This design comes from an exercise in tuning for small area, a short achievable clock period and few clock cycles per item on the open sky130 flow, not from production work.
At most, simulation tests tie the RTL to the original design; equivalence was not proved.
Some runs may be left out. An edit can pass the tests and still lose a function that they never use.
No functional check of the RTL was part of runs 6 and 7.
Power figures rest on the tool's default switching activity, not on a simulated workload.

===== flow/constraint.sdc =====
create_clock -name core_clock -period 5.5 [get_ports {clk}]
set_input_delay 1.1000 -clock core_clock [delete_from_list [all_inputs] [get_ports {clk}]]
set_output_delay 1.1000 -clock core_clock [all_outputs]
set_load 0.01 [all_outputs]

===== flow/design.v =====
`timescale 1ns/1ps
module ma_core_ema(clk, rst, in_valid, in_price, out_valid, out_avg);
  parameter ALPHA_SH = 4;   
  input clk;
  input rst;
  input in_valid;
  input  [31:0] in_price;    
  output        out_valid;
  output [31:0] out_avg;     
  reg out_valid;
  reg [31:0] out_avg;
  reg seeded;
  reg [47:0] avg48, x48, delta48, step48, next48;
  task arshift48;
    inout [47:0] v;
    input integer sh;
    integer k;
    begin
      for (k = 0; k < sh; k = k + 1)
        v = {v[47], v[47:1]};   
    end
  endtask
  always @(posedge clk) begin
    if (rst) begin
      out_valid <= 1'b0;
      out_avg   <= 32'd0;
      seeded    <= 1'b0;
    end else begin
      out_valid <= 1'b0;
      if (in_valid) begin
        avg48   = {{16{out_avg[31]}}, out_avg};
        x48     = {{16{in_price[31]}}, in_price};
        delta48 = x48 + (~avg48 + 48'd1);
        step48  = delta48;
        arshift48(step48, ALPHA_SH);
        if (!seeded) begin
          out_avg <= in_price;
          seeded  <= 1'b1;
        end else begin
          next48  = avg48 + step48;
          out_avg <= next48[31:0];
        end
        out_valid <= 1'b1;
      end
    end
  end
endmodule
`timescale 1ns/1ps
module tick_pipeline(
  clk, rst, in_valid, in_price, out_valid, out_signal, fast_dbg, slow_dbg
);
  parameter FAST_ALPHA_SH = 1;  
  parameter SLOW_ALPHA_SH = 6;  
  input clk;
  input rst;
  input in_valid;
  input  [31:0] in_price;    
  output        out_valid;
  output [1:0]  out_signal;  
  output [31:0] fast_dbg;    
  output [31:0] slow_dbg;    
  wire v_fast, v_slow;
  wire [31:0] fast_avg, slow_avg;
  ma_core_ema #(.ALPHA_SH(FAST_ALPHA_SH)) u_fast (
    .clk(clk),
    .rst(rst),
    .in_valid(in_valid),
    .in_price(in_price),
    .out_valid(v_fast),
    .out_avg(fast_avg)
  );
  ma_core_ema #(.ALPHA_SH(SLOW_ALPHA_SH)) u_slow (
    .clk(clk),
    .rst(rst),
    .in_valid(in_valid),
    .in_price(in_price),
    .out_valid(v_slow),
    .out_avg(slow_avg)
  );
  wire v_both = v_fast & v_slow;   
  reg        out_valid_r;
  reg [1:0]  signal_r;
  reg [31:0] fast_q, slow_q;   
  always @(posedge clk) begin
    if (rst) begin
      fast_q      <= 32'd0;
      slow_q      <= 32'd0;
      out_valid_r <= 1'b0;
      signal_r    <= 2'b00;
    end else begin
      if (v_both) begin
        fast_q <= fast_avg;
        slow_q <= slow_avg;
      end
      if (v_both) begin
        if (fast_q > slow_q)
          signal_r <= 2'b01;       
        else if (fast_q < slow_q)
          signal_r <= 2'b11;       
        else
          signal_r <= 2'b00;       
        out_valid_r <= 1'b1;
      end else begin
        out_valid_r <= 1'b0;
      end
    end
  end
  assign out_valid  = out_valid_r;
  assign out_signal = signal_r;
  assign fast_dbg   = fast_q;
  assign slow_dbg   = slow_q;
endmodule

===== flow/run.sh =====
#!/bin/bash
# synth_recipe.tcl (not shown) runs the flow's synth.tcl, then flattens the netlist and writes it again
# the make line also repeats each setting of config.mk as NAME=value (left out here)
make -C /OpenROAD-flow-scripts/flow DESIGN_CONFIG=/design/flow/config.mk WORK_HOME=/design/flow/orfs CLKGATE_MAP_FILE= SYNTH_SCRIPT=/design/flow/synth_recipe.tcl finish

===== flow/config.mk =====
export PLATFORM = sky130hd
export DESIGN_NAME = tick_pipeline
export DESIGN_NICKNAME = tick_pipeline
export VERILOG_FILES = /design/flow/design.v
export SDC_FILE = /design/flow/constraint.sdc
export NUM_CORES = 4
export LEC_CHECK = 0
export CAP_MARGIN = 20
export CORE_MARGIN = 2
export CORE_UTILIZATION = 40
export SLEW_MARGIN = 20

Figure 1. The whole layout, all layers (run 1).
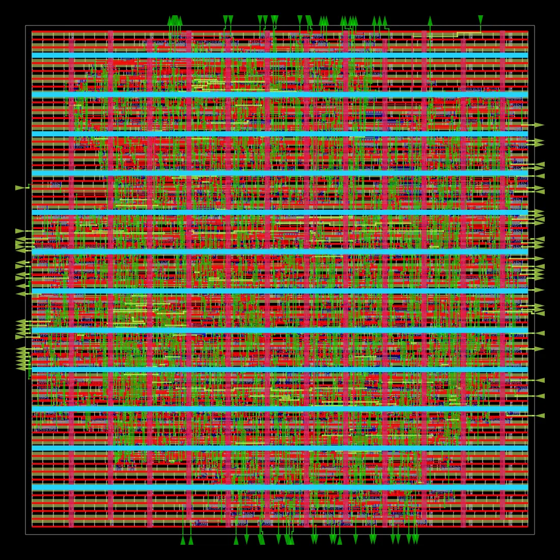
area of the die: 31100 sq um
count of non-filler cells in the finished layout: 2218

Figure 2. Wiring by layer (run 1).
Scale: 3 px per um. Two of the layers only.
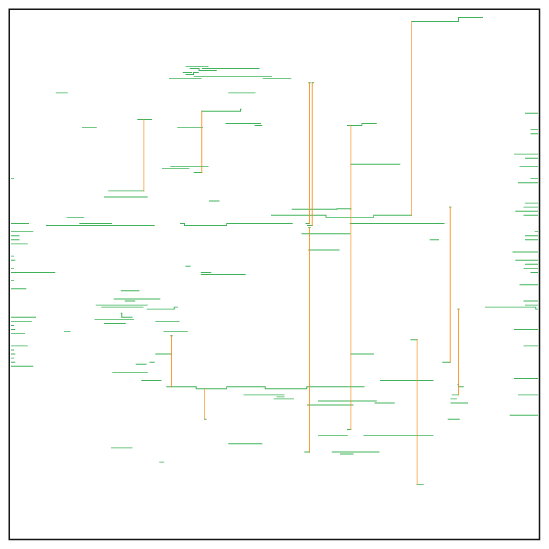
[orange] metal 4 | wire length: 535 um
[green] metal 3 | wire length: 1120 um
total wire length after detailed routing: 35900 um
detail-routed net length per standard cell: 16.2 um
routed via count: 11700
GRT Resource Usage Total: 23.1%

==> notes.md, run 1 <==
- Final weighted congestion in routability-driven placement: 0.897
- Maximum number of pins on one net before global-route repair: 67
- First-pass DRT Iterations: 5
- Wire length of the first global-routing pass: 57700 um
- Status: complete, no violations
- Leakage power summed over all cells: 7.23 nW
- Final setup vio count: 0
- Max-capacitance violation count: 0
- Worst hold path class: reg2reg
- Final-layout setup total negative slack: 0 ps
- Worst path slowest cell: sky130_fd_sc_hd__ha_1
- Critical path class: in2reg
- Worst hold slack: 507 ps
- Top cells by area, synth: sky130_fd_sc_hd__dfxtp_1 (22%), sky130_fd_sc_hd__ha_1 (17%), sky130_fd_sc_hd__mux2i_1 (6.8%), sky130_fd_sc_hd__nor2_1 (5.9%), sky130_fd_sc_hd__a21oi_1 (5.2%)
- Area leader, netlist: sky130_fd_sc_hd__dfxtp_1
- Global route overflow: 0
- Highest cell delay on the worst timing path: 340 ps
- Worst Path Required: 5800 ps
- Highest fanout seen on the critical path: 4
- Clock tree root buffer cell: sky130_fd_sc_hd__clkbuf_16
- Layout cells sized above 1: 19.4%
- Synthesized netlist cell count: 1491
- Vias in the first global route: 11200
- Standard-cell row count: 63
- Cell Chain, Critical Path: dlygate4sd2_1 -> ha_1 -> nand2_1 -> o21ai_2 -> a41oi_1 -> buf_4 -> a22o_4 -> buf_4 -> o21ba_2 -> o21bai_1 -> a21oi_1 -> xnor2_1 -> ha_1 -> a41o_1 -> nor3b_1 -> o31a_1 -> o31a_1 -> o21a_1 -> nand2b_1 -> a31oi_2 -> buf_4 -> o41ai_4 -> xor2_1 -> o22ai_1
- Synth warnings: 3
- Number of H-tree levels: 4
- Syn avg cell area: 7.96 sq um
- Synthesized Nets: 1689
- HPWL after detailed placement: 28000 um
- Normalized max-slew margin: 52.1%
- Launching element type of the critical path: input port
- CTS Buffer Depth: 2
- Count of state elements after synthesis: 133
- Core area: 29400 sq um
- Hold-fix buffers at CTS: 0
- Worst path most repeated cell: sky130_fd_sc_hd__buf_4
- Nature of the critical path endpoint: register
- DRC violation count after routing: 0
- Transition time at the pin with the least slew margin: 719 ps
- Fraction of registers with async set or reset after synthesis: 0%
- Worst skew pair latency: 440 ps
- Num CTS Buffers: 17
- Via count normalized by instance count: 5.28
- Height of the chip: 176 um
- Proportion of netlist area held by the largest area contributor: 22.4%
- Area overhead of the layout relative to synthesis: 34.5%
- Initial Util: 40.4%
- Count of buffers inserted at the top-level ports: 101
- Data arrival time of the critical path: 5570 ps
- Layout net count: 2013
- Post-Route Utilization: 54.3%
- DR iter-0 viols: 632
- Final Critical Period: 5270 ps
- Endpoints failing hold: 0
- Number of top-level pins: 102
- Final Instance Area: 16000 sq um
- Die Width: 176 um
- Most frequent standard cell in the layout excluding fill and tap cells: sky130_fd_sc_hd__buf_4
- Total power divided by cell area: 332 nW/um^2
- Number of sinks driven by the clock tree: 133
- Fin Clk Skew: 10.8 ps
- Most used cells in the layout excluding fill and tap cells: sky130_fd_sc_hd__buf_4 (256), sky130_fd_sc_hd__nor2_1 (184), sky130_fd_sc_hd__ha_1 (155)
- Distinct cells, synth: 76
- Worst vdd rail ir drop: 0.248 mV
- Proportion of synthesized chip area in sequential cells: 22.4%
- Total count of max-transition violations in the final report: 0
- Cell Area, Synth: 11900 sq um
- Clock-pin slew of the registers on the worst-case setup and hold paths: 60 ps
- Worst-case setup slack after placement: -602 ps
- Final Cycle Share: 95.8%
- FMAX: 190 MHz
- Dominant register cell in the synthesized netlist: sky130_fd_sc_hd__dfxtp_1
- Post-synth EDFFs: 0
- Count of antenna diodes in the layout: 0
- TritonCTS clock tree: yes
- Kind of cell adding the most delay to the critical path: compound AO/OA/AOI/OAI gates
- Number of antenna-violating nets in the routed design: 0
- Critical path buffers and inverters: 4
- Final worst-path setup slack: 230 ps
- Post-detailed-placement cell area: 15000 sq um
- Number of antenna violations at the first check in global routing: 0
Testbench counts for the RTL of run 1, summed over its fixed seeds: cycles 32,016, items 32,000.
Figure 3. Register map, names as in the netlist (run 1).
Scale: 3 px per um. Other sequential cells in the stronger grey, the rest of the logic in the fainter grey.
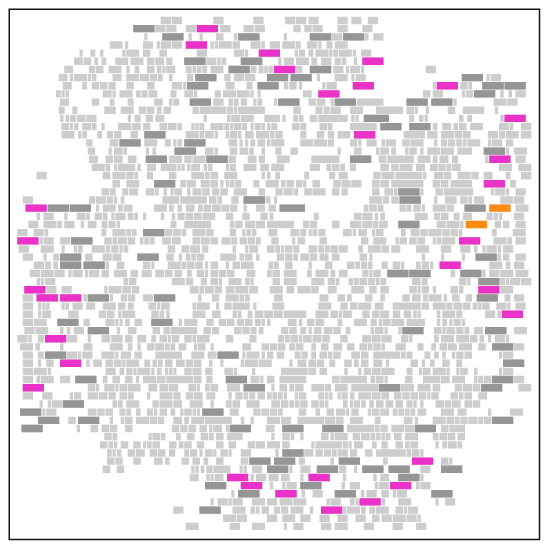
[orange] `signal_r` | flops: 2
[magenta] `slow_q` | flops: 32 | where: all over the die
register share of the cell area: 16.7%
power attributed to sequential cells: 1.15 mW
area of all sequential standard cells: 2670 sq um

-- run 1: power breakdown --
part / switching, mW / total [mW] / internal [mW]
Combinational: 1.48 / 2.99 / 1.52
Sequential: 0.113 / 1.15 / 1.04
Clock: 0.497 / 1.15 / 0.654
-- run 1: per-stage QoR --
stage	total power, mW	instances
global placement	4.01	2180
detailed placement	4.04	2180
finish	5.30	2218
floorplan	2.87	1491
global route	5.66	2218
CTS	5.24	2213
-- run 1: cell usage after synthesis (all sizes together) (18+ instances only) --
library cell	n
mux2i	81
a311oi	18
a21o	57
nor3	26
ha	160
a211oi	42
dfxtp	133
a21oi	129
nor2	188
nand2b	30
xnor2	70
nor2b	35
o21ai	58
inv	121
clkbuf	39
nand3	25
nand2	72
xor2	32
-- run 1: area by class of cell --
type / count / area [sq um]
Multi-Input combinational cell: 1186 / 8820
Sequential cell: 133 / 2670
Fill cell: 2754 / 13400
Clock buffer: 19 / 454
Tap cell: 390 / 488
Clock inverter: 13 / 120
Timing Repair Buffer: 356 / 2960
Inverter: 121 / 454
-- run 1: cells by family after synthesis --
group | share of synthesized area [%]
simple gates | 17.5
compound gates | 22.8
buf+inv | 5.47
fa+ha+maj | 17.4
flops | 22.4
xor+xnor | 7.53
mux | 6.93
-- run 1: final timing paths --
| check | depth (start not counted) | end | slack (ps) | start |
|---|---|---|---|---|
| min reg2reg | 1 | signal_r[1] | 510 | signal_r[1] |
| max reg2reg | 23 | u_fast.out_avg[31] | 650 | u_fast.out_avg[1] |
| min | 1 | signal_r[1] | 510 | signal_r[1] |
| max | 24 | u_slow.out_avg[30] | 230 | in_price[1] |
-- run 1: sequential cells by signal, indices dropped and copies added (netlist names) --
register          cells
fast_q               32
out_valid_r           1
signal_r              2
u_fast.out_avg       32
u_slow.out_valid      1
slow_q               32
u_slow.out_avg       32
u_fast.seeded         1
-- run 1: routing by layer --
metal | up-vias | routed length, um | part of all wire (%) | GRT usage (%)
met4 | 0 | 535 | 1.5 | 5.51
met1 | 5471 | 17300 | 48 | 31.3
met5 | - | 0 | 0 | 0
met3 | 29 | 1120 | 3.1 | 2.63
met2 | 222 | 17000 | 47 | 39.2
li1 | 5978 | - | - | -
-- run 1: timing repair --
item | CTS | global route
setup endpoints to repair | 13 | 26
resized for setup | 16 | 55
pin swaps | 8 | 33
setup buffers | 1 | 5
Figure 4. Wires at chosen ports, followed through buffers (run 1).
Scale: 4 px per um.
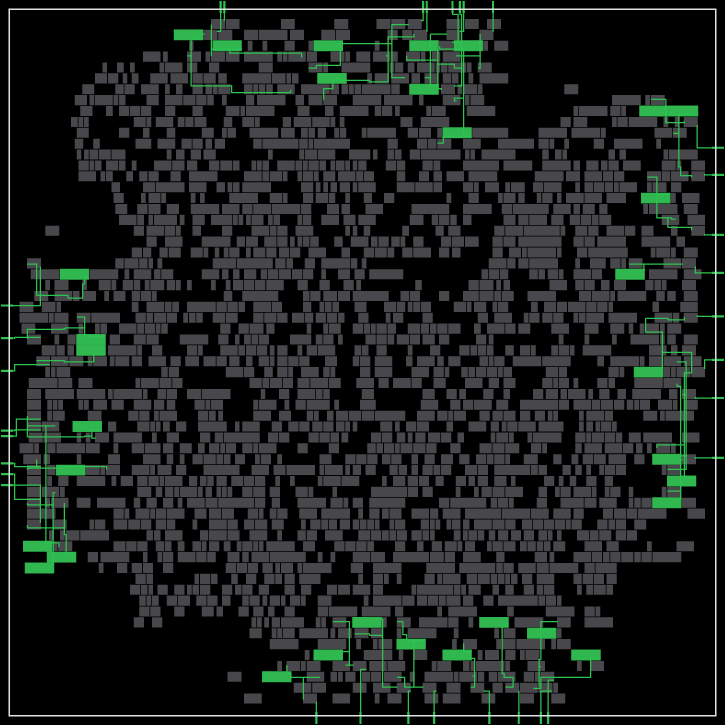

## Run 2: what changed since run 1
==> flow/design.v (replaced) <==
`timescale 1ns/1ps
module ma_core_ema(clk, in_valid, seeded, in_price, out_avg);
  parameter ALPHA_SH = 4;
  localparam W = 32 + ALPHA_SH;
  input clk;
  input in_valid;
  input seeded;
  input  [31:0] in_price;
  output [31:0] out_avg;
  reg [31:0] out_avg;
  wire [W-1:0] x_ext = {{ALPHA_SH{in_price[31]}}, in_price};
  wire [W-1:0] a_ext = {{ALPHA_SH{out_avg[31]}}, out_avg};
  wire [W-1:0] t;
  generate
    if (ALPHA_SH == 1) begin : g_two
      assign t = x_ext + a_ext;
    end else begin : g_csa
      wire [W-1:0] p = {out_avg, {ALPHA_SH{1'b0}}};
      wire [W-1:0] n = ~a_ext;
      wire [W-1:0] s = x_ext ^ p ^ n;
      wire [W-1:0] c = (x_ext & p) | (x_ext & n) | (p & n);
      assign t = s + {c[W-2:0], 1'b1};
    end
  endgenerate
  always @(posedge clk)
    if (in_valid)
      out_avg <= seeded ? t[W-1:ALPHA_SH] : in_price;
endmodule
`timescale 1ns/1ps
module tick_pipeline(
  clk, rst, in_valid, in_price, out_valid, out_signal, fast_dbg, slow_dbg
);
  parameter FAST_ALPHA_SH = 1;
  parameter SLOW_ALPHA_SH = 6;
  input clk;
  input rst;
  input in_valid;
  input  [31:0] in_price;
  output        out_valid;
  output [1:0]  out_signal;
  output [31:0] fast_dbg;
  output [31:0] slow_dbg;
  wire accept = in_valid & ~rst;
  reg seeded;
  reg out_valid_r;
  reg [1:0] signal_r;
  wire [31:0] fast_avg, slow_avg;
  ma_core_ema #(.ALPHA_SH(FAST_ALPHA_SH)) u_fast (
    .clk(clk), .in_valid(accept), .seeded(seeded),
    .in_price(in_price), .out_avg(fast_avg)
  );
  ma_core_ema #(.ALPHA_SH(SLOW_ALPHA_SH)) u_slow (
    .clk(clk), .in_valid(accept), .seeded(seeded),
    .in_price(in_price), .out_avg(slow_avg)
  );
  always @(posedge clk) begin
    out_valid_r <= accept;
    seeded      <= ~rst & (seeded | in_valid);
    if (!seeded)
      signal_r <= 2'b00;
    else if (fast_avg > slow_avg)
      signal_r <= 2'b01;
    else if (fast_avg < slow_avg)
      signal_r <= 2'b11;
    else
      signal_r <= 2'b00;
  end
  assign out_valid  = out_valid_r;
  assign out_signal = signal_r;
  assign fast_dbg   = fast_avg;
  assign slow_dbg   = slow_avg;
endmodule
--- a/flow/config.mk
+++ b/flow/config.mk
@@ -7,2 +7,3 @@
 export LEC_CHECK = 0
+export ABC_CLOCK_PERIOD_IN_PS = 3500
 export CAP_MARGIN = 20
@@ -10,2 +11,3 @@
 export CORE_UTILIZATION = 40
+export SETUP_SLACK_MARGIN = 1.5
 export SLEW_MARGIN = 20
Figure 5. Wires at chosen ports, followed through buffers (run 2).
Scale: 6 px per um.
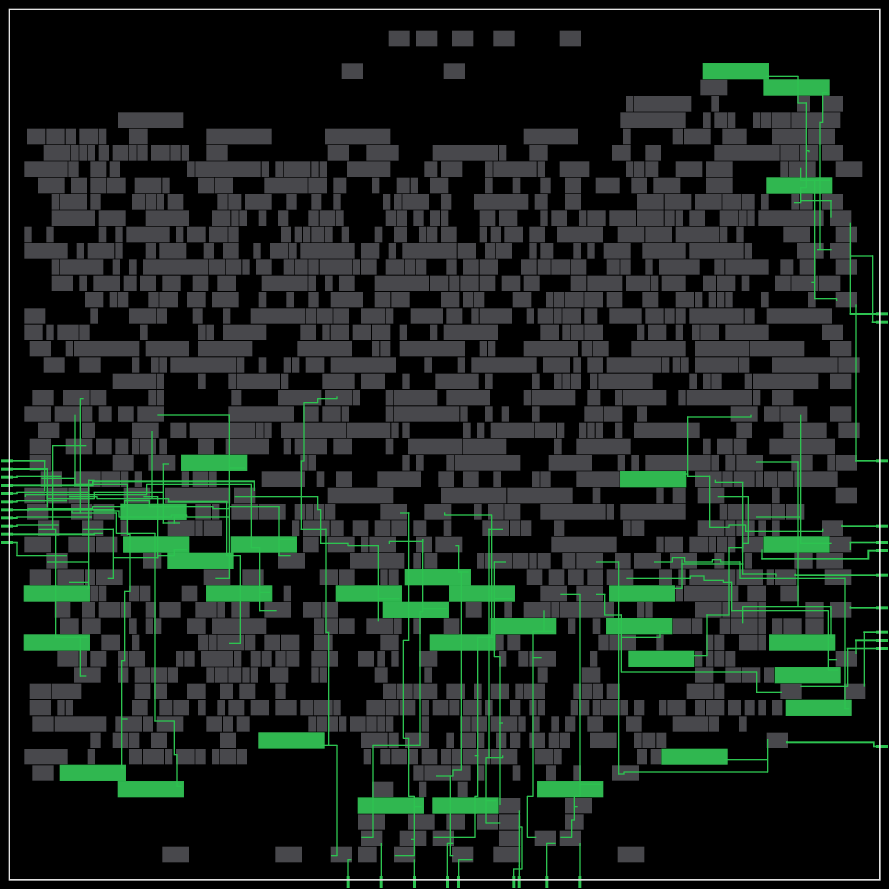
[green] `fast_dbg` | bits: 32 | direction: output | edge: 12 right, 11 left, 9 bottom | end cells: 32 | buffers: 32 | wire: 2140 um
number of top-level pins: 102
count of buffers inserted at the top-level ports: 101

==> notes.md, run 2 <==
- Status: complete, no violations
- Final Critical Period: 3990 ps (-1280 ps)
- Hold-fix buffers at CTS: 0 (unchanged)
- Endpoints failing hold: 0 (unchanged)
- Highest cell delay on the worst timing path: 540 ps (+200 ps)
- Area overhead of the layout relative to synthesis: 26.6%
- Post-synth EDFFs: 64 (+64)
- Normalized max-slew margin: 49.8% (-2.3 points)
- Routed via count: 7059 (-40%)
- Critical path class: in2reg
- Cell count of the worst hold path: 2 (+1)
- Clock tree root buffer cell: sky130_fd_sc_hd__clkbuf_16
- Count of state elements after synthesis: 68 (-49%)
- Worst path slowest cell: sky130_fd_sc_hd__fa_1
- Distinct cells, synth: 62 (-18%)
- CTS Buffer Depth: 2 (unchanged)
- Detail-routed net length per standard cell: 18.5 um (+14%)
- Endpoint of the worst hold path: seeded
- Highest fanout seen on the critical path: 5 (+1)
- Layout net count: 1204 (-40%)
- Critical register-to-register path endpoint: u_slow.out_avg[19]
- Number of sinks driven by the clock tree: 68 (-49%)
- Cell Chain, Critical Path: clkdlybuf4s50_1 -> inv_1 -> fa_1 -> inv_1 -> ha_4 -> nand4_1 -> nand2b_4 -> o31ai_4 -> buf_6 -> a21oi_2 -> o21bai_2 -> a21oi_2 -> xnor2_1 -> mux2_2
- Worst vdd rail ir drop: 0.180 mV (-27%)
- Num CTS Buffers: 9 (-8)
- Fin Clk Skew: 8.32 ps (-2.51 ps)
- Total power divided by cell area: 291 nW/um^2 (-12%)
- Worst Reg2Reg Path Length in Cells: 14 (-39%)
- DR iter-0 viols: 353 (-44%)
- Synthesized netlist cell count: 921 (-38%)
- Core area: 19500 sq um (-34%)
- Layout cells sized above 1: 10.7% (-8.7 points)
- Most used cells in the layout excluding fill and tap cells: sky130_fd_sc_hd__inv_1 (130), sky130_fd_sc_hd__nand2_1 (101), sky130_fd_sc_hd__ha_1 (88)
- Via count normalized by instance count: 5.43 (+2.9%)
- Registers with the most flip-flops: u_fast.out_avg (32), u_slow.out_avg (32), signal_r (2)
- Worst R2R Start: u_slow.out_avg[6]
- Leakage power summed over all cells: 4.62 nW (-36%)
- HPWL after detailed placement: 18700 um (-33%)
- Number of H-tree levels: 3 (-1)
- Fraction of registers with async set or reset after synthesis: 0% (unchanged)
- GRT Resource Usage Total: 23.5% (+0.44 points)
- Final setup vio count: 0 (unchanged)
- Post-synth top cells: sky130_fd_sc_hd__inv_1 (141), sky130_fd_sc_hd__ha_1 (106), sky130_fd_sc_hd__nand2_1 (102)
- Worst hold path class: reg2reg
- Proportion of netlist area held by the largest area contributor: 24.2% (+1.8 points)
- Number of antenna violations at the first check in global routing: 0 (unchanged)
- Synthesized Nets: 1094 (-35%)
Testbench counts for the RTL of run 2, summed over its fixed seeds: cycles 32,008, items 32,000.
Figure 6. The whole layout, all layers (run 2).
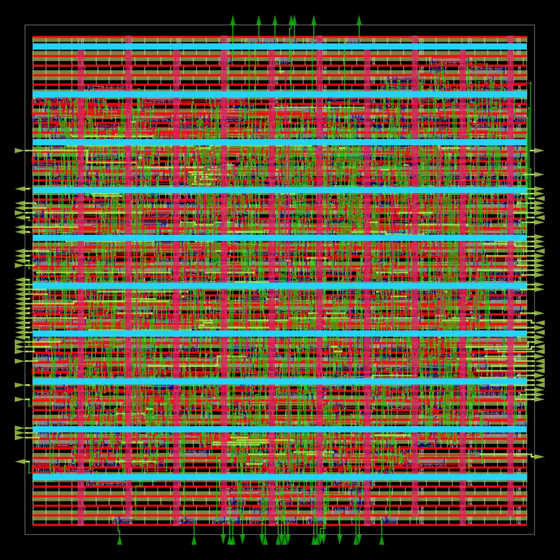
Die Width: 145 um
count of non-filler cells in the finished layout: 1301
total wire length after detailed routing: 24000 um
standard-cell row count: 51
Post-Route Utilization: 51.6%

==> run 2: tightest hold or removal path, stage by stage (launching register included) <==
cell and delay (ps):
sky130_fd_sc_hd__dfxtp_4 530, sky130_fd_sc_hd__nor2_1 170, sky130_fd_sc_hd__nor2_1 40
==> run 2: power by group <==
group          total [mW]  switching [mW]  internal, mW
clock               0.610           0.261         0.349
combinational        1.62           0.874         0.747
sequential          0.692          0.0562         0.635
total                2.92            1.19          1.73
==> run 2: cell families after synthesis <==
| logic type | count (synthesis) | share of synthesized area, % |
|---|---|---|
| buf+inv | 165 | 7.81 |
| fa+ha+maj | 138 | 24.8 |
| flops | 68 | 25.2 |
| compound gates | 257 | 21.3 |
| xor+xnor | 57 | 6.29 |
| mux | 11 | 1.42 |
| simple gates | 225 | 13.2 |
==> run 2: layer usage <==
layer | track usage [%] | routed length [um] | up-vias
met4 | 9.71 | 932 | 0
met2 | 42.1 | 12000 | 227
met1 | 27.9 | 9800 | 3328
met3 | 3.92 | 1300 | 50
met5 | 0 | 0 | -
li1 | - | - | 3454
==> run 2: worst max-delay path by stage <==
stage | startpoint | end | slack [ps] | depth (start not counted)
after floorplan | in_price[12] | u_slow.out_avg[19] | 1540 | 13
after global placement | in_price[12] | u_slow.out_avg[19] | 760 | 14
after detailed placement | in_price[12] | u_slow.out_avg[19] | 690 | 14
after CTS | in_price[5] | u_slow.out_avg[19] | 1470 | 13
after global routing | in_price[16] | u_slow.out_avg[19] | 1410 | 14
final | in_price[16] | u_slow.out_avg[19] | 1510 | 14
==> run 2: per-stage QoR <==
stage                     cell area, sq um  setup slack (ps)  hold WS [ps]
after floorplan                       7940              1540           628
after global placement                9210               761           782
after detailed placement              9210               694           775
after CTS                             9880              1470           791
after global routing                 10000              1410           846
final                                10000              1510           779
==> run 2: final cells by class <==
cell class              instances  area [sq um]
flip-flops and latches         68          2010
clock inverters                 5          52.6
fillers                      1831          9420
inverters                     141           529
multi-input cells             688          5700
clock buffers                  11           233
repair buffers                123          1190
well taps                     265           332
==> run 2: what timing repair did <==
item | in CTS | in global routing
pin swaps | 21 | 12
resized for setup | 65 | 38
setup buffers | 16 | 4
setup endpoints to repair | 28 | 25
Figure 7. Register map, names as in the netlist (run 2).
Scale: 3 px per um. Other sequential cells in the stronger grey, the rest of the logic in the fainter grey.
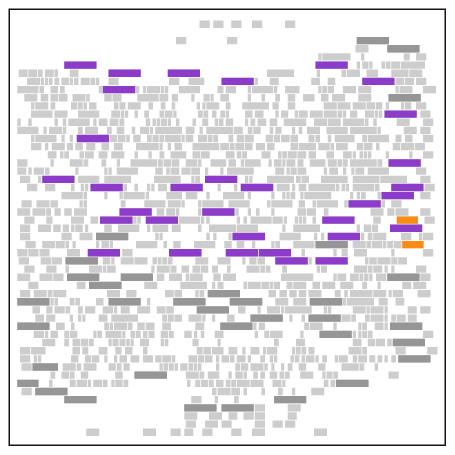

## Run 3: what changed since run 2
--- a/flow/config.mk
+++ b/flow/config.mk
@@ -7,3 +7,2 @@
 export LEC_CHECK = 0
-export ABC_CLOCK_PERIOD_IN_PS = 3500
 export CAP_MARGIN = 20
@@ -11,3 +10,2 @@
 export CORE_UTILIZATION = 40
-export SETUP_SLACK_MARGIN = 1.5
 export SLEW_MARGIN = 20
Figure 8. Register map, names as in the netlist (run 3).
Scale: 3 px per um. Other sequential cells in the stronger grey, the rest of the logic in the fainter grey.
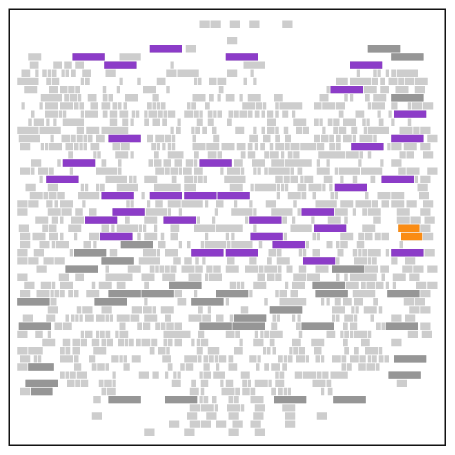
[purple] `u_slow.out_avg` | flops: 32
[orange] `signal_r` | flops: 2
not coloured: 34
area of all sequential standard cells: 2010 sq um
register share of the cell area: 21.2%
Post-Route Utilization: 48.7%
power attributed to sequential cells: 696 uW

Figure 9. The whole layout, all layers (run 3).
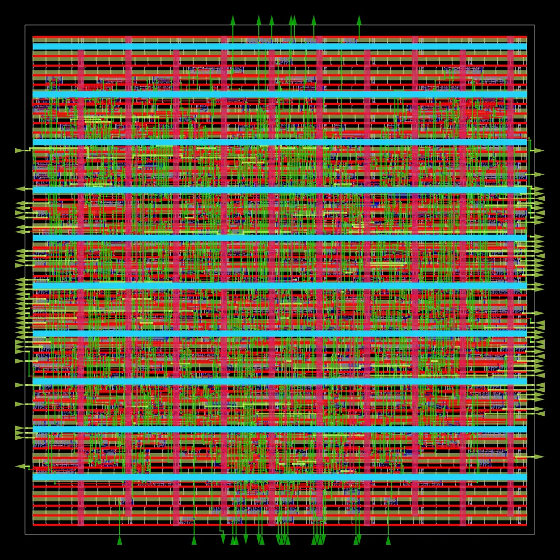
count of non-filler cells in the finished layout: 1281
height of the chip: 145 um
area of the die: 21000 sq um
Final Instance Area: 9480 sq um
total wire length after detailed routing: 23000 um

==> notes.md, run 3 <==
- Count of buffers inserted at the top-level ports: 101 (unchanged)
- Worst Min Path Start: u_fast.out_avg[1]
- Normalized max-slew margin: 40.0% (-9.8 points)
- Worst hold path class: reg2reg
- Number of sinks driven by the clock tree: 68 (unchanged)
- Setup Buffers After CTS: 0 (-16)
- Number of H-tree levels: 3 (unchanged)
- Initial Util: 40.8%
- Resized Gates After CTS: 0 (-100%)
- Highest fanout seen on the critical path: 7 (+2)
- Final Cycle Share: 82.2%
- Global route overflow: 0
- Transition time at the pin with the least slew margin: 901 ps
- Most used cells in the layout excluding fill and tap cells: sky130_fd_sc_hd__inv_1 (141), sky130_fd_sc_hd__ha_1 (106), sky130_fd_sc_hd__nand2_1 (102)
- CTS Buffer Depth: 2 (unchanged)
- Total count of max-transition violations in the final report: 0
- Wire length of the first global-routing pass: 36000 um
- Clock-pin slew of the registers on the worst-case setup and hold paths: 60 ps
- Cell Count Post-Placement: 1265
- Number of top-level pins: 102 (unchanged)
- Post-route total power: 2.63 mW
- Synth warnings: 3
- Core area: 19500 sq um (unchanged)
- Post-synth top cells: sky130_fd_sc_hd__inv_1 (141), sky130_fd_sc_hd__ha_1 (106), sky130_fd_sc_hd__nand2_1 (102)
- Fraction of registers with async set or reset after synthesis: 0% (unchanged)
- Dominant register cell in the synthesized netlist: sky130_fd_sc_hd__edfxtp_1
- DRC violation count after routing: 0
- Proportion of netlist area held by the largest area contributor: 24.2% (unchanged)
- Data arrival time of the critical path: 4620 ps
- RSZ-0062 raised after global routing: false
- Endpoints failing hold: 0 (unchanged)
- Num CTS Buffers: 9 (unchanged)
- Fin Clk Skew: 7.48 ps (-0.842 ps)
- Number of antenna-violating nets in the routed design: 0
- GRT Resource Usage Total: 22.8% (-0.73 points)
- Final-layout setup total negative slack: 0 ps
- Post-synth EDFFs: 64 (unchanged)
- Launching element type of the critical path: input port
- Registers with the most flip-flops: u_fast.out_avg (32), u_slow.out_avg (32), signal_r (2)
- HPWL after detailed placement: 18600 um (-0.63%)
- Total power divided by cell area: 277 nW/um^2 (-4.7%)
- TritonCTS clock tree: yes
- Clock tree root buffer cell: sky130_fd_sc_hd__clkbuf_16
- Vias in the first global route: 6788
- Count of antenna diodes in the layout: 0
- Leakage power summed over all cells: 4.37 nW (-5.5%)
- First-pass DRT Iterations: 5
- Layout net count: 1184 (-1.7%)
- Worst skew pair latency: 350 ps
- DR iter-0 viols: 309 (-12%)
- Detail-routed net length per standard cell: 17.9 um (-2.9%)
- Beginning of the critical path: in_price[12]
- Syn avg cell area: 8.62 sq um
- Critical path class: in2reg
- Via count normalized by instance count: 5.34 (-1.7%)
- Most frequent standard cell in the layout excluding fill and tap cells: sky130_fd_sc_hd__inv_1
- Worst hold slack: 851 ps (+71.8 ps)
- Maximum number of pins on one net before global-route repair: 86
- Proportion of synthesized chip area in sequential cells: 25.2%
- Cell Area, Synth: 7940 sq um
- Synthesized netlist cell count: 921 (unchanged)
- Area overhead of the layout relative to synthesis: 19.4%
- Routed via count: 6835 (-3.2%)
- Number of antenna violations at the first check in global routing: 0 (unchanged)
- Most frequent cell after synthesis: sky130_fd_sc_hd__inv_1
- Final setup vio count: 0 (unchanged)
- Max-capacitance violation count: 0
- Layout cells sized above 1: 2.95% (-7.8 points)
- Status: complete, no violations
- Distinct cells, synth: 62 (unchanged)
- Worst vdd rail ir drop: 0.164 mV (-9.1%)
- Area leader, netlist: sky130_fd_sc_hd__edfxtp_1
- Final weighted congestion in routability-driven placement: 0.864
- Count of state elements after synthesis: 68 (unchanged)
- Worst R2R Start: u_slow.out_avg[6]
- Synthesized Nets: 1094 (unchanged)
- Standard-cell row count: 51 (unchanged)
- Die Width: 145 um (unchanged)
- Final Critical Period: 4520 ps (+534 ps)
- Hold-fix buffers at CTS: 0 (unchanged)
- Nature of the critical path endpoint: register
run 3: cell counts after synthesis:
Identical to the previous run, type by type.
run 3: layer usage:
layer	global-route usage (%)	wire length, um	up-vias	share of wire [%]
li1	-	-	3406	-
met5	0	0	-	0
met1	27.3	9790	3225	43
met2	42.1	11600	174	50
met3	3.39	1020	30	4.4
met4	6.75	563	0	2.5
run 3: worst paths after layout:
path                                      endpoint  slack, ps  depth (start not counted)
worst max-delay path            u_slow.out_avg[19]        980                         14
worst min-delay path             u_fast.out_avg[0]        850                          3
worst max register to register  u_slow.out_avg[19]       1770                         13
worst min register to register   u_fast.out_avg[0]        850                          3
run 3: through the flow:
step	utilization (%)	setup slack, ps	instance area, sq um
after floorplan	-	1020	7940
after global placement	47.3	702	9210
after detailed placement	47.3	659	9210
after CTS	48.7	1010	9480
after global routing	48.7	789	9480
final	48.7	980	9480
run 3: kinds of logic (layout without fill, tap and decap cells):
family / count (synthesis) / after routing / synth area share [%]
AOI/OAI and AO/OA: 257 / 257 / 21.3
and+or+nand+nor: 225 / 225 / 13.2
buffers and inverters: 165 / 260 / 7.81
adders and majority gates: 138 / 138 / 24.8
DFF: 68 / 68 / 25.2
xor gates and xnor gates: 57 / 57 / 6.29
muxes: 11 / 11 / 1.42
run 3: cell type report:
cell class                      count  area [sq um]
Fill cell                        1943          9990
Multi-Input combinational cell    688          5320
Sequential cell                    68          2010
Timing Repair Buffer              103          1030
Inverter                          141           529
Tap cell                          265           332
Clock buffer                       11           233
Clock inverter                      5          28.8
run 3: where the power goes:
group          internal, mW  switching, mW  total, mW
clock                 0.303          0.251      0.554
combinational         0.598          0.780       1.38
sequential            0.635         0.0607      0.696
total                  1.54           1.09       2.63
run 3: critical path, stage by stage:
cell                              delay [ps]
sky130_fd_sc_hd__clkdlybuf4s50_1         480
sky130_fd_sc_hd__inv_1                   110
sky130_fd_sc_hd__fa_1                    540
sky130_fd_sc_hd__inv_1                    40
sky130_fd_sc_hd__ha_1                    350
sky130_fd_sc_hd__a21oi_1                 170
sky130_fd_sc_hd__nor2b_1                 180
sky130_fd_sc_hd__and4bb_2                260
sky130_fd_sc_hd__o31ai_4                 400
sky130_fd_sc_hd__a21oi_1                 180
sky130_fd_sc_hd__o21bai_1                280
sky130_fd_sc_hd__a21oi_1                 130
sky130_fd_sc_hd__xnor2_1                 130
sky130_fd_sc_hd__mux2_2                  260
Figure 10. Wiring by layer (run 3).
Scale: 3 px per um. Two of the layers only.
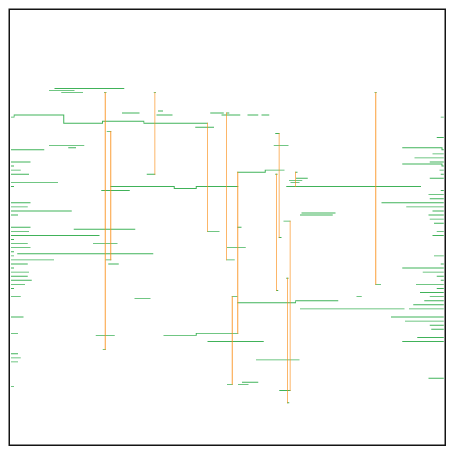

## Run 4: what changed since run 3
--- a/flow/config.mk
+++ b/flow/config.mk
@@ -7,2 +7,3 @@
 export LEC_CHECK = 0
+export ABC_CLOCK_PERIOD_IN_PS = 2500
 export CAP_MARGIN = 20
@@ -10,2 +11,3 @@
 export CORE_UTILIZATION = 40
+export SETUP_SLACK_MARGIN = 2.5
 export SLEW_MARGIN = 20
Figure 11. Wiring by layer (run 4).
Scale: 3 px per um. Two of the layers only.
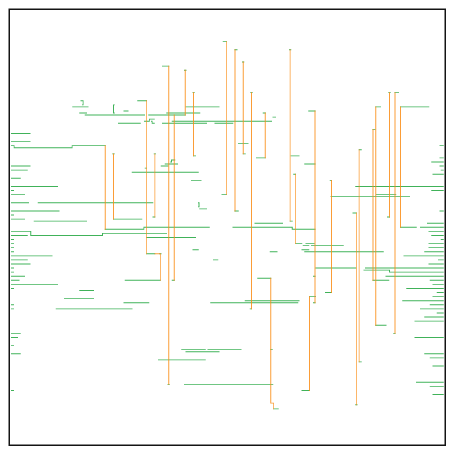
[orange] metal 4 | wire length: 1230 um
[green] metal 3 | wire length: 1200 um
detail-routed net length per standard cell: 19.6 um
total wire length after detailed routing: 26800 um

Figure 12. The whole layout, all layers (run 4).
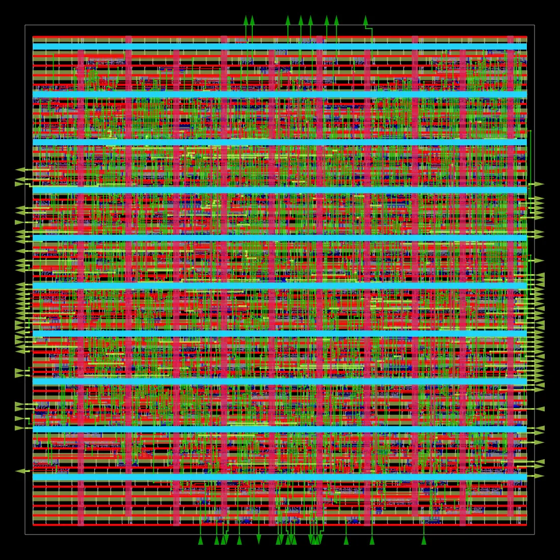
Post-Route Utilization: 59.9%
Final Instance Area: 11700 sq um
count of non-filler cells in the finished layout: 1369

==> notes.md, run 4 <==
- Status: complete, no violations
- Height of the chip: 145 um (unchanged)
- Maximum number of pins on one net before global-route repair: 65 (-24%)
- Top cells by area, synth: sky130_fd_sc_hd__edfxtp_1 (24%), sky130_fd_sc_hd__ha_1 (17%), sky130_fd_sc_hd__fa_1 (8.1%), sky130_fd_sc_hd__inv_1 (6.7%), sky130_fd_sc_hd__a21oi_1 (4.9%)
- Post-synth top cells: sky130_fd_sc_hd__inv_1 (141), sky130_fd_sc_hd__ha_1 (106), sky130_fd_sc_hd__nand2_1 (102)
- Synthesized Nets: 1094 (unchanged)
- Vias in the first global route: 7404 (+9.1%)
- Registers with the most flip-flops: u_fast.out_avg (32), u_slow.out_avg (32), signal_r (2)
- Post-synth EDFFs: 64 (unchanged)
- Most frequent cell after synthesis: sky130_fd_sc_hd__inv_1
- DR iter-0 viols: 370 (+20%)
- Transition time at the pin with the least slew margin: 778 ps (-122 ps)
- Worst Min Path Start: seeded
- Fraction of registers with async set or reset after synthesis: 0% (unchanged)
- Normalized max-slew margin: 48.1% (+8.2 points)
- Core area: 19500 sq um (unchanged)
- Highest cell delay on the worst timing path: 540 ps (about the same)
- Endpoints failing hold: 0 (unchanged)
- Cell Chain, Critical Path: clkdlybuf4s15_2 -> inv_2 -> fa_1 -> inv_1 -> ha_4 -> a21oi_4 -> o22ai_2 -> nor2_2 -> o31ai_4 -> buf_6 -> a31oi_4 -> o21ai_4 -> a21oi_2 -> xor2_1 -> mux2i_1
- Final Cycle Share: 65.4% (-17 points)
- Hold-fix buffers at CTS: 0 (unchanged)
- Die Width: 145 um (unchanged)
- First-pass DRT Iterations: 4 (-1)
- Launching element type of the critical path: input port
- Worst skew pair latency: 350 ps (about the same)
- Layout net count: 1272 (+7.4%)
- Global route overflow: 0 (unchanged)
- Final Critical Period: 3590 ps (-925 ps)
- Routed via count: 7459 (+9.1%)
- Synthesized netlist cell count: 921 (unchanged)
- TritonCTS clock tree: yes
- Clock-pin slew of the registers on the worst-case setup and hold paths: 70 ps (about the same)
- Most frequent standard cell in the layout excluding fill and tap cells: sky130_fd_sc_hd__inv_1
- Worst Path Required: 5580 ps
- Proportion of netlist area held by the largest area contributor: 24.2% (unchanged)
- Total power divided by cell area: 301 nW/um^2 (+8.5%)
- Filler instances: 1683 (-13%)
- Area leader, netlist: sky130_fd_sc_hd__edfxtp_1
- Area overhead of the layout relative to synthesis: 47.0%
- Most used cells in the layout excluding fill and tap cells: sky130_fd_sc_hd__inv_1 (109), sky130_fd_sc_hd__nand2_1 (97), sky130_fd_sc_hd__clkdlybuf4s50_1 (70)
- Final weighted congestion in routability-driven placement: 0.905 (+4.7%)
- Setup Buffers After CTS: 62 (+62)
- Nature of the critical path endpoint: register
- Final setup vio count: 0 (unchanged)
- Worst R2R Start: u_slow.out_avg[3]
- Layout cells sized above 1: 30.2% (+27 points)
- Synth warnings: 3 (unchanged)
- HPWL after detailed placement: 19500 um (+4.7%)
- RSZ-0062 raised after global routing: true
- Num CTS Buffers: 9 (unchanged)
- Initial Util: 40.8% (unchanged)
- Proportion of synthesized chip area in sequential cells: 25.2% (unchanged)
- Highest fanout seen on the critical path: 5 (-2)
- Cell count of the worst hold path: 1 (-2)
- Dominant register cell in the synthesized netlist: sky130_fd_sc_hd__edfxtp_1
- Critical path class: in2reg
- Worst hold path class: reg2reg
- Via count normalized by instance count: 5.45 (+2.1%)
- R2R setup slack: 2190 ps (+420 ps)
- GRT Resource Usage Total: 25.6% (+2.8 points)
- CTS Buffer Depth: 2 (unchanged)
- Syn avg cell area: 8.62 sq um (unchanged)
- Count of state elements after synthesis: 68 (unchanged)
- Resized Gates After CTS: 314 (+314)
- Data arrival time of the critical path: 3670 ps (-950 ps)
- Critical register-to-register path endpoint: u_slow.out_avg[20]
- Number of antenna violations at the first check in global routing: 0 (unchanged)
- Worst Reg2Reg Path Length in Cells: 13 (unchanged)
- Endpoint of the worst hold path: signal_r[0]
- Count of antenna diodes in the layout: 0 (unchanged)
- Count of buffers inserted at the top-level ports: 101 (unchanged)
- Fin Clk Skew: 14.7 ps (+7.27 ps)
- Max-capacitance violation count: 0 (unchanged)
- Number of antenna-violating nets in the routed design: 0 (unchanged)
- Cell Area, Synth: 7940 sq um (unchanged)
- Number of H-tree levels: 3 (unchanged)
- Post-detailed-placement cell area: 9620 sq um (+4.4%)
- Final-layout setup total negative slack: 0 ps (unchanged)
- Standard-cell row count: 51 (unchanged)
- DRC violation count after routing: 0 (unchanged)
- Clock tree root buffer cell: sky130_fd_sc_hd__clkbuf_16
- Worst path slowest cell: sky130_fd_sc_hd__fa_1
- Worst vdd rail ir drop: 0.185 mV (+13%)
- Number of top-level pins: 102 (unchanged)
- Distinct cells, synth: 62 (unchanged)
- Area of the die: 21000 sq um (unchanged)
- Total count of max-transition violations in the final report: 0 (unchanged)
- Wire length of the first global-routing pass: 40100 um (+11%)
- FMAX: 278 MHz
- Number of sinks driven by the clock tree: 68 (unchanged)
- Leakage power summed over all cells: 5.09 nW (+17%)
## run 4: cell counts after synthesis
Identical to the previous run, type by type.
## run 4: worst max-delay path, delay by kind of cell
family | cells | cell delay (ps)
AND/OR/NAND/NOR | 1 | 160
multiplexers | 1 | 90
adder cells (fa/ha/maj) | 2 | 800
XOR/XNOR | 1 | 200
AO/OA/AOI/OAI | 6 | 820
buffers and inverters | 4 | 490
## run 4: worst max path at each step
| stage | slack [ps] | end | startpoint | depth (start not counted) |
|---|---|---|---|---|
| detailed placement | 830 | u_slow.out_avg[19] | in_price[17] | 13 |
| global route | 1800 | u_slow.out_avg[19] | in_price[14] | 15 |
| finish | 1910 | u_slow.out_avg[27] | in_price[14] | 15 |
| floorplan | 1760 | u_slow.out_avg[19] | in_price[8] | 13 |
| CTS | 1850 | u_slow.out_avg[20] | in_price[7] | 14 |
| global placement | 880 | u_slow.out_avg[19] | in_price[17] | 13 |
## run 4: cell type report
cell class | instances | area [sq um] | share of cell area (%)
Tap cell | 265 | 332 | 2.84
Multi-Input combinational cell | 688 | 6640 | 57.0
Inverter | 141 | 579 | 4.97
Sequential cell | 68 | 2010 | 17.2
Clock inverter | 3 | 40.0 | 0.343
Clock buffer | 13 | 250 | 2.15
Timing Repair Buffer | 191 | 1810 | 15.5
## run 4: cell families after synthesis
group | count (synthesis) | share of synthesized area (%)
simple gates | 225 | 13.2
flops | 68 | 25.2
compound gates | 257 | 21.3
xor+xnor | 57 | 6.29
mux | 11 | 1.42
fa+ha+maj | 138 | 24.8
buf+inv | 165 | 7.81
## run 4: power by group
part | total [mW] | switching (mW) | internal [mW]
sequential | 0.697 | 0.0617 | 0.636
clock | 0.611 | 0.248 | 0.364
combinational | 2.20 | 1.10 | 1.11
## run 4: metrics by stage
stage	hold slack [ps]	cells	power, mW	setup WS, ps	utilization (%)
after floorplan	628	921	1.82	1760	-
after global routing	895	1369	3.71	1800	59.9
after CTS	858	1343	3.28	1850	57.6
final	853	1369	3.51	1910	59.9
after detailed placement	827	1265	2.19	834	49.4
after global placement	828	1265	2.19	884	49.4
## run 4: layer usage
metal | GRT usage (%) | wire length (um) | vias to the layer above
met5 | 0 | 0 | -
met4 | 12.4 | 1230 | 0
met3 | 3.13 | 1200 | 61
met2 | 47.7 | 13900 | 235
met1 | 28.7 | 10400 | 3583
li1 | - | - | 3580
Figure 13. Wires at chosen ports, followed through buffers (run 4).
Scale: 6 px per um.
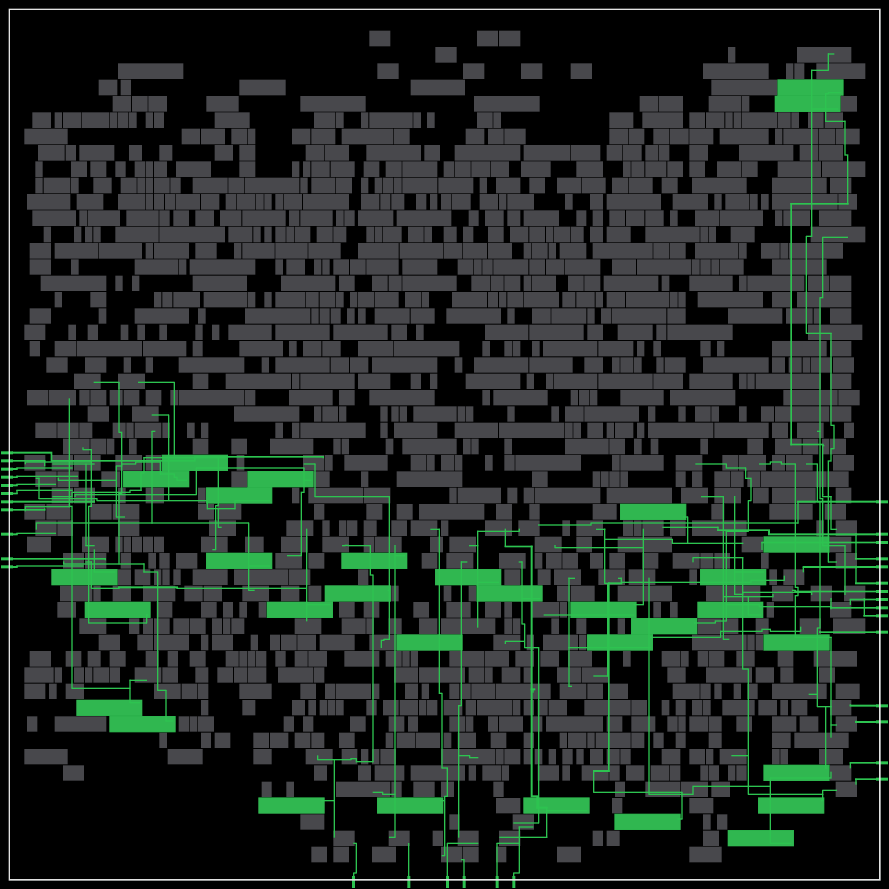

## Run 5: what changed since run 4
==> flow/flow/run.sh (new file) <==
#!/bin/bash
set -euo pipefail
bash standard.sh "BUFFER_PORTS_ARGS=-buffer_cell sky130_fd_sc_hd__buf_2" finish > flow.log 2>&1
==> flow/standard.sh (new file) <==
#!/bin/bash
# synth_recipe.tcl (not shown) runs the flow's synth.tcl, then flattens the netlist and writes it again
# the make line also repeats each setting of config.mk as NAME=value (left out here)
make -C /OpenROAD-flow-scripts/flow DESIGN_CONFIG=/design/flow/config.mk WORK_HOME=/design/flow/orfs CLKGATE_MAP_FILE= SYNTH_SCRIPT=/design/flow/synth_recipe.tcl "${@:-finish}"
--- a/flow/config.mk
+++ b/flow/config.mk
@@ -7,3 +7,3 @@
 export LEC_CHECK = 0
-export ABC_CLOCK_PERIOD_IN_PS = 2500
+export ABC_CLOCK_PERIOD_IN_PS = 3500
 export CAP_MARGIN = 20
@@ -11,3 +11,3 @@
 export CORE_UTILIZATION = 40
-export SETUP_SLACK_MARGIN = 2.5
+export SETUP_SLACK_MARGIN = 1.5
 export SLEW_MARGIN = 20
removed: flow/run.sh
Figure 14. Wires at chosen ports, followed through buffers (run 5).
Scale: 6 px per um.
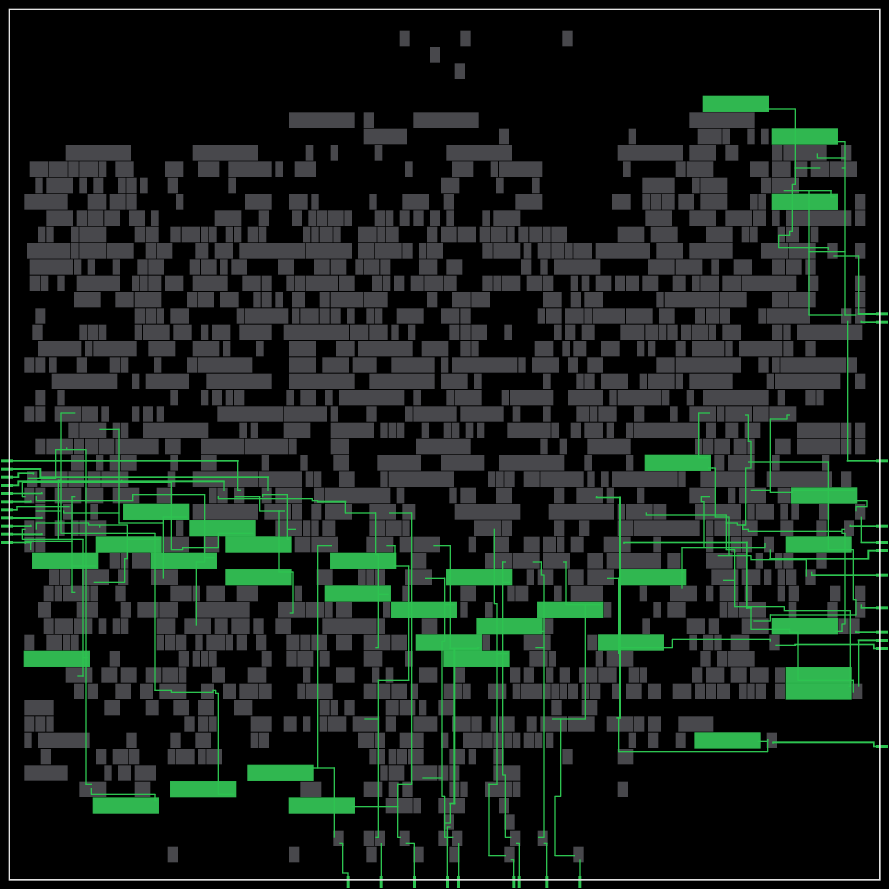
[green] `fast_dbg` | bits: 32 | direction: output | edge: 12 right, 11 left, 9 bottom | end cells: 32 | buffers: 32 | wire: 2040 um

Figure 15. Routed metal per tile (run 5).
Scale: 2 px per um. 29 x 29 tiles, from white (low) to dark blue (high), scaled to the fullest tile. Values are wire area over tile area, all layers added.
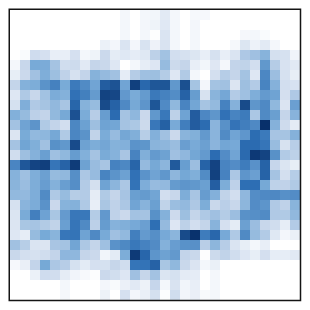
mean over tiles: 0.18
fullest tile: 0.53
nearly empty tiles: 17%
tiles over half the peak: 28%
routed via count: 6988
total wire length after detailed routing: 23100 um
GRT Resource Usage Total: 22.7%
detail-routed net length per standard cell: 18.0 um

==> notes.md, run 5 <==
- Nature of the critical path endpoint: register
- Number of top-level pins: 102 (unchanged)
- Beginning of the critical path: in_price[12]
- Count of inverters other than clock inverters in the layout: 141 (unchanged)
- Worst path slowest cell: sky130_fd_sc_hd__fa_1
- Seq Cell Count: 68 (unchanged)
- WL met2: 11500 um (-17%)
- Maximum number of pins on one net before global-route repair: 72 (+11%)
- Cell count of the worst hold path: 2 (+1)
- FMAX: 257 MHz (-7.5%)
- Tap cells: 265 (unchanged)
- DR iter-0 viols: 429 (+16%)
- Synth warnings: 3 (unchanged)
- Total power divided by cell area: 300 nW/um^2 (-0.38%)
- Post-synth top cells: sky130_fd_sc_hd__inv_1 (141), sky130_fd_sc_hd__ha_1 (106), sky130_fd_sc_hd__nand2_1 (102)
- HPWL after detailed placement: 18700 um (-4.2%)
- Most used cells in the layout excluding fill and tap cells: sky130_fd_sc_hd__inv_1 (141), sky130_fd_sc_hd__ha_1 (103), sky130_fd_sc_hd__nand2_1 (102)
- Global route overflow: 0 (unchanged)
- Launching element type of the critical path: input port
- Max layer used: met4
- Clock-pin slew of the registers on the worst-case setup and hold paths: 70 ps (about the same)
- Final weighted congestion in routability-driven placement: 0.902 (-0.31%)
- Most frequent standard cell in the layout excluding fill and tap cells: sky130_fd_sc_hd__inv_1
- Number of ordinary and repair buffers in the finished layout: 108 (-43%)
- Final Critical Period: 3890 ps (+290 ps)
- Number of sinks driven by the clock tree: 68 (unchanged)
- Fraction of registers with async set or reset after synthesis: 0% (unchanged)
- Synthesized netlist cell count: 921 (unchanged)
- Area overhead of the layout relative to synthesis: 15.4%
- Worst R2R Start: u_slow.out_avg[6]
- Status: complete, no violations
- Cell Area, Synth: 7940 sq um (unchanged)
- Synthesized Nets: 1094 (unchanged)
- RSZ-0062 raised after global routing: true
- Proportion of synthesized chip area in sequential cells: 25.2% (unchanged)
- Fraction of the mapped netlist area in compound gates: 21.3% (unchanged)
- Highest cell delay on the worst timing path: 540 ps (about the same)
- Highest fanout seen on the critical path: 7 (+2)
- Initial Util: 40.8% (unchanged)
- Count of non-filler cells in the finished layout: 1286 (-6.1%)
- Top cell category: multi-input gates
- GRT met1 Usage: 27.0% (-1.7 points)
- Height of the chip: 145 um (unchanged)
- Most frequent cell after synthesis: sky130_fd_sc_hd__inv_1
- Area leader, netlist: sky130_fd_sc_hd__edfxtp_1
- Number of H-tree levels: 3 (unchanged)
- Multi-In Gates: 688 (unchanged)
- Post-synthesis adder-cell area fraction: 24.8% (unchanged)
- Worst Min Path Start: seeded
- Buffer share of cell area: 6.09% (-9.4 points)
- Layout cells sized above 1: 15.0% (-15 points)
- Worst Reg2Reg Path Length in Cells: 15 (+2)
- Count of state elements after synthesis: 68 (unchanged)
- Final-layout setup total negative slack: 0 ps (unchanged)
- First-pass DRT Iterations: 5 (+1)
- M1 wire length: 9690 um (-7.2%)
- Count of antenna diodes in the layout: 0 (unchanged)
- Num CTS Buffers: 9 (unchanged)
- Kind of cell adding the most delay to the critical path: compound AO/OA/AOI/OAI gates
- Worst vdd rail ir drop: 0.157 mV (-15%)
- Vias in the first global route: 6923 (-6.5%)
- Final Instance Area: 9160 sq um (-21%)
- Data arrival time of the critical path: 3970 ps (+300 ps)
- Leakage power summed over all cells: 4.44 nW (-13%)
- Sum of met3 wire segment lengths after detailed routing: 1200 um (-0.25%)
- Worst Path Required: 5580 ps (about the same)
- Filler instances: 1936 (+15%)
- Endpoints failing hold: 0 (unchanged)
- Critical path buffers and inverters: 5 (+1)
- Dominant register cell in the synthesized netlist: sky130_fd_sc_hd__edfxtp_1
- Proportion of netlist area held by the largest area contributor: 24.2% (unchanged)
- Standard-cell row count: 51 (unchanged)
- DRC violation count after routing: 0 (unchanged)
- Met3 Resource Use GR: 3.88% (+0.76 points)
- Multi-input combinational cell area: 5420 sq um (-18%)
- Distinct cells, synth: 62 (unchanged)
- Registers with the most flip-flops: u_fast.out_avg (32), u_slow.out_avg (32), signal_r (2)
- Worst hold path class: reg2reg
- Core area: 19500 sq um (unchanged)
- Layout clock area frac: 3.39% (+0.90 points)
- CTS Buffer Depth: 2 (unchanged)
- Fraction of synthesized cell area in xor and xnor cells: 6.29% (unchanged)
- Post-synth EDFFs: 64 (unchanged)
- Final Cycle Share: 70.6% (+5.3 points)
- Post-Synth Simple-Gate Area: 13.2% (unchanged)
- TritonCTS clock tree: yes
- Number of antenna violations at the first check in global routing: 0 (unchanged)
- Total count of max-transition violations in the final report: 0 (unchanged)
- Clock tree root buffer cell: sky130_fd_sc_hd__clkbuf_16
- Register share of the cell area: 21.9% (+4.7 points)
- Worst skew pair latency: 350 ps (about the same)
- Count of buffers inserted at the top-level ports: 101 (unchanged)
- Hold-fix buffers at CTS: 0 (unchanged)
- Layout clock buffer count: 11 (-2)
- Fin Clk Skew: 10.3 ps (-4.43 ps)
- Final setup vio count: 0 (unchanged)
- Mux share of post-synthesis cell area: 1.42% (unchanged)
- Dominant combinational cell family by area after synthesis: adder cells
- Critical path depth: 16 (+1)
- Syn avg cell area: 8.62 sq um (unchanged)
- Wire length of the first global-routing pass: 36200 um (-9.9%)
- Die Width: 145 um (unchanged)
- Cell Count Post-Placement: 1265 (unchanged)
- Area of the die: 21000 sq um (unchanged)
- Number of antenna-violating nets in the routed design: 0 (unchanged)
- Critical path class: in2reg
## run 5: cell types whose count changed in the layout (fill, tap and decap cells not counted), sizes merged
cell,change
clkdlybuf4s50,-70
buf,-5
clkbuf,-5
clkdlybuf4s15,-3
dlygate4sd2,-2
bufinv,+1
clkinvlp,+1
## run 5: per-stage QoR
| stage | worst slack, ps | power, mW | util (%) | hold slack [ps] |
|---|---|---|---|---|
| after floorplan | 1540 | 1.69 | - | 628 |
| after global placement | 1190 | 2.01 | 44.7 | 723 |
| final | 1610 | 2.75 | 47.1 | 741 |
| after detailed placement | 1060 | 2.02 | 44.7 | 742 |
| after global routing | 1420 | 2.95 | 47.1 | 781 |
| after CTS | 1500 | 2.70 | 46.5 | 754 |
## run 5: cells by family (layout without fill, tap and decap cells)
kind of cell / count (synthesis) / count (layout)
muxes: 11 / 11
buffers and inverters: 165 / 265
xor gates and xnor gates: 57 / 57
and+or+nand+nor: 225 / 225
AOI/OAI and AO/OA: 257 / 257
DFF: 68 / 68
adders and majority gates: 138 / 138
## run 5: final timing paths
kind	slack, ps	end
hold reg to reg	740	seeded
hold / removal	740	seeded
setup reg to reg	1990	u_slow.out_avg[28]
setup / recovery	1610	u_slow.out_avg[28]
## run 5: worst register-to-register path: stages (launching register included)
cell and delay (ps):
sky130_fd_sc_hd__edfxtp_1 470, sky130_fd_sc_hd__inv_1 160, sky130_fd_sc_hd__fa_1 420, sky130_fd_sc_hd__inv_1 100
sky130_fd_sc_hd__ha_2 330, sky130_fd_sc_hd__a21oi_4 230, sky130_fd_sc_hd__nor2b_2 190, sky130_fd_sc_hd__and4bb_2 280
sky130_fd_sc_hd__o31ai_4 80, sky130_fd_sc_hd__buf_4 170, sky130_fd_sc_hd__buf_4 130, sky130_fd_sc_hd__a21o_4 210
sky130_fd_sc_hd__a21oi_2 180, sky130_fd_sc_hd__o211ai_1 110, sky130_fd_sc_hd__nand3_1 100, sky130_fd_sc_hd__o21ai_0 80
## run 5: timing repair
action / CTS / global route
endpoints found under the setup margin: 4 / 17
setup buffers: 3 / 2
gates resized for setup: 1 / 19
pin swaps: 2 / 7
## run 5: where the power goes
part           switching, mW  total [mW]  internal, mW  leakage, nW
registers             0.0535       0.689         0.635        0.637
logic                  0.815        1.41         0.591         3.65
clock network          0.254       0.651         0.397        0.150
total                   1.12        2.75          1.62         4.44
Figure 16. The whole layout, all layers (run 5).
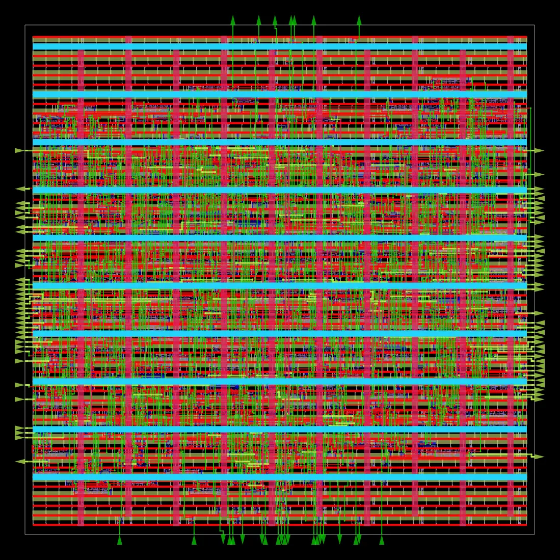

## Run 6: what changed since run 5
--- a/flow/design.v
+++ b/flow/design.v
@@ -42,3 +42,8 @@
   output [31:0] slow_dbg;
-  wire accept = in_valid & ~rst;
+  reg        tick_v;
+  reg [31:0] tick_x;
+  always @(posedge clk) begin
+    tick_v <= in_valid & ~rst;
+    tick_x <= in_price;
+  end
   reg seeded;
@@ -48,12 +53,12 @@
   ma_core_ema #(.ALPHA_SH(FAST_ALPHA_SH)) u_fast (
-    .clk(clk), .in_valid(accept), .seeded(seeded),
-    .in_price(in_price), .out_avg(fast_avg)
+    .clk(clk), .in_valid(tick_v), .seeded(seeded),
+    .in_price(tick_x), .out_avg(fast_avg)
   );
   ma_core_ema #(.ALPHA_SH(SLOW_ALPHA_SH)) u_slow (
-    .clk(clk), .in_valid(accept), .seeded(seeded),
-    .in_price(in_price), .out_avg(slow_avg)
+    .clk(clk), .in_valid(tick_v), .seeded(seeded),
+    .in_price(tick_x), .out_avg(slow_avg)
   );
   always @(posedge clk) begin
-    out_valid_r <= accept;
-    seeded      <= ~rst & (seeded | in_valid);
+    out_valid_r <= tick_v & ~rst;
+    seeded      <= ~rst & (seeded | tick_v);
     if (!seeded)
==> flow/run.sh (new file) <==
#!/bin/bash
# synth_recipe.tcl (not shown) runs the flow's synth.tcl, then flattens the netlist and writes it again
# the make line also repeats each setting of config.mk as NAME=value (left out here)
make -C /OpenROAD-flow-scripts/flow DESIGN_CONFIG=/design/flow/config.mk WORK_HOME=/design/flow/orfs CLKGATE_MAP_FILE= SYNTH_SCRIPT=/design/flow/synth_recipe.tcl finish
removed: flow/flow/run.sh
removed: flow/standard.sh
Figure 17. The whole layout, all layers (run 6).
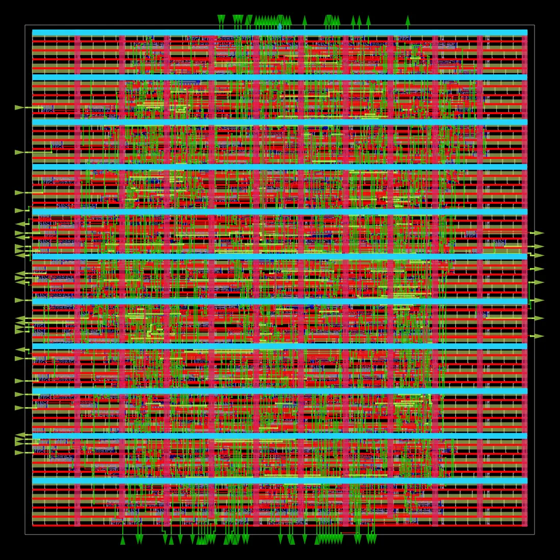
count of non-filler cells in the finished layout: 1385
Post-Route Utilization: 47.1%

Figure 18. Wiring by layer (run 6).
Scale: 3 px per um. Two of the layers only.
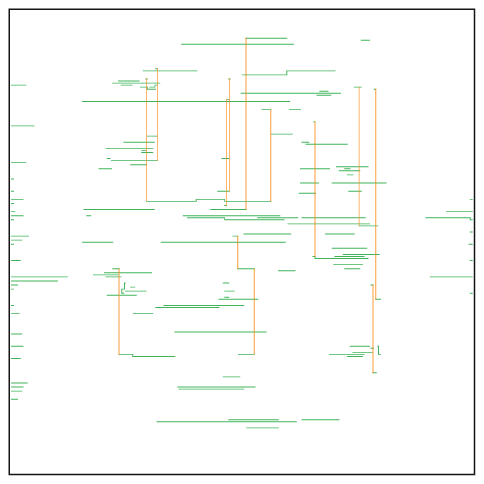
[orange] metal 4 | wire length: 490 um
[green] metal 3 | wire length: 1290 um
routed via count: 7883
detail-routed net length per standard cell: 19.8 um

==> notes.md, run 6 <==
- Total power divided by cell area: 272 nW/um^2 (-9.3%)
- Resized Gates After CTS: 0 (-1)
- Data arrival time of the critical path: 3780 ps (-190 ps)
- Clock tree root buffer cell: sky130_fd_sc_hd__clkbuf_16
- Final-layout setup total negative slack: 0 ps (unchanged)
- Clock-pin slew of the registers on the worst-case setup and hold paths: 80 ps (about the same)
- Num CTS Buffers: 9 (unchanged)
- Count of buffers inserted at the top-level ports: 101 (unchanged)
- Critical path buffers and inverters: 2 (-3)
- Worst vdd rail ir drop: 0.162 mV (+3.6%)
- Endpoints failing hold: 0 (unchanged)
- Post-synth top cells: sky130_fd_sc_hd__inv_1 (132), sky130_fd_sc_hd__ha_1 (106), sky130_fd_sc_hd__a21oi_1 (78), sky130_fd_sc_hd__nand2_1 (78), sky130_fd_sc_hd__o21ai_0 (65)
- Syn avg cell area: 8.97 sq um (+4.1%)
- Count of state elements after synthesis: 101 (+49%)
- HPWL after detailed placement: 22000 um (+18%)
- Area of the die: 23900 sq um (+14%)
- Registers with the most flip-flops: tick_x (32), u_fast.out_avg (32), u_slow.out_avg (32)
- Number of H-tree levels: 3 (unchanged)
- Worst path slowest cell: sky130_fd_sc_hd__nor4_1
- Worst skew pair latency: 370 ps (+20 ps)
- DR iter-0 viols: 662 (+54%)
- GRT Resource Usage Total: 23.0% (+0.31 points)
- Vias in the first global route: 7630 (+10%)
- Cell Count Post-Placement: 1369 (+8.2%)
- Proportion of netlist area held by the largest area contributor: 21.2% (-3.0 points)
- Setup Buffers After CTS: 0 (-3)
- Filler instances: 2181 (+13%)
- Post-synth EDFFs: 64 (unchanged)
- Status: complete, no violations
- Worst Path Required: 5610 ps (+30 ps)
- Final weighted congestion in routability-driven placement: 0.898 (-0.43%)
- Total wire length after detailed routing: 27400 um (+18%)
- Critical register-to-register path endpoint: u_slow.out_avg[31]
- Number of antenna violations at the first check in global routing: 0 (unchanged)
- Synth warnings: 3 (unchanged)
- Most frequent cell after synthesis: sky130_fd_sc_hd__inv_1
- Standard-cell row count: 55 (+7.8%)
- R2R setup slack: 1820 ps (-170 ps)
- Endpoint of the worst hold path: seeded
- Hold-fix buffers at CTS: 0 (unchanged)
- Most frequent standard cell in the layout excluding fill and tap cells: sky130_fd_sc_hd__inv_1
- Fin Clk Skew: 10.4 ps (+0.133 ps)
- Leakage power summed over all cells: 4.71 nW (+6.2%)
- Initial Util: 40.4% (-0.34 points)
- Height of the chip: 155 um (+6.7%)
- Highest cell delay on the worst timing path: 610 ps (+70 ps)
-- run 6: changes by cell type after synthesis, sizes merged, moves of 7 or more --
cell and change:
buf +10, o21ai +12, a21o +7, nor2 +22
nand2b -8, nand2 -24, xnor2 -8, nor3 +14
o21a +11, inv -9, dfxtp +33, nand4 +10
-- run 6: logic make-up (layout without fill, tap and decap cells) --
family / Yosys count / after routing / share of synthesized area (%)
AOI/OAI and AO/OA: 301 / 301 / 22.1
and+or+nand+nor: 247 / 247 / 13.2
buffers and inverters: 163 / 252 / 7.57
adders and majority gates: 138 / 138 / 21.7
DFF: 101 / 101 / 29.4
xor gates and xnor gates: 49 / 49 / 4.73
muxes: 12 / 12 / 1.38
-- run 6: per-layer routing --
| layer | GRT usage [%] | up-vias | wire length, um |
|---|---|---|---|
| met4 | 6.17 | 0 | 490 |
| met1 | 35.9 | 3821 | 14100 |
| met5 | 0 | - | 0 |
| met2 | 34.0 | 232 | 11500 |
| li1 | - | 3803 | - |
| met3 | 2.02 | 27 | 1290 |
-- run 6: where the power goes --
group	total (mW)	leakage, nW	switching, mW	internal [mW]
combinational	1.29	3.65	0.769	0.525
clock	0.650	0.143	0.331	0.319
sequential	0.928	0.915	0.0565	0.872
total	2.87	4.71	1.16	1.72
-- run 6: worst max-delay path by stage --
stage | startpoint | endpoint | slack, ps | depth (start not counted)
final | u_slow.out_avg[15] | u_slow.out_avg[31] | 1820 | 11
after global routing | u_slow.out_avg[15] | u_slow.out_avg[31] | 1600 | 11
after CTS | u_slow.out_avg[15] | u_slow.out_avg[31] | 1840 | 11
after detailed placement | u_slow.out_avg[15] | u_slow.out_avg[31] | 1860 | 11
after global placement | u_slow.out_avg[15] | u_slow.out_avg[31] | 1830 | 11
after floorplan | u_slow.out_avg[13] | u_slow.out_avg[28] | 2500 | 11
-- run 6: final cells by class --
class,count,area (sq um),share of cell area [%]
well taps,285,357,3.38
clock buffers,9,225,2.13
inverters,132,495,4.69
clock inverters,7,68.8,0.651
multi-input cells,747,5720,54.1
repair buffers,104,1030,9.78
flip-flops and latches,101,2670,25.2
-- run 6: through the flow --
| stage | hold slack [ps] | setup slack [ps] |
|---|---|---|
| after floorplan | 539 | 2500 |
| after global placement | 537 | 1830 |
| after detailed placement | 541 | 1860 |
| after CTS | 555 | 1840 |
| after global routing | 573 | 1600 |
| final | 556 | 1820 |
Figure 19. Register map, names as in the netlist (run 6).
Scale: 3 px per um. Other sequential cells in the stronger grey, the rest of the logic in the fainter grey.
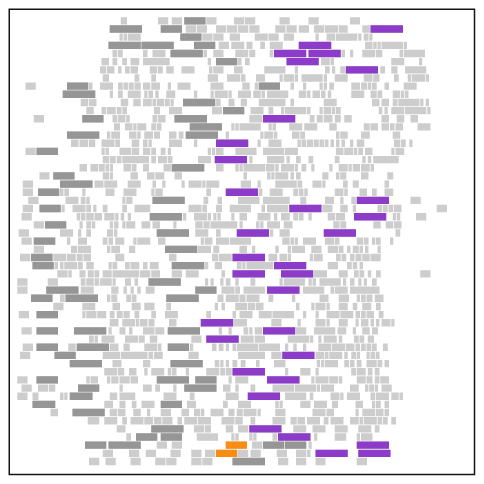

## Run 7: what changed since run 6
==> flow/design.v (replaced) <==
`timescale 1ns/1ps
module ma_core_ema(clk, upd, ld, in_price, out_avg);
  parameter ALPHA_SH = 4;
  localparam W = 32 + ALPHA_SH;
  input clk;
  input upd;                
  input ld;                 
  input  [31:0] in_price;
  output [31:0] out_avg;
  reg [31:0] out_avg;
  wire [W-1:0] x_ext = {{ALPHA_SH{in_price[31]}}, in_price};
  wire [W-1:0] x_shl = {in_price, {ALPHA_SH{1'b0}}};
  wire [W-1:0] a_ext = {{ALPHA_SH{out_avg[31]}}, out_avg};
  wire [W-1:0] a_shl = {out_avg, {ALPHA_SH{1'b0}}};
  wire [W-1:0] t;
  wire [W-1:0] opx = ({W{upd}} & x_ext) | ({W{ld}} & x_shl);
  generate
    if (ALPHA_SH == 1) begin : g_two
      wire [W-1:0] opa = ({W{upd}} & a_ext) | ({W{~upd & ~ld}} & a_shl);
      assign t = opx + opa;
    end else begin : g_csa
      wire [W-1:0] p = {W{~ld}} & a_shl;
      wire [W-1:0] n = {W{upd}} & ~a_ext;
      wire [W-1:0] s = opx ^ p ^ n;
      wire [W-1:0] c = (opx & p) | (opx & n) | (p & n);
      assign t = s + {c[W-2:0], upd};
    end
  endgenerate
  always @(posedge clk)
    out_avg <= t[W-1:ALPHA_SH];
endmodule
`timescale 1ns/1ps
module tick_pipeline(
  clk, rst, in_valid, in_price, out_valid, out_signal, fast_dbg, slow_dbg
);
  parameter FAST_ALPHA_SH = 1;
  parameter SLOW_ALPHA_SH = 6;
  input clk;
  input rst;
  input in_valid;
  input  [31:0] in_price;
  output        out_valid;
  output [1:0]  out_signal;
  output [31:0] fast_dbg;
  output [31:0] slow_dbg;
  reg seeded;
  wire accept   = in_valid & ~rst;
  wire tick_upd = accept & seeded;
  wire tick_ld  = accept & ~seeded;
  wire [31:0] tick_x = in_price;
  always @(posedge clk)
    seeded <= ~rst & (seeded | in_valid);
  reg out_valid_r;
  reg [1:0] signal_r;
  wire [31:0] fast_avg, slow_avg;
  ma_core_ema #(.ALPHA_SH(FAST_ALPHA_SH)) u_fast (
    .clk(clk), .upd(tick_upd), .ld(tick_ld),
    .in_price(tick_x), .out_avg(fast_avg)
  );
  ma_core_ema #(.ALPHA_SH(SLOW_ALPHA_SH)) u_slow (
    .clk(clk), .upd(tick_upd), .ld(tick_ld),
    .in_price(tick_x), .out_avg(slow_avg)
  );
  always @(posedge clk) begin
    out_valid_r <= (tick_upd | tick_ld) & ~rst;
    if (!tick_upd)
      signal_r <= 2'b00;
    else if (fast_avg > slow_avg)
      signal_r <= 2'b01;
    else if (fast_avg < slow_avg)
      signal_r <= 2'b11;
    else
      signal_r <= 2'b00;
  end
  assign out_valid  = out_valid_r;
  assign out_signal = signal_r;
  assign fast_dbg   = fast_avg;
  assign slow_dbg   = slow_avg;
endmodule
==> flow/flow/run.sh (new file) <==
#!/bin/bash
set -euo pipefail
bash standard.sh "BUFFER_PORTS_ARGS=-buffer_cell sky130_fd_sc_hd__buf_2" finish > flow.log 2>&1
==> flow/standard.sh (new file) <==
#!/bin/bash
# synth_recipe.tcl (not shown) runs the flow's synth.tcl, then flattens the netlist and writes it again
# the make line also repeats each setting of config.mk as NAME=value (left out here)
make -C /OpenROAD-flow-scripts/flow DESIGN_CONFIG=/design/flow/config.mk WORK_HOME=/design/flow/orfs CLKGATE_MAP_FILE= SYNTH_SCRIPT=/design/flow/synth_recipe.tcl "${@:-finish}"
removed: flow/run.sh
Figure 20. Register map, names as in the netlist (run 7).
Scale: 3 px per um. Other sequential cells in the stronger grey, the rest of the logic in the fainter grey.
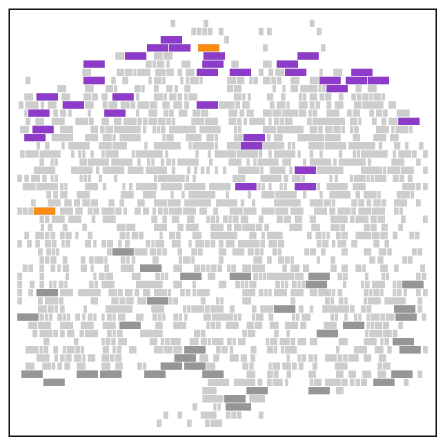
[orange] `signal_r` | flops: 2
[purple] `u_slow.out_avg` | flops: 32 | where: a band across the top
Post-Route Utilization: 49.4%
power attributed to sequential cells: 1.10 mW
area of all sequential standard cells: 1370 sq um
register share of the cell area: 14.8%

Figure 21. Wires at chosen ports, followed through buffers (run 7).
Scale: 6 px per um.
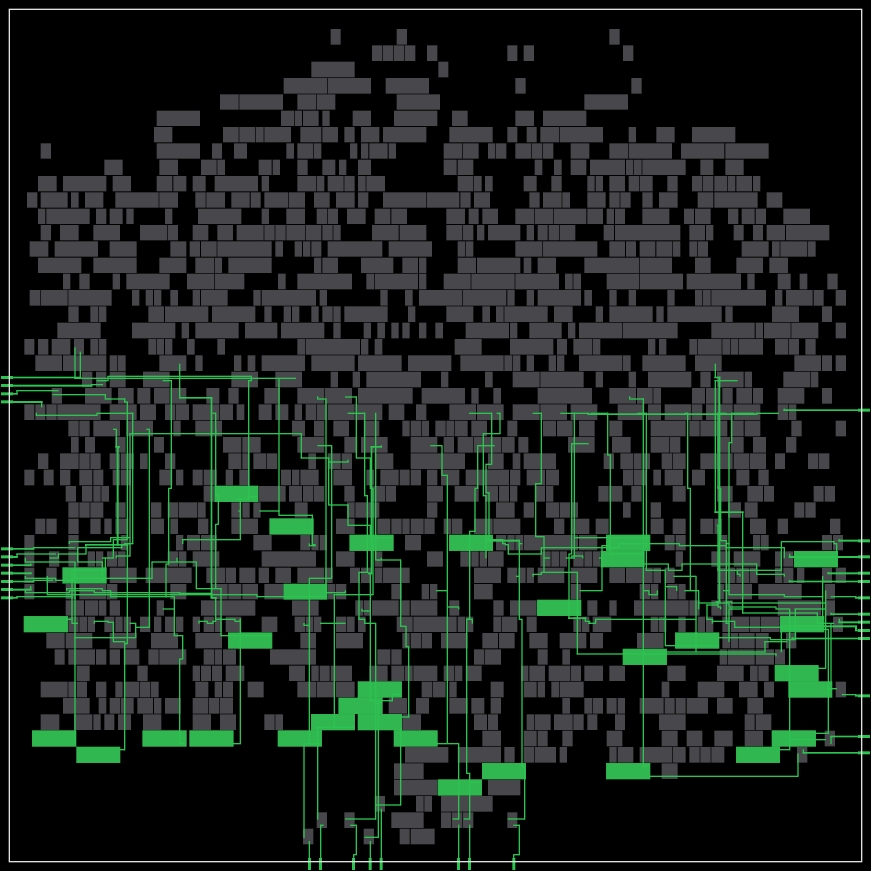
[green] `fast_dbg` | bits: 32 | direction: output | edge: 13 right, 11 left, 8 bottom | end cells: 32 | buffers: 32 | wire: 2790 um

==> notes.md, run 7 <==
- Status: complete, no violations
- Final weighted congestion in routability-driven placement: 0.956 (+6.4%)
- Critical path class: in2reg
- Proportion of synthesized chip area in sequential cells: 17.9%
- Clock tree root buffer cell: sky130_fd_sc_hd__clkbuf_16
- Fraction of power consumed by the clock network: 14.3% (-8.3 points)
- Internal portion of total power: 2.23 mW (+30%)
- Synth warnings: 3 (unchanged)
- Worst skew pair latency: 350 ps (-20 ps)
- DR iter-0 viols: 406 (-39%)
- Post-synth top cells: sky130_fd_sc_hd__nand2_1 (128), sky130_fd_sc_hd__a21oi_1 (120), sky130_fd_sc_hd__ha_1 (105)
- Cell Area, Synth: 7600 sq um
- Routed via count: 7405 (-6.1%)
- Clock-pin slew of the registers on the worst-case setup and hold paths: 70 ps (about the same)
- Die Width: 142 um
- Leakage power summed over all cells: 4.68 nW (-0.69%)
- Registers with the most flip-flops: u_fast.out_avg (32), u_slow.out_avg (32), signal_r (2)
- Syn avg cell area: 7.63 sq um (-15%)
- Portion of total power attributed to sequential cells: 25.8% (-6.5 points)
- GRT Resource Usage Total: 23.4% (+0.40 points)
- HPWL after detailed placement: 18500 um (-16%)
- Most used cells in the layout excluding fill and tap cells: sky130_fd_sc_hd__nand2_1 (127), sky130_fd_sc_hd__a21oi_1 (101), sky130_fd_sc_hd__buf_2 (99)
- Total power divided by cell area: 461 nW/um^2 (+70%)
- Num CTS Buffers: 9 (unchanged)
- Worst vdd rail ir drop: 0.237 mV (+46%)
- Layout net count: 1271
- Switching part of the total: 47.6% (+7.4 points)
- Post-synth EDFFs: 0 (-100%)
- Height of the chip: 142 um (-8.3%)
- Vias in the first global route: 6992 (-8.4%)
- Count of buffers inserted at the top-level ports: 101 (unchanged)
- Final Critical Period: 3930 ps
- Endpoints failing hold: 0 (unchanged)
- Area of the die: 20100 sq um (-16%)
- Net load switching power: 2.02 mW (+75%)
- Final-layout setup total negative slack: 0 ps (unchanged)
- Worst path slowest cell: sky130_fd_sc_hd__fa_1
- Number of H-tree levels: 3 (unchanged)
- Detail-routed net length per standard cell: 17.9 um (-9.5%)
- Initial Util: 40.8% (+0.33 points)
- Number of antenna violations at the first check in global routing: 0 (unchanged)
- Most frequent cell after synthesis: sky130_fd_sc_hd__nand2_1
- Logic gate share of total power: 59.9% (+15 points)
- Fin Clk Skew: 12.2 ps (+1.71 ps)
- Worst Path Required: 5780 ps (+170 ps)
- Standard-cell row count: 50 (-9.1%)
- Critical path buffers and inverters: 2 (unchanged)
- Count of state elements after synthesis: 68 (-33%)
- DRC violation count after routing: 0
- Total wire length after detailed routing: 23900 um (-13%)
- Data arrival time of the critical path: 4210 ps (+430 ps)
- Proportion of netlist area held by the largest area contributor: 17.9% (-3.3 points)
- Highest cell delay on the worst timing path: 480 ps (-130 ps)
- Most frequent standard cell in the layout excluding fill and tap cells: sky130_fd_sc_hd__nand2_1
run 7: through the flow:
step | instance area [sq um] | worst slack (ps) | hold slack, ps | util [%] | instances
after global placement | 8380 | 816 | 645 | 45.0 | 1298
after CTS | 8780 | 1510 | 661 | 47.1 | 1321
after detailed placement | 8380 | 699 | 652 | 45.0 | 1298
final | 9210 | 1570 | 660 | 49.4 | 1338
after global routing | 9210 | 1410 | 708 | 49.4 | 1338
after floorplan | 7730 | 1510 | 626 | - | 996
run 7: final timing paths:
check                    startpoint                 end  slack (ps)  depth (start not counted)
setup / recovery                rst  u_slow.out_avg[22]        1570                         15
hold / removal    u_fast.out_avg[0]   u_fast.out_avg[0]         660                          3
setup reg to reg             seeded  u_slow.out_avg[21]        1770                         12
hold reg to reg   u_fast.out_avg[0]   u_fast.out_avg[0]         660                          3
run 7: power by group through the flow:
| stage | logic, mW | clock network [mW] | registers (mW) |
|---|---|---|---|
| detailed placement | 2.39 | 0 | 1.10 |
| floorplan | 1.65 | 0 | 1.05 |
| finish | 2.54 | 0.607 | 1.10 |
| global route | 2.86 | 0.640 | 1.11 |
| CTS | 2.42 | 0.619 | 1.09 |
| global placement | 2.38 | 0 | 1.11 |
run 7: repair_timing:
action | in CTS | in global routing
resized for setup | 11 | 61
pin swaps | 4 | 26
buffers inserted | 5 | 15
setup endpoints to repair | 27 | 23
cloned | 2 | 2
hold buffers | 0 | 0
run 7: area by class of cell:
cell class                 count  area, sq um
clock buffer                  10          239
clock inverter                 6         63.8
fill                        1893         9430
inverter                      52          208
multi-input combinational    839         6220
sequential                    68         1370
tap                          234          293
timing repair buffer         129          827
run 7: logic make-up (layout without fill, tap and decap cells):
kind of cell	Yosys count	count (layout)	synth area share (%)
AND/OR/NAND/NOR	370	372	22.6
buffers and inverters	91	197	4.51
flip-flops	68	68	17.9
AO/OA/AOI/OAI	273	273	22.7
adder cells (fa/ha/maj)	137	137	25.7
XOR/XNOR	57	57	6.57
run 7: routing by layer:
| layer | up-vias | track usage (%) | share of wire [%] |
|---|---|---|---|
| met2 | 221 | 41.0 | 48 |
| met1 | 3435 | 30.2 | 45 |
| met3 | 36 | 3.24 | 4.7 |
| li1 | 3713 | - | - |
| met5 | - | 0 | 0 |
| met4 | 0 | 6.74 | 2.1 |
run 7: worst min-delay path, delay by kind of cell (launching register included):
family        cells  cell delay [ps]
flops             1              350
simple gates      1               90
fa+ha+maj         1              150
buf+inv           1               30
Figure 22. Wiring by layer (run 7).
Scale: 3 px per um. Two of the layers only.
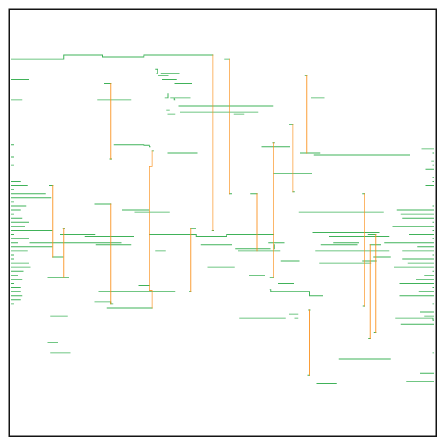

## Run 8: what changed since run 7
--- a/flow/design.v
+++ b/flow/design.v
@@ -45,9 +45,13 @@
   output [31:0] slow_dbg;
-  reg seeded;
-  wire accept   = in_valid & ~rst;
-  wire tick_upd = accept & seeded;
-  wire tick_ld  = accept & ~seeded;
-  wire [31:0] tick_x = in_price;
-  always @(posedge clk)
-    seeded <= ~rst & (seeded | in_valid);
+  reg        seeded;
+  reg        tick_upd, tick_ld;
+  reg [31:0] tick_x;
+  wire accept = in_valid & ~rst;
+  wire seen   = seeded | tick_upd | tick_ld;
+  always @(posedge clk) begin
+    tick_upd <= accept & seen;
+    tick_ld  <= accept & ~seen;
+    tick_x   <= in_price;
+    seeded   <= ~rst & seen;
+  end
   reg out_valid_r;
Figure 23. Wiring by layer (run 8).
Scale: 3 px per um. Two of the layers only.
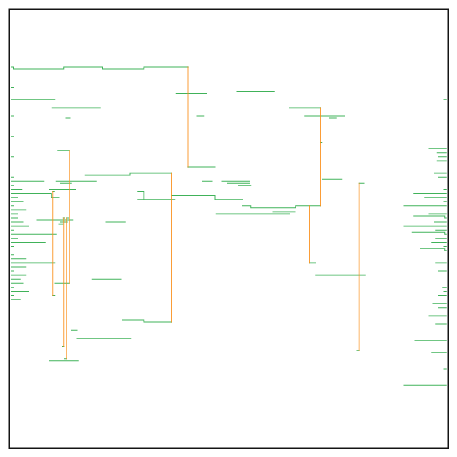
[orange] metal 4 | wire length: 359 um
[green] metal 3 | wire length: 771 um
detail-routed net length per standard cell: 16.8 um
routed via count: 6928
total wire length after detailed routing: 22000 um
GRT Resource Usage Total: 20.8%

==> notes.md, run 8 <==
- Layout net count: 1208 (-5.0%)
- WL met2: 11000 um (-4.7%)
- Final weighted congestion in routability-driven placement: 0.897 (-6.2%)
- Area of the die: 21300 sq um (+5.7%)
- Cell Count Post-Placement: 1289 (-0.69%)
- Filler instances: 1985 (+4.9%)
- Number of H-tree levels: 3 (unchanged)
- Most frequent standard cell in the layout excluding fill and tap cells: sky130_fd_sc_hd__nand2_1
- Synth warnings: 3 (unchanged)
- Data arrival time of the critical path: 4020 ps (-190 ps)
- Global routing usage on met2: 37.2% (-3.7 points)
- Status: complete, no violations
- Number of sinks driven by the clock tree: 102
- Final Critical Period: 3730 ps (-198 ps)
- Post-synth EDFFs: 0 (unchanged)
- Fin Clk Skew: 8.54 ps (-3.62 ps)
- Count of non-filler cells in the finished layout: 1305 (-2.5%)
- HPWL after detailed placement: 17700 um (-4.3%)
- Busiest layer in global routing: met2
- Most frequent cell after synthesis: sky130_fd_sc_hd__nand2_1
- Clock tree root buffer cell: sky130_fd_sc_hd__clkbuf_16
- Cell Area, Synth: 8050 sq um (+5.9%)
- Vias in the first global route: 6734 (-3.7%)
- Worst path slowest cell: sky130_fd_sc_hd__dfxtp_4
- Registers with the most flip-flops: tick_x (32), u_fast.out_avg (32), u_slow.out_avg (32)
- Final worst-path setup slack: 1770 ps (+198 ps)
- Proportion of synthesized chip area in sequential cells: 25.4% (+7.5 points)
- Internal portion of total power: 2.47 mW (+11%)
- Worst skew pair latency: 360 ps (about the same)
- Met3 Resource Use GR: 3.42% (+0.18 points)
- Highest cell delay on the worst timing path: 610 ps (+130 ps)
- Syn avg cell area: 8.48 sq um (+11%)
- Worst hold slack: 424 ps (-236 ps)
- Post-synth top cells: sky130_fd_sc_hd__nand2_1 (142), sky130_fd_sc_hd__ha_1 (105), sky130_fd_sc_hd__dfxtp_1 (102)
- Final-layout setup total negative slack: 0 ps (unchanged)
- GRT met1 Usage: 26.0% (-4.1 points)
- Endpoints failing hold: 0 (unchanged)
- Sum of met3 wire segment lengths after detailed routing: 771 um (-32%)
- Max layer used: met4
- Worst-case setup slack after placement: 1450 ps (+755 ps)
- Count of state elements after synthesis: 102 (+50%)
- DR iter-0 viols: 283 (-30%)
- Most used cells in the layout excluding fill and tap cells: sky130_fd_sc_hd__nand2_1 (142), sky130_fd_sc_hd__ha_1 (105), sky130_fd_sc_hd__buf_2 (101)
- Proportion of netlist area held by the largest area contributor: 25.4% (+7.5 points)
- M1 wire length: 9810 um (-8.6%)
- Leakage power summed over all cells: 4.95 nW (+5.9%)
- Die Width: 146 um (+2.8%)
- Number of antenna violations at the first check in global routing: 0 (unchanged)
- Critical path buffers and inverters: 1 (-1)
- Total power divided by cell area: 501 nW/um^2 (+8.7%)
- Initial Util: 41.1% (+0.32 points)
- Worst Path Required: 5790 ps (about the same)
- Max-capacitance violation count: 0
- Logic gate share of total power: 56.9% (-3.0 points)
- DRC violation count after routing: 0 (unchanged)
- Switching part of the total: 46.0% (-1.6 points)
- Worst vdd rail ir drop: 0.272 mV (+15%)
- Portion of total power attributed to sequential cells: 29.6% (+3.8 points)
- Critical path class: reg2reg
- Standard-cell row count: 51 (+2.0%)
- Height of the chip: 146 um (+2.8%)
- Hold-fix buffers at CTS: 0 (unchanged)
- Fraction of power consumed by the clock network: 13.5% (-0.8 points)
- Count of buffers inserted at the top-level ports: 101 (unchanged)
- Num CTS Buffers: 9 (unchanged)
- Clock-pin slew of the registers on the worst-case setup and hold paths: 70 ps (about the same)
Testbench counts for the RTL of run 8, summed over its fixed seeds: cycles 32,016, items 32,000.
Figure 24. Wires at chosen ports, followed through buffers (run 8).
Scale: 6 px per um.
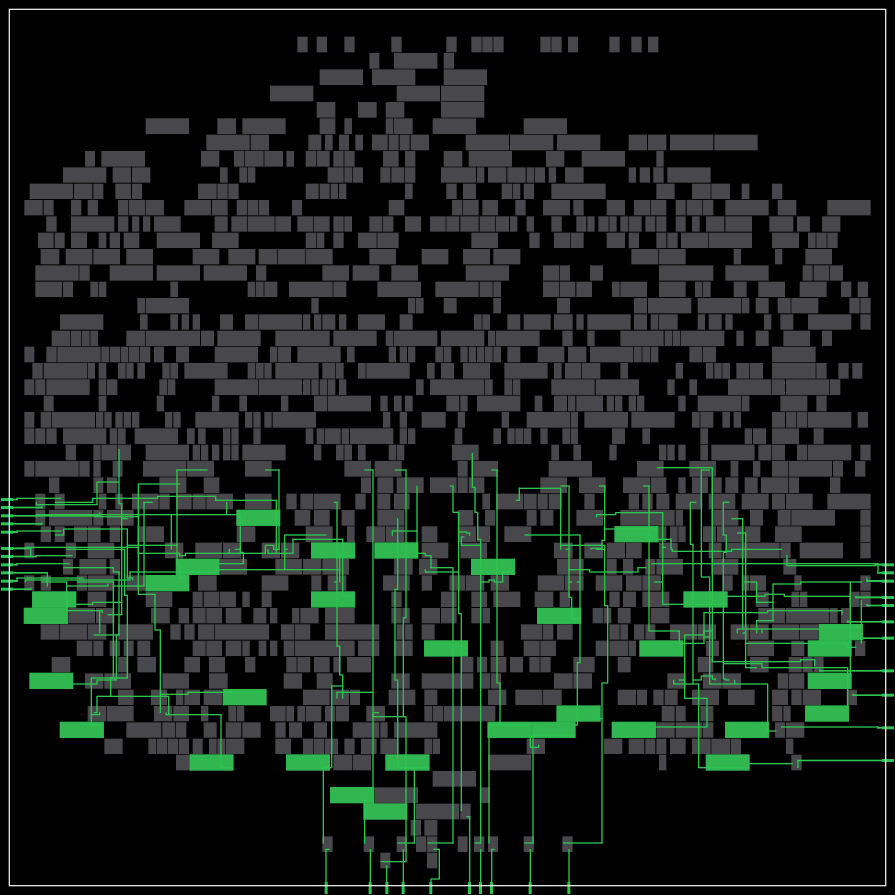
[green] `fast_dbg` | bits: 32 | direction: output | edge: 11 right, 11 left, 10 bottom | end cells: 32 | buffers: 32 | wire: 2300 um

-- run 8: worst paths after layout --
check | from | end | slack, ps | cells past startpoint
setup / recovery | tick_upd | u_slow.out_avg[28] | 1770 | 13
hold / removal | seeded | tick_ld | 420 | 1
hold reg to reg | seeded | tick_ld | 420 | 1
setup reg to reg | tick_upd | u_slow.out_avg[28] | 1770 | 13
-- run 8: cell type report --
class                      instances  area (sq um)  area share [%]
multi-input combinational        767          5710            62.7
sequential                       102          2050            22.5
tap                              265           332            3.64
clock inverter                     5          35.0           0.385
timing repair buffer             105           552            6.06
inverter                          51           191            2.10
clock buffer                      10           239            2.62
-- run 8: power by group through the flow --
stage | combinational (mW) | clock, mW | sequential, mW
2_1_floorplan | 1.80 | 0 | 1.33
6_report | 2.60 | 0.618 | 1.35
3_3_place_gp | 2.56 | 0 | 1.39
4_1_cts | 2.61 | 0.635 | 1.36
3_5_place_dp | 2.59 | 0 | 1.38
5_1_grt | 2.94 | 0.666 | 1.39
-- run 8: worst register-to-register path: stages (launching register included) --
cell                       delay (ps)
sky130_fd_sc_hd__dfxtp_4          610
sky130_fd_sc_hd__buf_6            310
sky130_fd_sc_hd__nor2b_1          200
sky130_fd_sc_hd__fa_1             430
sky130_fd_sc_hd__ha_1             250
sky130_fd_sc_hd__or4_1            510
sky130_fd_sc_hd__o21ai_0          120
sky130_fd_sc_hd__nor3b_1          100
sky130_fd_sc_hd__a211oi_2         300
sky130_fd_sc_hd__a21oi_2          140
sky130_fd_sc_hd__a31oi_2          280
sky130_fd_sc_hd__o21bai_1         120
sky130_fd_sc_hd__a21oi_1          190
sky130_fd_sc_hd__xnor2_1          130
-- run 8: repair_timing --
action                     4_1_cts  5_1_grt
setup endpoints to repair        7        4
resized for setup                1        2
buffers inserted                 1        0
-- run 8: cells by family (layout without fill, tap and decap cells) --
kind of cell,Yosys count,count (layout),synth area share (%)
buf+inv,80,171,3.73
flops,102,102,25.4
simple gates,323,323,18.8
xor+xnor,63,63,6.86
compound gates,244,244,20.9
fa+ha+maj,137,137,24.3
-- run 8: per-stage QoR --
| stage | utilization [%] | total power [mW] | area (sq um) |
|---|---|---|---|
| after floorplan | - | 3.13 | 8050 |
| after global placement | 44.9 | 3.95 | 8800 |
| after detailed placement | 44.9 | 3.97 | 8800 |
| after CTS | 46.5 | 4.61 | 9100 |
| after global routing | 46.5 | 5.00 | 9110 |
| final | 46.5 | 4.57 | 9110 |
Figure 25. Register map, names as in the netlist (run 8).
Scale: 3 px per um. Other sequential cells in the stronger grey, the rest of the logic in the fainter grey.
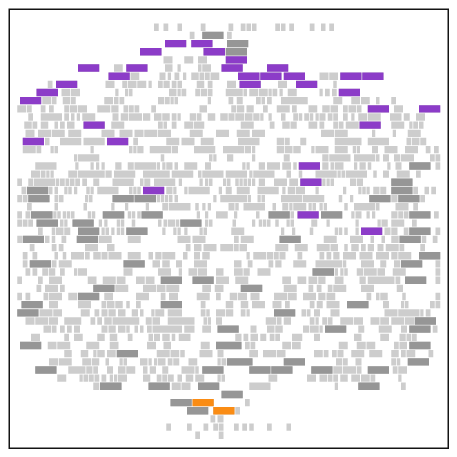

## Run 9: what changed since run 8
--- a/flow/config.mk
+++ b/flow/config.mk
@@ -7,3 +7,3 @@
 export LEC_CHECK = 0
-export ABC_CLOCK_PERIOD_IN_PS = 3500
+export ABC_CLOCK_PERIOD_IN_PS = 2500
 export CAP_MARGIN = 20
@@ -11,3 +11,3 @@
 export CORE_UTILIZATION = 40
-export SETUP_SLACK_MARGIN = 1.5
+export SETUP_SLACK_MARGIN = 2.5
 export SLEW_MARGIN = 20
Figure 26. Register map, names as in the netlist (run 9).
Scale: 3 px per um. Other sequential cells in the stronger grey, the rest of the logic in the fainter grey.
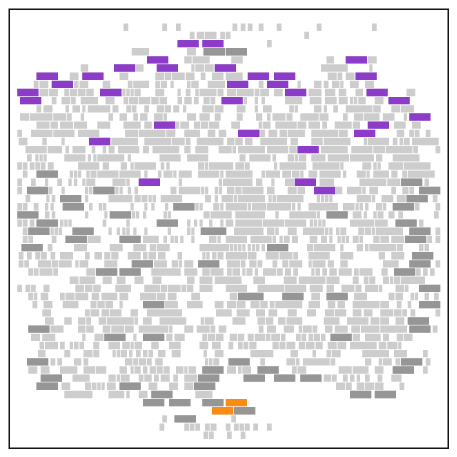
[orange] `signal_r` | flops: 2
[purple] `u_slow.out_avg` | flops: 32 | where: a band across the top
Post-Route Utilization: 54.9%
area of all sequential standard cells: 2050 sq um
register share of the cell area: 19.1%
power attributed to sequential cells: 1.37 mW

Figure 27. Wiring by layer (run 9).
Scale: 3 px per um. Two of the layers only.
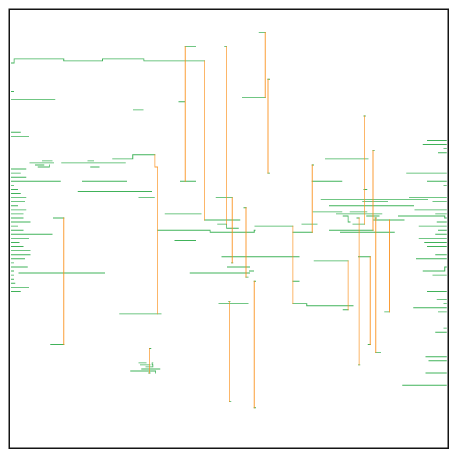
[orange] metal 4 | wire length: 716 um
[green] metal 3 | wire length: 1040 um
GRT Resource Usage Total: 23.3%
detail-routed net length per standard cell: 18.5 um
routed via count: 7361
total wire length after detailed routing: 25200 um

==> notes.md, run 9 <==
- Status: complete, no violations
- Syn avg cell area: 8.48 sq um (unchanged)
- Total power divided by cell area: 488 nW/um^2 (-2.7%)
- Final weighted congestion in routability-driven placement: 0.836 (-6.8%)
- Count of state elements after synthesis: 102 (unchanged)
- Post-Synth Simple-Gate Area: 18.8% (unchanged)
- Final-layout setup total negative slack: 0 ps (unchanged)
- HPWL after detailed placement: 18000 um (+1.6%)
- Worst Reg2Reg Path Length in Cells: 15 (+2)
- Filler instances: 1818 (-8.4%)
- Final Critical Period: 3300 ps (-430 ps)
- Post-synth top cells: sky130_fd_sc_hd__nand2_1 (142), sky130_fd_sc_hd__ha_1 (105), sky130_fd_sc_hd__dfxtp_1 (102)
- Setup Buffers After CTS: 41 (+40)
- Count of buffers inserted at the top-level ports: 101 (unchanged)
- Endpoints failing hold: 0 (unchanged)
- Multi-input combinational cell area: 6670 sq um (+17%)
- Worst vdd rail ir drop: 0.241 mV (-11%)
- Standard-cell row count: 51 (unchanged)
- Layout net count: 1261 (+4.4%)
- Data arrival time of the critical path: 3600 ps (-420 ps)
- Synth warnings: 3 (unchanged)
- Number of sinks driven by the clock tree: 102 (unchanged)
- Critical path class: reg2reg
- Height of the chip: 146 um (unchanged)
- Post-detailed-placement cell area: 9000 sq um (+2.2%)
- Post-synth EDFFs: 0 (unchanged)
- Fraction of synthesized cell area in xor and xnor cells: 6.86% (unchanged)
- Max-capacitance violation count: 0 (unchanged)
- Hold-fix buffers at CTS: 0 (unchanged)
- Clock tree root buffer cell: sky130_fd_sc_hd__clkbuf_16
- Number of top-level pins: 102
- Fin Clk Skew: 11.9 ps (+3.34 ps)
- Cell Area, Synth: 8050 sq um (unchanged)
- Most frequent standard cell in the layout excluding fill and tap cells: sky130_fd_sc_hd__nand2_1
- Wire length of the first global-routing pass: 39200 um
- DRC violation count after routing: 0 (unchanged)
- Number of antenna-violating nets in the routed design: 0
- Final Instance Area: 10800 sq um (+18%)
- Mux share of post-synthesis cell area: 0% (unchanged)
- Number of antenna violations at the first check in global routing: 0 (unchanged)
- Dominant combinational cell family by area after synthesis: adder cells
- Number of H-tree levels: 3 (unchanged)
- Proportion of synthesized chip area in sequential cells: 25.4% (unchanged)
- Post-synthesis adder-cell area fraction: 24.3% (unchanged)
- Cell count of the worst hold path: 1 (unchanged)
- Num CTS Buffers: 9 (unchanged)
- Most frequent cell after synthesis: sky130_fd_sc_hd__nand2_1
- Most used cells in the layout excluding fill and tap cells: sky130_fd_sc_hd__nand2_1 (125), sky130_fd_sc_hd__buf_2 (101), sky130_fd_sc_hd__dfxtp_1 (100)
- Proportion of netlist area held by the largest area contributor: 25.4% (unchanged)
- Worst Path Required: 5800 ps (about the same)
- Leakage power summed over all cells: 5.38 nW (+8.5%)
- Area of the die: 21300 sq um (unchanged)
- Registers with the most flip-flops: tick_x (32), u_fast.out_avg (32), u_slow.out_avg (32)
- Maximum number of pins on one net before global-route repair: 44
- Vias in the first global route: 7449 (+11%)
- Die Width: 146 um (unchanged)
==> run 9: critical path, stage by stage (launching register included) <==
cell	delay, ps
sky130_fd_sc_hd__dfxtp_4	390
sky130_fd_sc_hd__buf_12	140
sky130_fd_sc_hd__buf_16	130
sky130_fd_sc_hd__nand2_2	70
sky130_fd_sc_hd__nand2_2	70
sky130_fd_sc_hd__fa_1	530
sky130_fd_sc_hd__ha_4	300
sky130_fd_sc_hd__inv_1	50
sky130_fd_sc_hd__or3_4	410
sky130_fd_sc_hd__nor3_4	160
sky130_fd_sc_hd__a211oi_4	100
sky130_fd_sc_hd__a21oi_2	260
sky130_fd_sc_hd__a31oi_4	140
sky130_fd_sc_hd__o21bai_1	190
sky130_fd_sc_hd__buf_4	140
sky130_fd_sc_hd__xor2_1	140
==> run 9: worst paths after layout <==
check                           startpoint                  to  slack [ps]
worst max-delay path              tick_upd  u_slow.out_avg[27]        2200
worst min-delay path                seeded             tick_ld         440
worst max register to register    tick_upd  u_slow.out_avg[27]        2200
worst min register to register      seeded             tick_ld         440
==> run 9: per-stage QoR <==
stage	power (mW)	cells	util (%)	worst slack, ps	hold WS (ps)
finish	5.25	1359	54.9	2200	440
global route	5.66	1359	54.9	2100	473
CTS	5.11	1351	53.4	2230	420
detailed placement	4.08	1288	45.9	1370	406
global placement	4.06	1288	45.9	1500	400
floorplan	3.25	949	-	2270	399
==> run 9: cell families after synthesis <==
| family | count (synthesis) |
|---|---|
| AO/OA/AOI/OAI | 244 |
| flip-flops | 102 |
| XOR/XNOR | 63 |
| adder cells (fa/ha/maj) | 137 |
| AND/OR/NAND/NOR | 323 |
| buffers and inverters | 80 |
==> run 9: metal layers <==
layer | part of all wire (%) | track usage [%]
met5 | 0 | 0
met4 | 2.8 | 8.04
met3 | 4.1 | 3.48
met2 | 51 | 42.3
met1 | 42 | 28.0
==> run 9: power by group <==
group / switching (mW) / total [mW] / internal, mW
Clock: 0.334 / 0.653 / 0.319
Combinational: 1.71 / 3.23 / 1.51
Sequential: 0.359 / 1.37 / 1.01
Total: 2.40 / 5.25 / 2.85
==> run 9: cell type report <==
| class | count | share of cell area, % |
|---|---|---|
| Clock buffer | 9 | 2.09 |
| Tap cell | 265 | 3.08 |
| Multi-Input combinational cell | 767 | 62.0 |
| Sequential cell | 102 | 19.1 |
| Clock inverter | 7 | 0.605 |
| Inverter | 51 | 1.80 |
| Timing Repair Buffer | 158 | 11.3 |
Figure 28. Wires at chosen ports, followed through buffers (run 9).
Scale: 6 px per um.
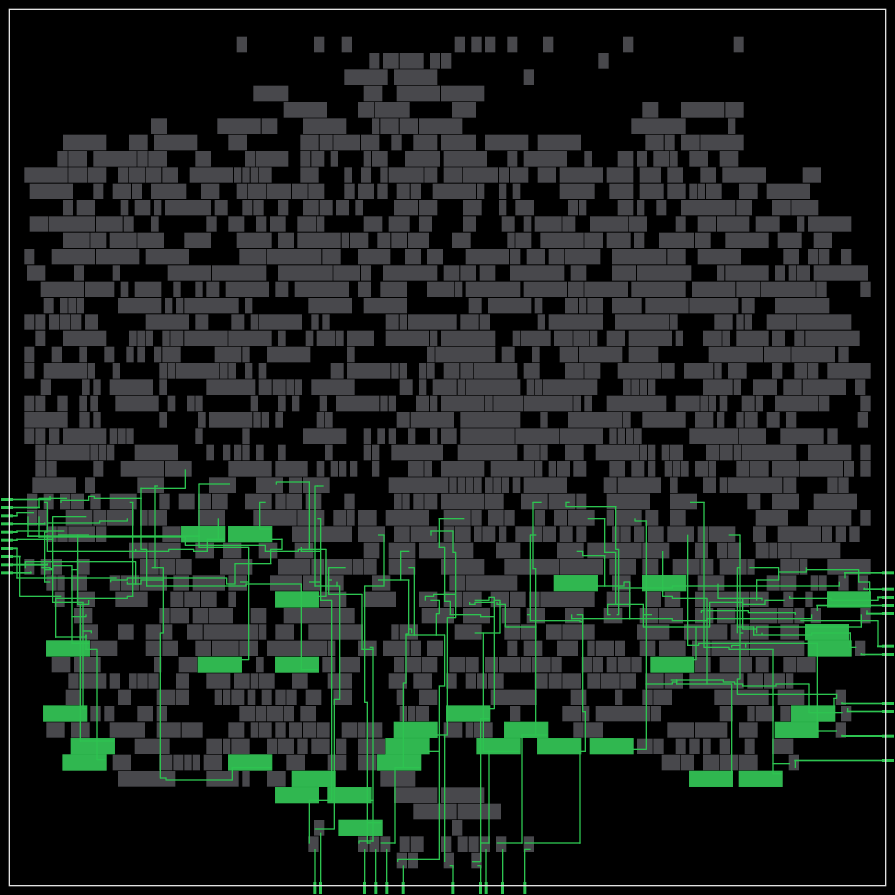

## Run 10: what changed since run 9
--- a/flow/config.mk
+++ b/flow/config.mk
@@ -7,3 +7,2 @@
 export LEC_CHECK = 0
-export ABC_CLOCK_PERIOD_IN_PS = 2500
 export CAP_MARGIN = 20
@@ -11,3 +10,3 @@
 export CORE_UTILIZATION = 40
-export SETUP_SLACK_MARGIN = 2.5
+export SETUP_SLACK_MARGIN = 2.0
 export SLEW_MARGIN = 20
Figure 29. Wires at chosen ports, followed through buffers (run 10).
Scale: 6 px per um.
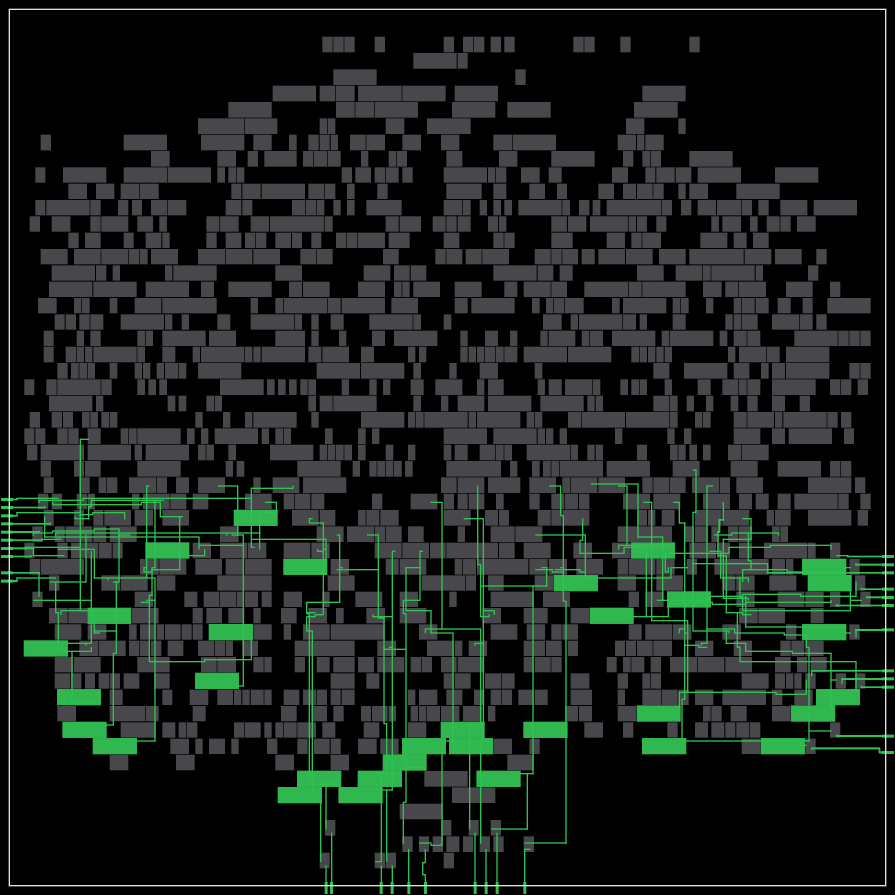
[green] `fast_dbg` | bits: 32 | direction: output | edge: 12 right, 10 bottom, 10 left | end cells: 32 | buffers: 32 | wire: 2170 um

==> notes.md, run 10 <==
- Kind of cell adding the most delay to the critical path: simple AND/OR/NAND/NOR gates
- Count of buffers inserted at the top-level ports: 101 (unchanged)
- Die Width: 146 um (unchanged)
- RSZ-0062 raised after global routing: true
- Wire length of the first global-routing pass: 35900 um (-8.5%)
- Number of antenna-violating nets in the routed design: 0 (unchanged)
- Syn avg cell area: 8.48 sq um (unchanged)
- Hold-fix buffers at CTS: 0 (unchanged)
- Proportion of synthesized chip area in sequential cells: 25.4% (unchanged)
- Synthesized netlist cell count: 949
- Dominant register cell in the synthesized netlist: sky130_fd_sc_hd__dfxtp_1
- Synth warnings: 3 (unchanged)
- Total wire length after detailed routing: 22600 um (-10%)
- CTS Buffer Depth: 2
- DRC violation count after routing: 0 (unchanged)
- Filler instances: 1984 (+9.1%)
- Most frequent cell after synthesis: sky130_fd_sc_hd__nand2_1
- Registers with the most flip-flops: tick_x (32), u_fast.out_avg (32), u_slow.out_avg (32)
- Detail-routed net length per standard cell: 17.1 um (-7.6%)
- GRT Resource Usage Total: 21.2% (-2.1 points)
- Number of antenna violations at the first check in global routing: 0 (unchanged)
- Clock tree root buffer cell: sky130_fd_sc_hd__clkbuf_16
- Highest fanout seen on the critical path: 27
- R2R setup slack: 2050 ps (-150 ps)
- HPWL after detailed placement: 17500 um (-2.5%)
- Worst Path Required: 5750 ps (-50 ps)
- Final Critical Period: 3450 ps (+148 ps)
- Post-synth top cells: sky130_fd_sc_hd__nand2_1 (142), sky130_fd_sc_hd__ha_1 (105), sky130_fd_sc_hd__dfxtp_1 (102)
- Number of H-tree levels: 3 (unchanged)
- Via count normalized by instance count: 5.34
- Layout cells sized above 1: 15.4%
- Endpoints failing hold: 0 (unchanged)
- Multi-input combinational cell area: 5790 sq um (-13%)
- Routed via count: 7047 (-4.3%)
- Worst path most repeated cell: sky130_fd_sc_hd__nand2_1
- Final weighted congestion in routability-driven placement: 0.877 (+4.9%)
- Vias in the first global route: 6940 (-6.8%)
- Worst vdd rail ir drop: 0.216 mV (-11%)
- Number of sinks driven by the clock tree: 102 (unchanged)
- Number of top-level pins: 102 (unchanged)
- Data arrival time of the critical path: 3700 ps (+100 ps)
- Max-capacitance violation count: 0 (unchanged)
- Cell Chain, Critical Path: buf_4 -> buf_8 -> nand2_1 -> nand2_1 -> fa_1 -> ha_1 -> inv_1 -> or3_1 -> nor3_2 -> a211oi_4 -> a21oi_4 -> a31oi_4 -> o21bai_1 -> a21oi_2 -> xnor2_1
- FMAX: 290 MHz
- Critical path buffers and inverters: 3 (-1)
- TritonCTS clock tree: yes
- Count of antenna diodes in the layout: 0
- Total power divided by cell area: 497 nW/um^2 (+1.7%)
- Synthesized Nets: 1121
- Height of the chip: 146 um (unchanged)
- Area of all sequential standard cells: 2050 sq um (unchanged)
- Critical path class: reg2reg
- Status: complete, no violations
- Highest cell delay on the worst timing path: 440 ps (-90 ps)
- Area leader, netlist: sky130_fd_sc_hd__dfxtp_1
- Proportion of netlist area held by the largest area contributor: 25.4% (unchanged)
- Total count of max-transition violations in the final report: 0
- Transition time at the pin with the least slew margin: 856 ps
- Worst hold path class: reg2reg
- Launching element type of the critical path: register
- Fin Clk Skew: 10.1 ps (-1.82 ps)
- Global route overflow: 0
- Area overhead of the layout relative to synthesis: 16.1%
- Most used cells in the layout excluding fill and tap cells: sky130_fd_sc_hd__nand2_1 (142), sky130_fd_sc_hd__ha_1 (105), sky130_fd_sc_hd__buf_2 (101)
- Final setup vio count: 0
- Worst path slowest cell: sky130_fd_sc_hd__fa_1
- Standard-cell row count: 51 (unchanged)
- DR iter-0 viols: 328
- Final-layout setup total negative slack: 0 ps (unchanged)
- Leakage power summed over all cells: 5.06 nW (-5.9%)
- Layout net count: 1221 (-3.2%)
- Core area: 19600 sq um
- Area of the die: 21300 sq um (unchanged)
- Num CTS Buffers: 9 (unchanged)
- Cell Area, Synth: 8050 sq um (unchanged)
- Post-synth EDFFs: 0 (unchanged)
- Clock-pin slew of the registers on the worst-case setup and hold paths: 70 ps
- Most frequent standard cell in the layout excluding fill and tap cells: sky130_fd_sc_hd__nand2_1
- Count of state elements after synthesis: 102 (unchanged)
- Maximum number of pins on one net before global-route repair: 54 (+23%)
Figure 30. Register map, names as in the netlist (run 10).
Scale: 3 px per um. Other sequential cells in the stronger grey, the rest of the logic in the fainter grey.
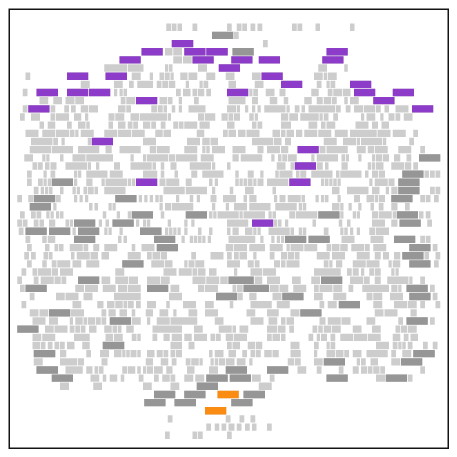
[orange] `signal_r` | flops: 2
[purple] `u_slow.out_avg` | flops: 32
power attributed to sequential cells: 1.35 mW
Post-Route Utilization: 47.7%
register share of the cell area: 21.9%

[run 10: final cells by class]
cell class              instances  share of cell area, %
multi-input cells             767                   62.0
flip-flops and latches        102                   21.9
repair buffers                118                   7.48
well taps                     265                   3.55
clock buffers                  11                   2.60
inverters                      51                   2.05
clock inverters                 5                  0.375
[run 10: kinds of logic (layout without fill, tap and decap cells)]
| logic type | count (synthesis) | after routing | share of synthesized area, % |
|---|---|---|---|
| AOI/OAI and AO/OA | 244 | 244 | 20.9 |
| DFF | 102 | 102 | 25.4 |
| buffers and inverters | 80 | 185 | 3.73 |
| xor gates and xnor gates | 63 | 63 | 6.86 |
| and+or+nand+nor | 323 | 323 | 18.8 |
| adders and majority gates | 137 | 137 | 24.3 |
[run 10: worst reg2reg max path, delay by kind of cell (launching register included)]
kind,cells,cell delay (ps)
and+or+nand+nor,4,870
AOI/OAI and AO/OA,5,800
adders and majority gates,2,790
DFF,1,380
buffers and inverters,3,370
xor gates and xnor gates,1,120
[run 10: report_power, final]
part | internal [mW] | total (mW) | switching, mW
clock network | 0.320 | 0.626 | 0.306
logic | 1.16 | 2.66 | 1.51
registers | 1.01 | 1.35 | 0.336
[run 10: stage by stage]
| stage | instances | setup WS, ps | hold WS (ps) | area, sq um | total power, mW |
|---|---|---|---|---|---|
| 2_1_floorplan | 949 | 2000 | 399 | 8070 | 3.13 |
| 3_3_place_gp | 1288 | 1530 | 394 | 8800 | 3.95 |
| 3_5_place_dp | 1288 | 1460 | 400 | 8800 | 3.97 |
| 4_1_cts | 1308 | 2010 | 407 | 9140 | 4.62 |
| 5_1_grt | 1319 | 1890 | 444 | 9340 | 5.05 |
| 6_report | 1319 | 2050 | 410 | 9340 | 4.64 |
[run 10: final timing paths]
kind	endpoint	cells after the start	from
setup / recovery	u_slow.out_avg[28]	15	tick_upd
hold / removal	tick_ld	1	seeded
setup reg to reg	u_slow.out_avg[28]	15	tick_upd
hold reg to reg	tick_ld	1	seeded
[run 10: per-layer routing]
layer | GRT usage [%] | wire length [um]
met1 | 25.7 | 9740
met2 | 38.4 | 11400
met3 | 3.45 | 998
met4 | 6.62 | 438
met5 | 0 | 0
[run 10: timing repair]
| action | CTS | global route |
|---|---|---|
| setup buffers | 4 | 11 |
| gates resized for setup | 4 | 19 |
| cloned | 0 | 0 |
| pin swaps | 1 | 9 |
| endpoints found under the setup margin | 39 | 17 |
Figure 31. Routed metal per tile (run 10).
Scale: 2 px per um. 29 x 29 tiles, from white (low) to dark blue (high), scaled to the fullest tile. Values are wire area over tile area, all layers added.
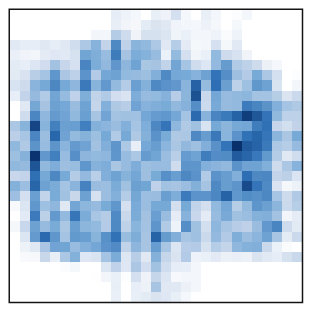

## Run 11: what changed since run 10
--- a/flow/config.mk
+++ b/flow/config.mk
@@ -9,3 +9,3 @@
 export CORE_MARGIN = 2
-export CORE_UTILIZATION = 40
+export CORE_UTILIZATION = 65
 export SETUP_SLACK_MARGIN = 2.0
Figure 32. Routed metal per tile (run 11).
Scale: 3 px per um. 23 x 23 tiles, from white (low) to dark blue (high), scaled to the fullest tile. Values are wire area over tile area, all layers added.
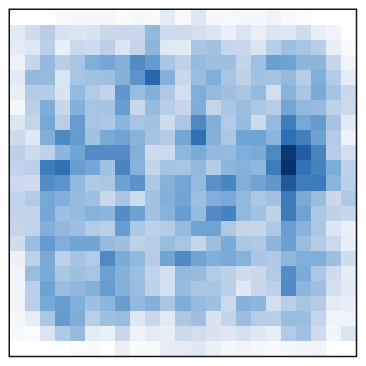
mean over tiles: 0.27
tiles over half the peak: 17%
nearly empty tiles: 2.6%
fullest tile: 0.79
routed via count: 7228
GRT Resource Usage Total: 32.5%

Figure 33. Wiring by layer (run 11).
Scale: 4 px per um. Two of the layers only.
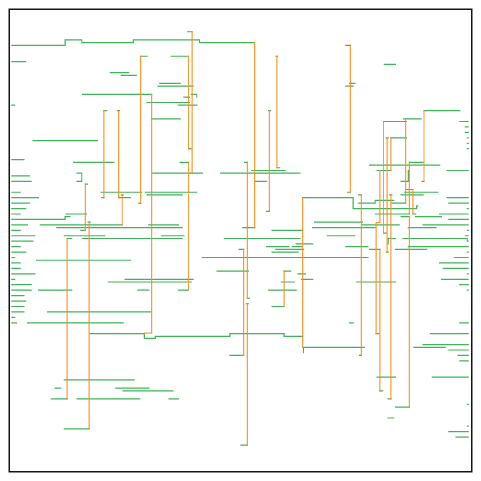
[orange] metal 4 | wire length: 960 um
[green] metal 3 | wire length: 1250 um
total wire length after detailed routing: 21600 um
detail-routed net length per standard cell: 17.7 um

==> notes.md, run 11 <==
- Status: complete, no violations
- Global route overflow: 0 (unchanged)
- Total power divided by cell area: 504 nW/um^2 (+1.5%)
- Proportion of netlist area held by the largest area contributor: 25.4% (unchanged)
- Number of H-tree levels: 3 (unchanged)
- Final setup vio count: 0 (unchanged)
- Count of antenna diodes in the layout: 0 (unchanged)
- Worst path slowest cell: sky130_fd_sc_hd__fa_1
- Worst hold path class: reg2reg
- Fin Clk Skew: 8.49 ps (-1.57 ps)
- Layout net count: 1220 (-0.082%)
- Worst Path Required: 5750 ps (about the same)
- FMAX: 293 MHz (+1.0%)
- Cell Area, Synth: 8050 sq um (unchanged)
- Number of top-level pins: 102 (unchanged)
- Layout cells sized above 1: 15.8% (+0.41 points)
- Kind of cell adding the most delay to the critical path: compound AO/OA/AOI/OAI gates
- Hold-fix buffers at CTS: 0 (unchanged)
- Launching element type of the critical path: register
- Proportion of synthesized chip area in sequential cells: 25.4% (unchanged)
- Count of buffers inserted at the top-level ports: 101 (unchanged)
- Area overhead of the layout relative to synthesis: 14.5%
- Post-synth top cells: sky130_fd_sc_hd__nand2_1 (142), sky130_fd_sc_hd__ha_1 (105), sky130_fd_sc_hd__dfxtp_1 (102)
- Final weighted congestion in routability-driven placement: 0.937 (+6.9%)
- DRC violation count after routing: 0 (unchanged)
- Filler instances: 960 (-52%)
- Clock-pin slew of the registers on the worst-case setup and hold paths: 70 ps (about the same)
- Most used cells in the layout excluding fill and tap cells: sky130_fd_sc_hd__nand2_1 (142), sky130_fd_sc_hd__buf_2 (101), sky130_fd_sc_hd__ha_1 (100), sky130_fd_sc_hd__dfxtp_1 (100), sky130_fd_sc_hd__a21oi_1 (65)
- Max layer used: met4
- Max-capacitance violation count: 0 (unchanged)
- RSZ-0062 raised after global routing: false
- Critical path class: reg2reg
- Transition time at the pin with the least slew margin: 508 ps (-348 ps)
- Syn avg cell area: 8.48 sq um (unchanged)
- Maximum number of pins on one net before global-route repair: 36 (-33%)
- Synthesized Nets: 1121 (unchanged)
- Vias in the first global route: 6827 (-1.6%)
- Synth warnings: 3 (unchanged)
- Dominant register cell in the synthesized netlist: sky130_fd_sc_hd__dfxtp_1
- Height of the chip: 115 um (-21%)
- Standard-cell row count: 40 (-22%)
- Endpoints failing hold: 0 (unchanged)
- Most frequent standard cell in the layout excluding fill and tap cells: sky130_fd_sc_hd__nand2_1
- Via count normalized by instance count: 5.92 (+11%)
- Wire length of the first global-routing pass: 33300 um (-7.1%)
- Sum of met3 wire segment lengths after detailed routing: 1250 um (+26%)
- Number of sinks driven by the clock tree: 102 (unchanged)
- Highest cell delay on the worst timing path: 550 ps (+110 ps)
- Core area: 12100 sq um (-38%)
- Worst vdd rail ir drop: 0.312 mV (+45%)
- Area leader, netlist: sky130_fd_sc_hd__dfxtp_1
- Area of the die: 13300 sq um (-38%)
- Post-Route Utilization: 76.4% (+29 points)
- HPWL after detailed placement: 16500 um (-5.4%)
- M1 wire length: 8430 um (-13%)
- Critical path buffers and inverters: 2 (-1)
- Die Width: 115 um (-21%)
- Data arrival time of the critical path: 3660 ps (-40 ps)
- Number of antenna violations at the first check in global routing: 0 (unchanged)
- CTS Buffer Depth: 2 (unchanged)
- Synthesized netlist cell count: 949 (unchanged)
- Final Critical Period: 3410 ps (-35.1 ps)
- Highest fanout seen on the critical path: 10 (-63%)
- DR iter-0 viols: 511 (+56%)
- Distinct cells, synth: 57
- Post-synth EDFFs: 0 (unchanged)
- Final Cycle Share: 62.1%
- Num CTS Buffers: 9 (unchanged)
- Total count of max-transition violations in the final report: 0 (unchanged)
- Clock tree root buffer cell: sky130_fd_sc_hd__clkbuf_16
- Number of antenna-violating nets in the routed design: 0 (unchanged)
- Leakage power summed over all cells: 5.02 nW (-0.61%)
- Most frequent cell after synthesis: sky130_fd_sc_hd__nand2_1
- Count of state elements after synthesis: 102 (unchanged)
-- run 11: repair_timing --
item,4_1_cts,5_1_grt
pin swaps,1,9
setup endpoints to repair,41,21
gates resized for setup,5,27
buffers inserted,6,6
-- run 11: logic make-up after synthesis --
kind of cell | count (synthesis) | synth area share, %
xor+xnor | 63 | 6.86
fa+ha+maj | 137 | 24.3
flops | 102 | 25.4
buf+inv | 80 | 3.73
simple gates | 323 | 18.8
compound gates | 244 | 20.9
-- run 11: metal layers --
layer	GRT usage [%]	vias up
li1	-	3525
met1	36.5	3348
met2	58.9	288
met3	5.90	67
met4	16.0	0
met5	0	-
-- run 11: final timing paths --
kind,from,to,slack [ps],depth (start not counted)
max,tick_upd,u_slow.out_avg[19],2090,13
min reg2reg,seeded,tick_ld,440,1
min,seeded,tick_ld,440,1
max reg2reg,tick_upd,u_slow.out_avg[19],2090,13
-- run 11: report_power, final --
group          leakage (nW)  internal (mW)  switching (mW)  total, mW
Sequential            0.859           1.01           0.314       1.33
Clock                 0.133          0.330           0.284      0.613
Combinational          4.03           1.19            1.52       2.70
-- run 11: layout make-up --
class                           instances  area [sq um]  share of cell area, %
Clock buffer                           14           264                   2.86
Clock inverter                          1          5.00                 0.0543
Inverter                               51           191                   2.08
Multi-Input combinational cell        767          5820                   63.1
Sequential cell                       102          2050                   22.2
Tap cell                              168           210                   2.28
Timing Repair Buffer                  117           678                   7.36
-- run 11: per-stage QoR --
stage               hold WS (ps)  setup WS, ps  area [sq um]  total power [mW]  cells
CTS                          428          2030          9050              4.56   1214
finish                       442          2090          9220              4.64   1220
global route                 463          1940          9220              5.02   1220
floorplan                    399          2000          8070              3.13    949
detailed placement           411          1430          8690              3.92   1193
global placement             406          1470          8690              3.89   1193

==> layout pictures side by side <==
The whole layout, all layers.
(a)
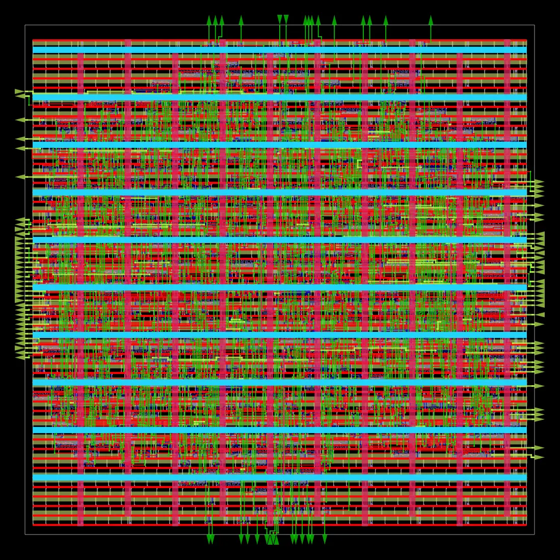
(b)
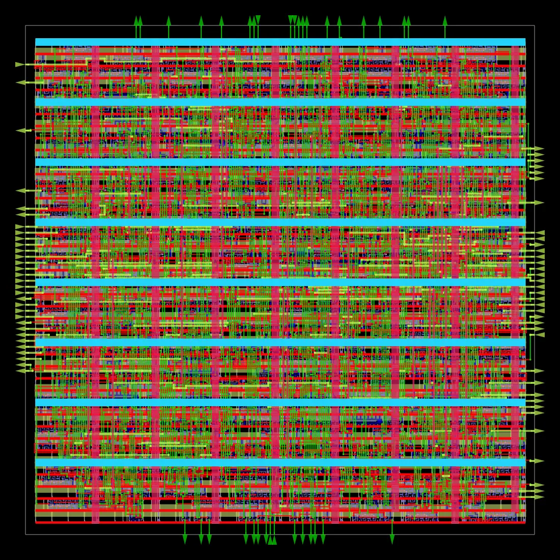
(b): run 11
(a): run 10
- highest utilization: (b)
- largest die: (a)


==> gallery <==
Routed metal per tile.
Plate I
Scale: 2 px per um. 31 x 31 tiles, from white (low) to dark blue (high), scaled to the fullest tile. Values are wire area over tile area, all layers added.
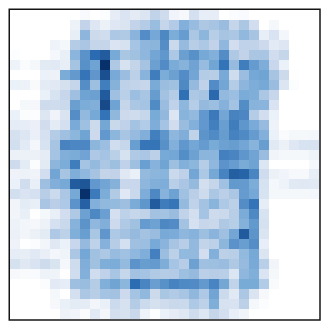
Plate II
Scale: 2 px per um. 35 x 35 tiles, from white (low) to dark blue (high), scaled to the fullest tile. Values are wire area over tile area, all layers added.
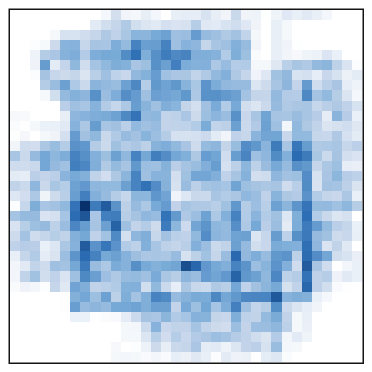
Plate III
Scale: 2 px per um. 29 x 29 tiles, from white (low) to dark blue (high), scaled to the fullest tile. Values are wire area over tile area, all layers added.
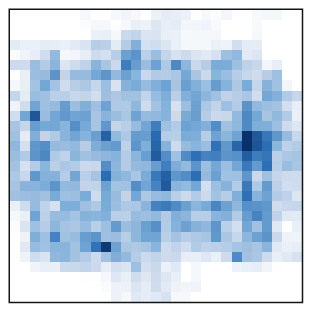
Plate IV
Scale: 2 px per um. 29 x 29 tiles, from white (low) to dark blue (high), scaled to the fullest tile. Values are wire area over tile area, all layers added.
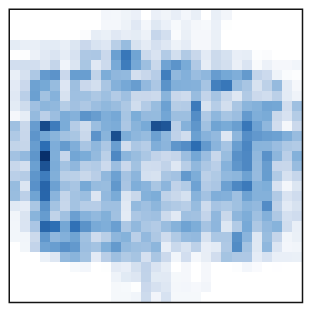
Plate V
Scale: 2 px per um. 29 x 29 tiles, from white (low) to dark blue (high), scaled to the fullest tile. Values are wire area over tile area, all layers added.
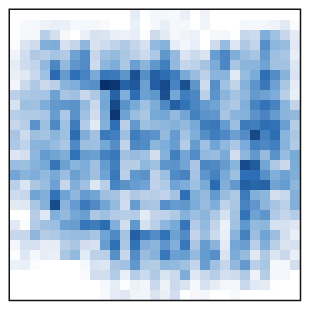
Plate VI
Scale: 3 px per um. 28 x 28 tiles, from white (low) to dark blue (high), scaled to the fullest tile. Values are wire area over tile area, all layers added.
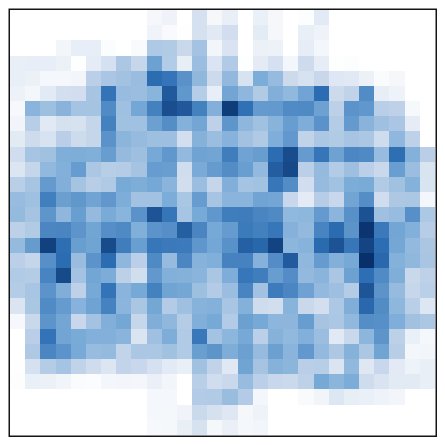
Run 9 is Plate III.
Run 8 is Plate IV.
Run 4 is Plate V.
Run 7 is Plate VI.
Run 6 is Plate I.
Run 1 is Plate II.
The one with the largest die is Plate II.

[afterwards: timing with drivers on the ports]
The flow's constraints put no driver on any port. The routed layouts listed below were extracted and timed again, unchanged, in two steps.
Step 1, drivers: a clkbuf_16 drives clk and a buf_2 each remaining input, both assumed.
Step 2, shift: input delay + t, output delay - t, t = (earliest + latest rising clock arrival at the registers) / 2. This alone moves slack from input paths to output paths.
Three values: no drivers, after step 1, after step 2; two values: the first two.
run | t, ns | setup WS [ns] | worst setup path after step 2 | worst slew at a driven data input, ns
run 1 | 0.479 | 0.230 / 0.248 / -0.231 | input to register | 0.04
run 2 | 0.393 | 1.514 / 1.525 / 1.133 | input to register | 0.05
run 3 | 0.388 | 0.980 / 0.996 / 0.609 | input to register | 0.04
run 4 | 0.383 | 1.905 / 1.903 / 1.520 | input to register | 0.10
run 5 | 0.390 | 1.615 / 1.628 / 1.238 | input to register | 0.04
run 6 | 0.401 | 1.822 / 1.822 / 1.822 | register to register | 0.05
run 7 | 0.389 | 1.572 / 1.576 / 1.187 | input to register | 0.05
run 8 | 0.396 | 1.770 / 1.770 / 1.770 | register to register | 0.04
run 9 | 0.407 | 2.200 / 2.200 / 2.200 | register to register | 0.03
run 10 | 0.404 | 2.052 / 2.052 / 2.052 | register to register | 0.05
run 11 | 0.401 | 2.087 / 2.087 / 2.087 | register to register | 0.07
With both steps, setup timing fails in run 1, where it was met with ideal ports. For run 1, which loses most, drivers alone change the setup slack by +0.018 ns; drivers and shift together by -0.461 ns.
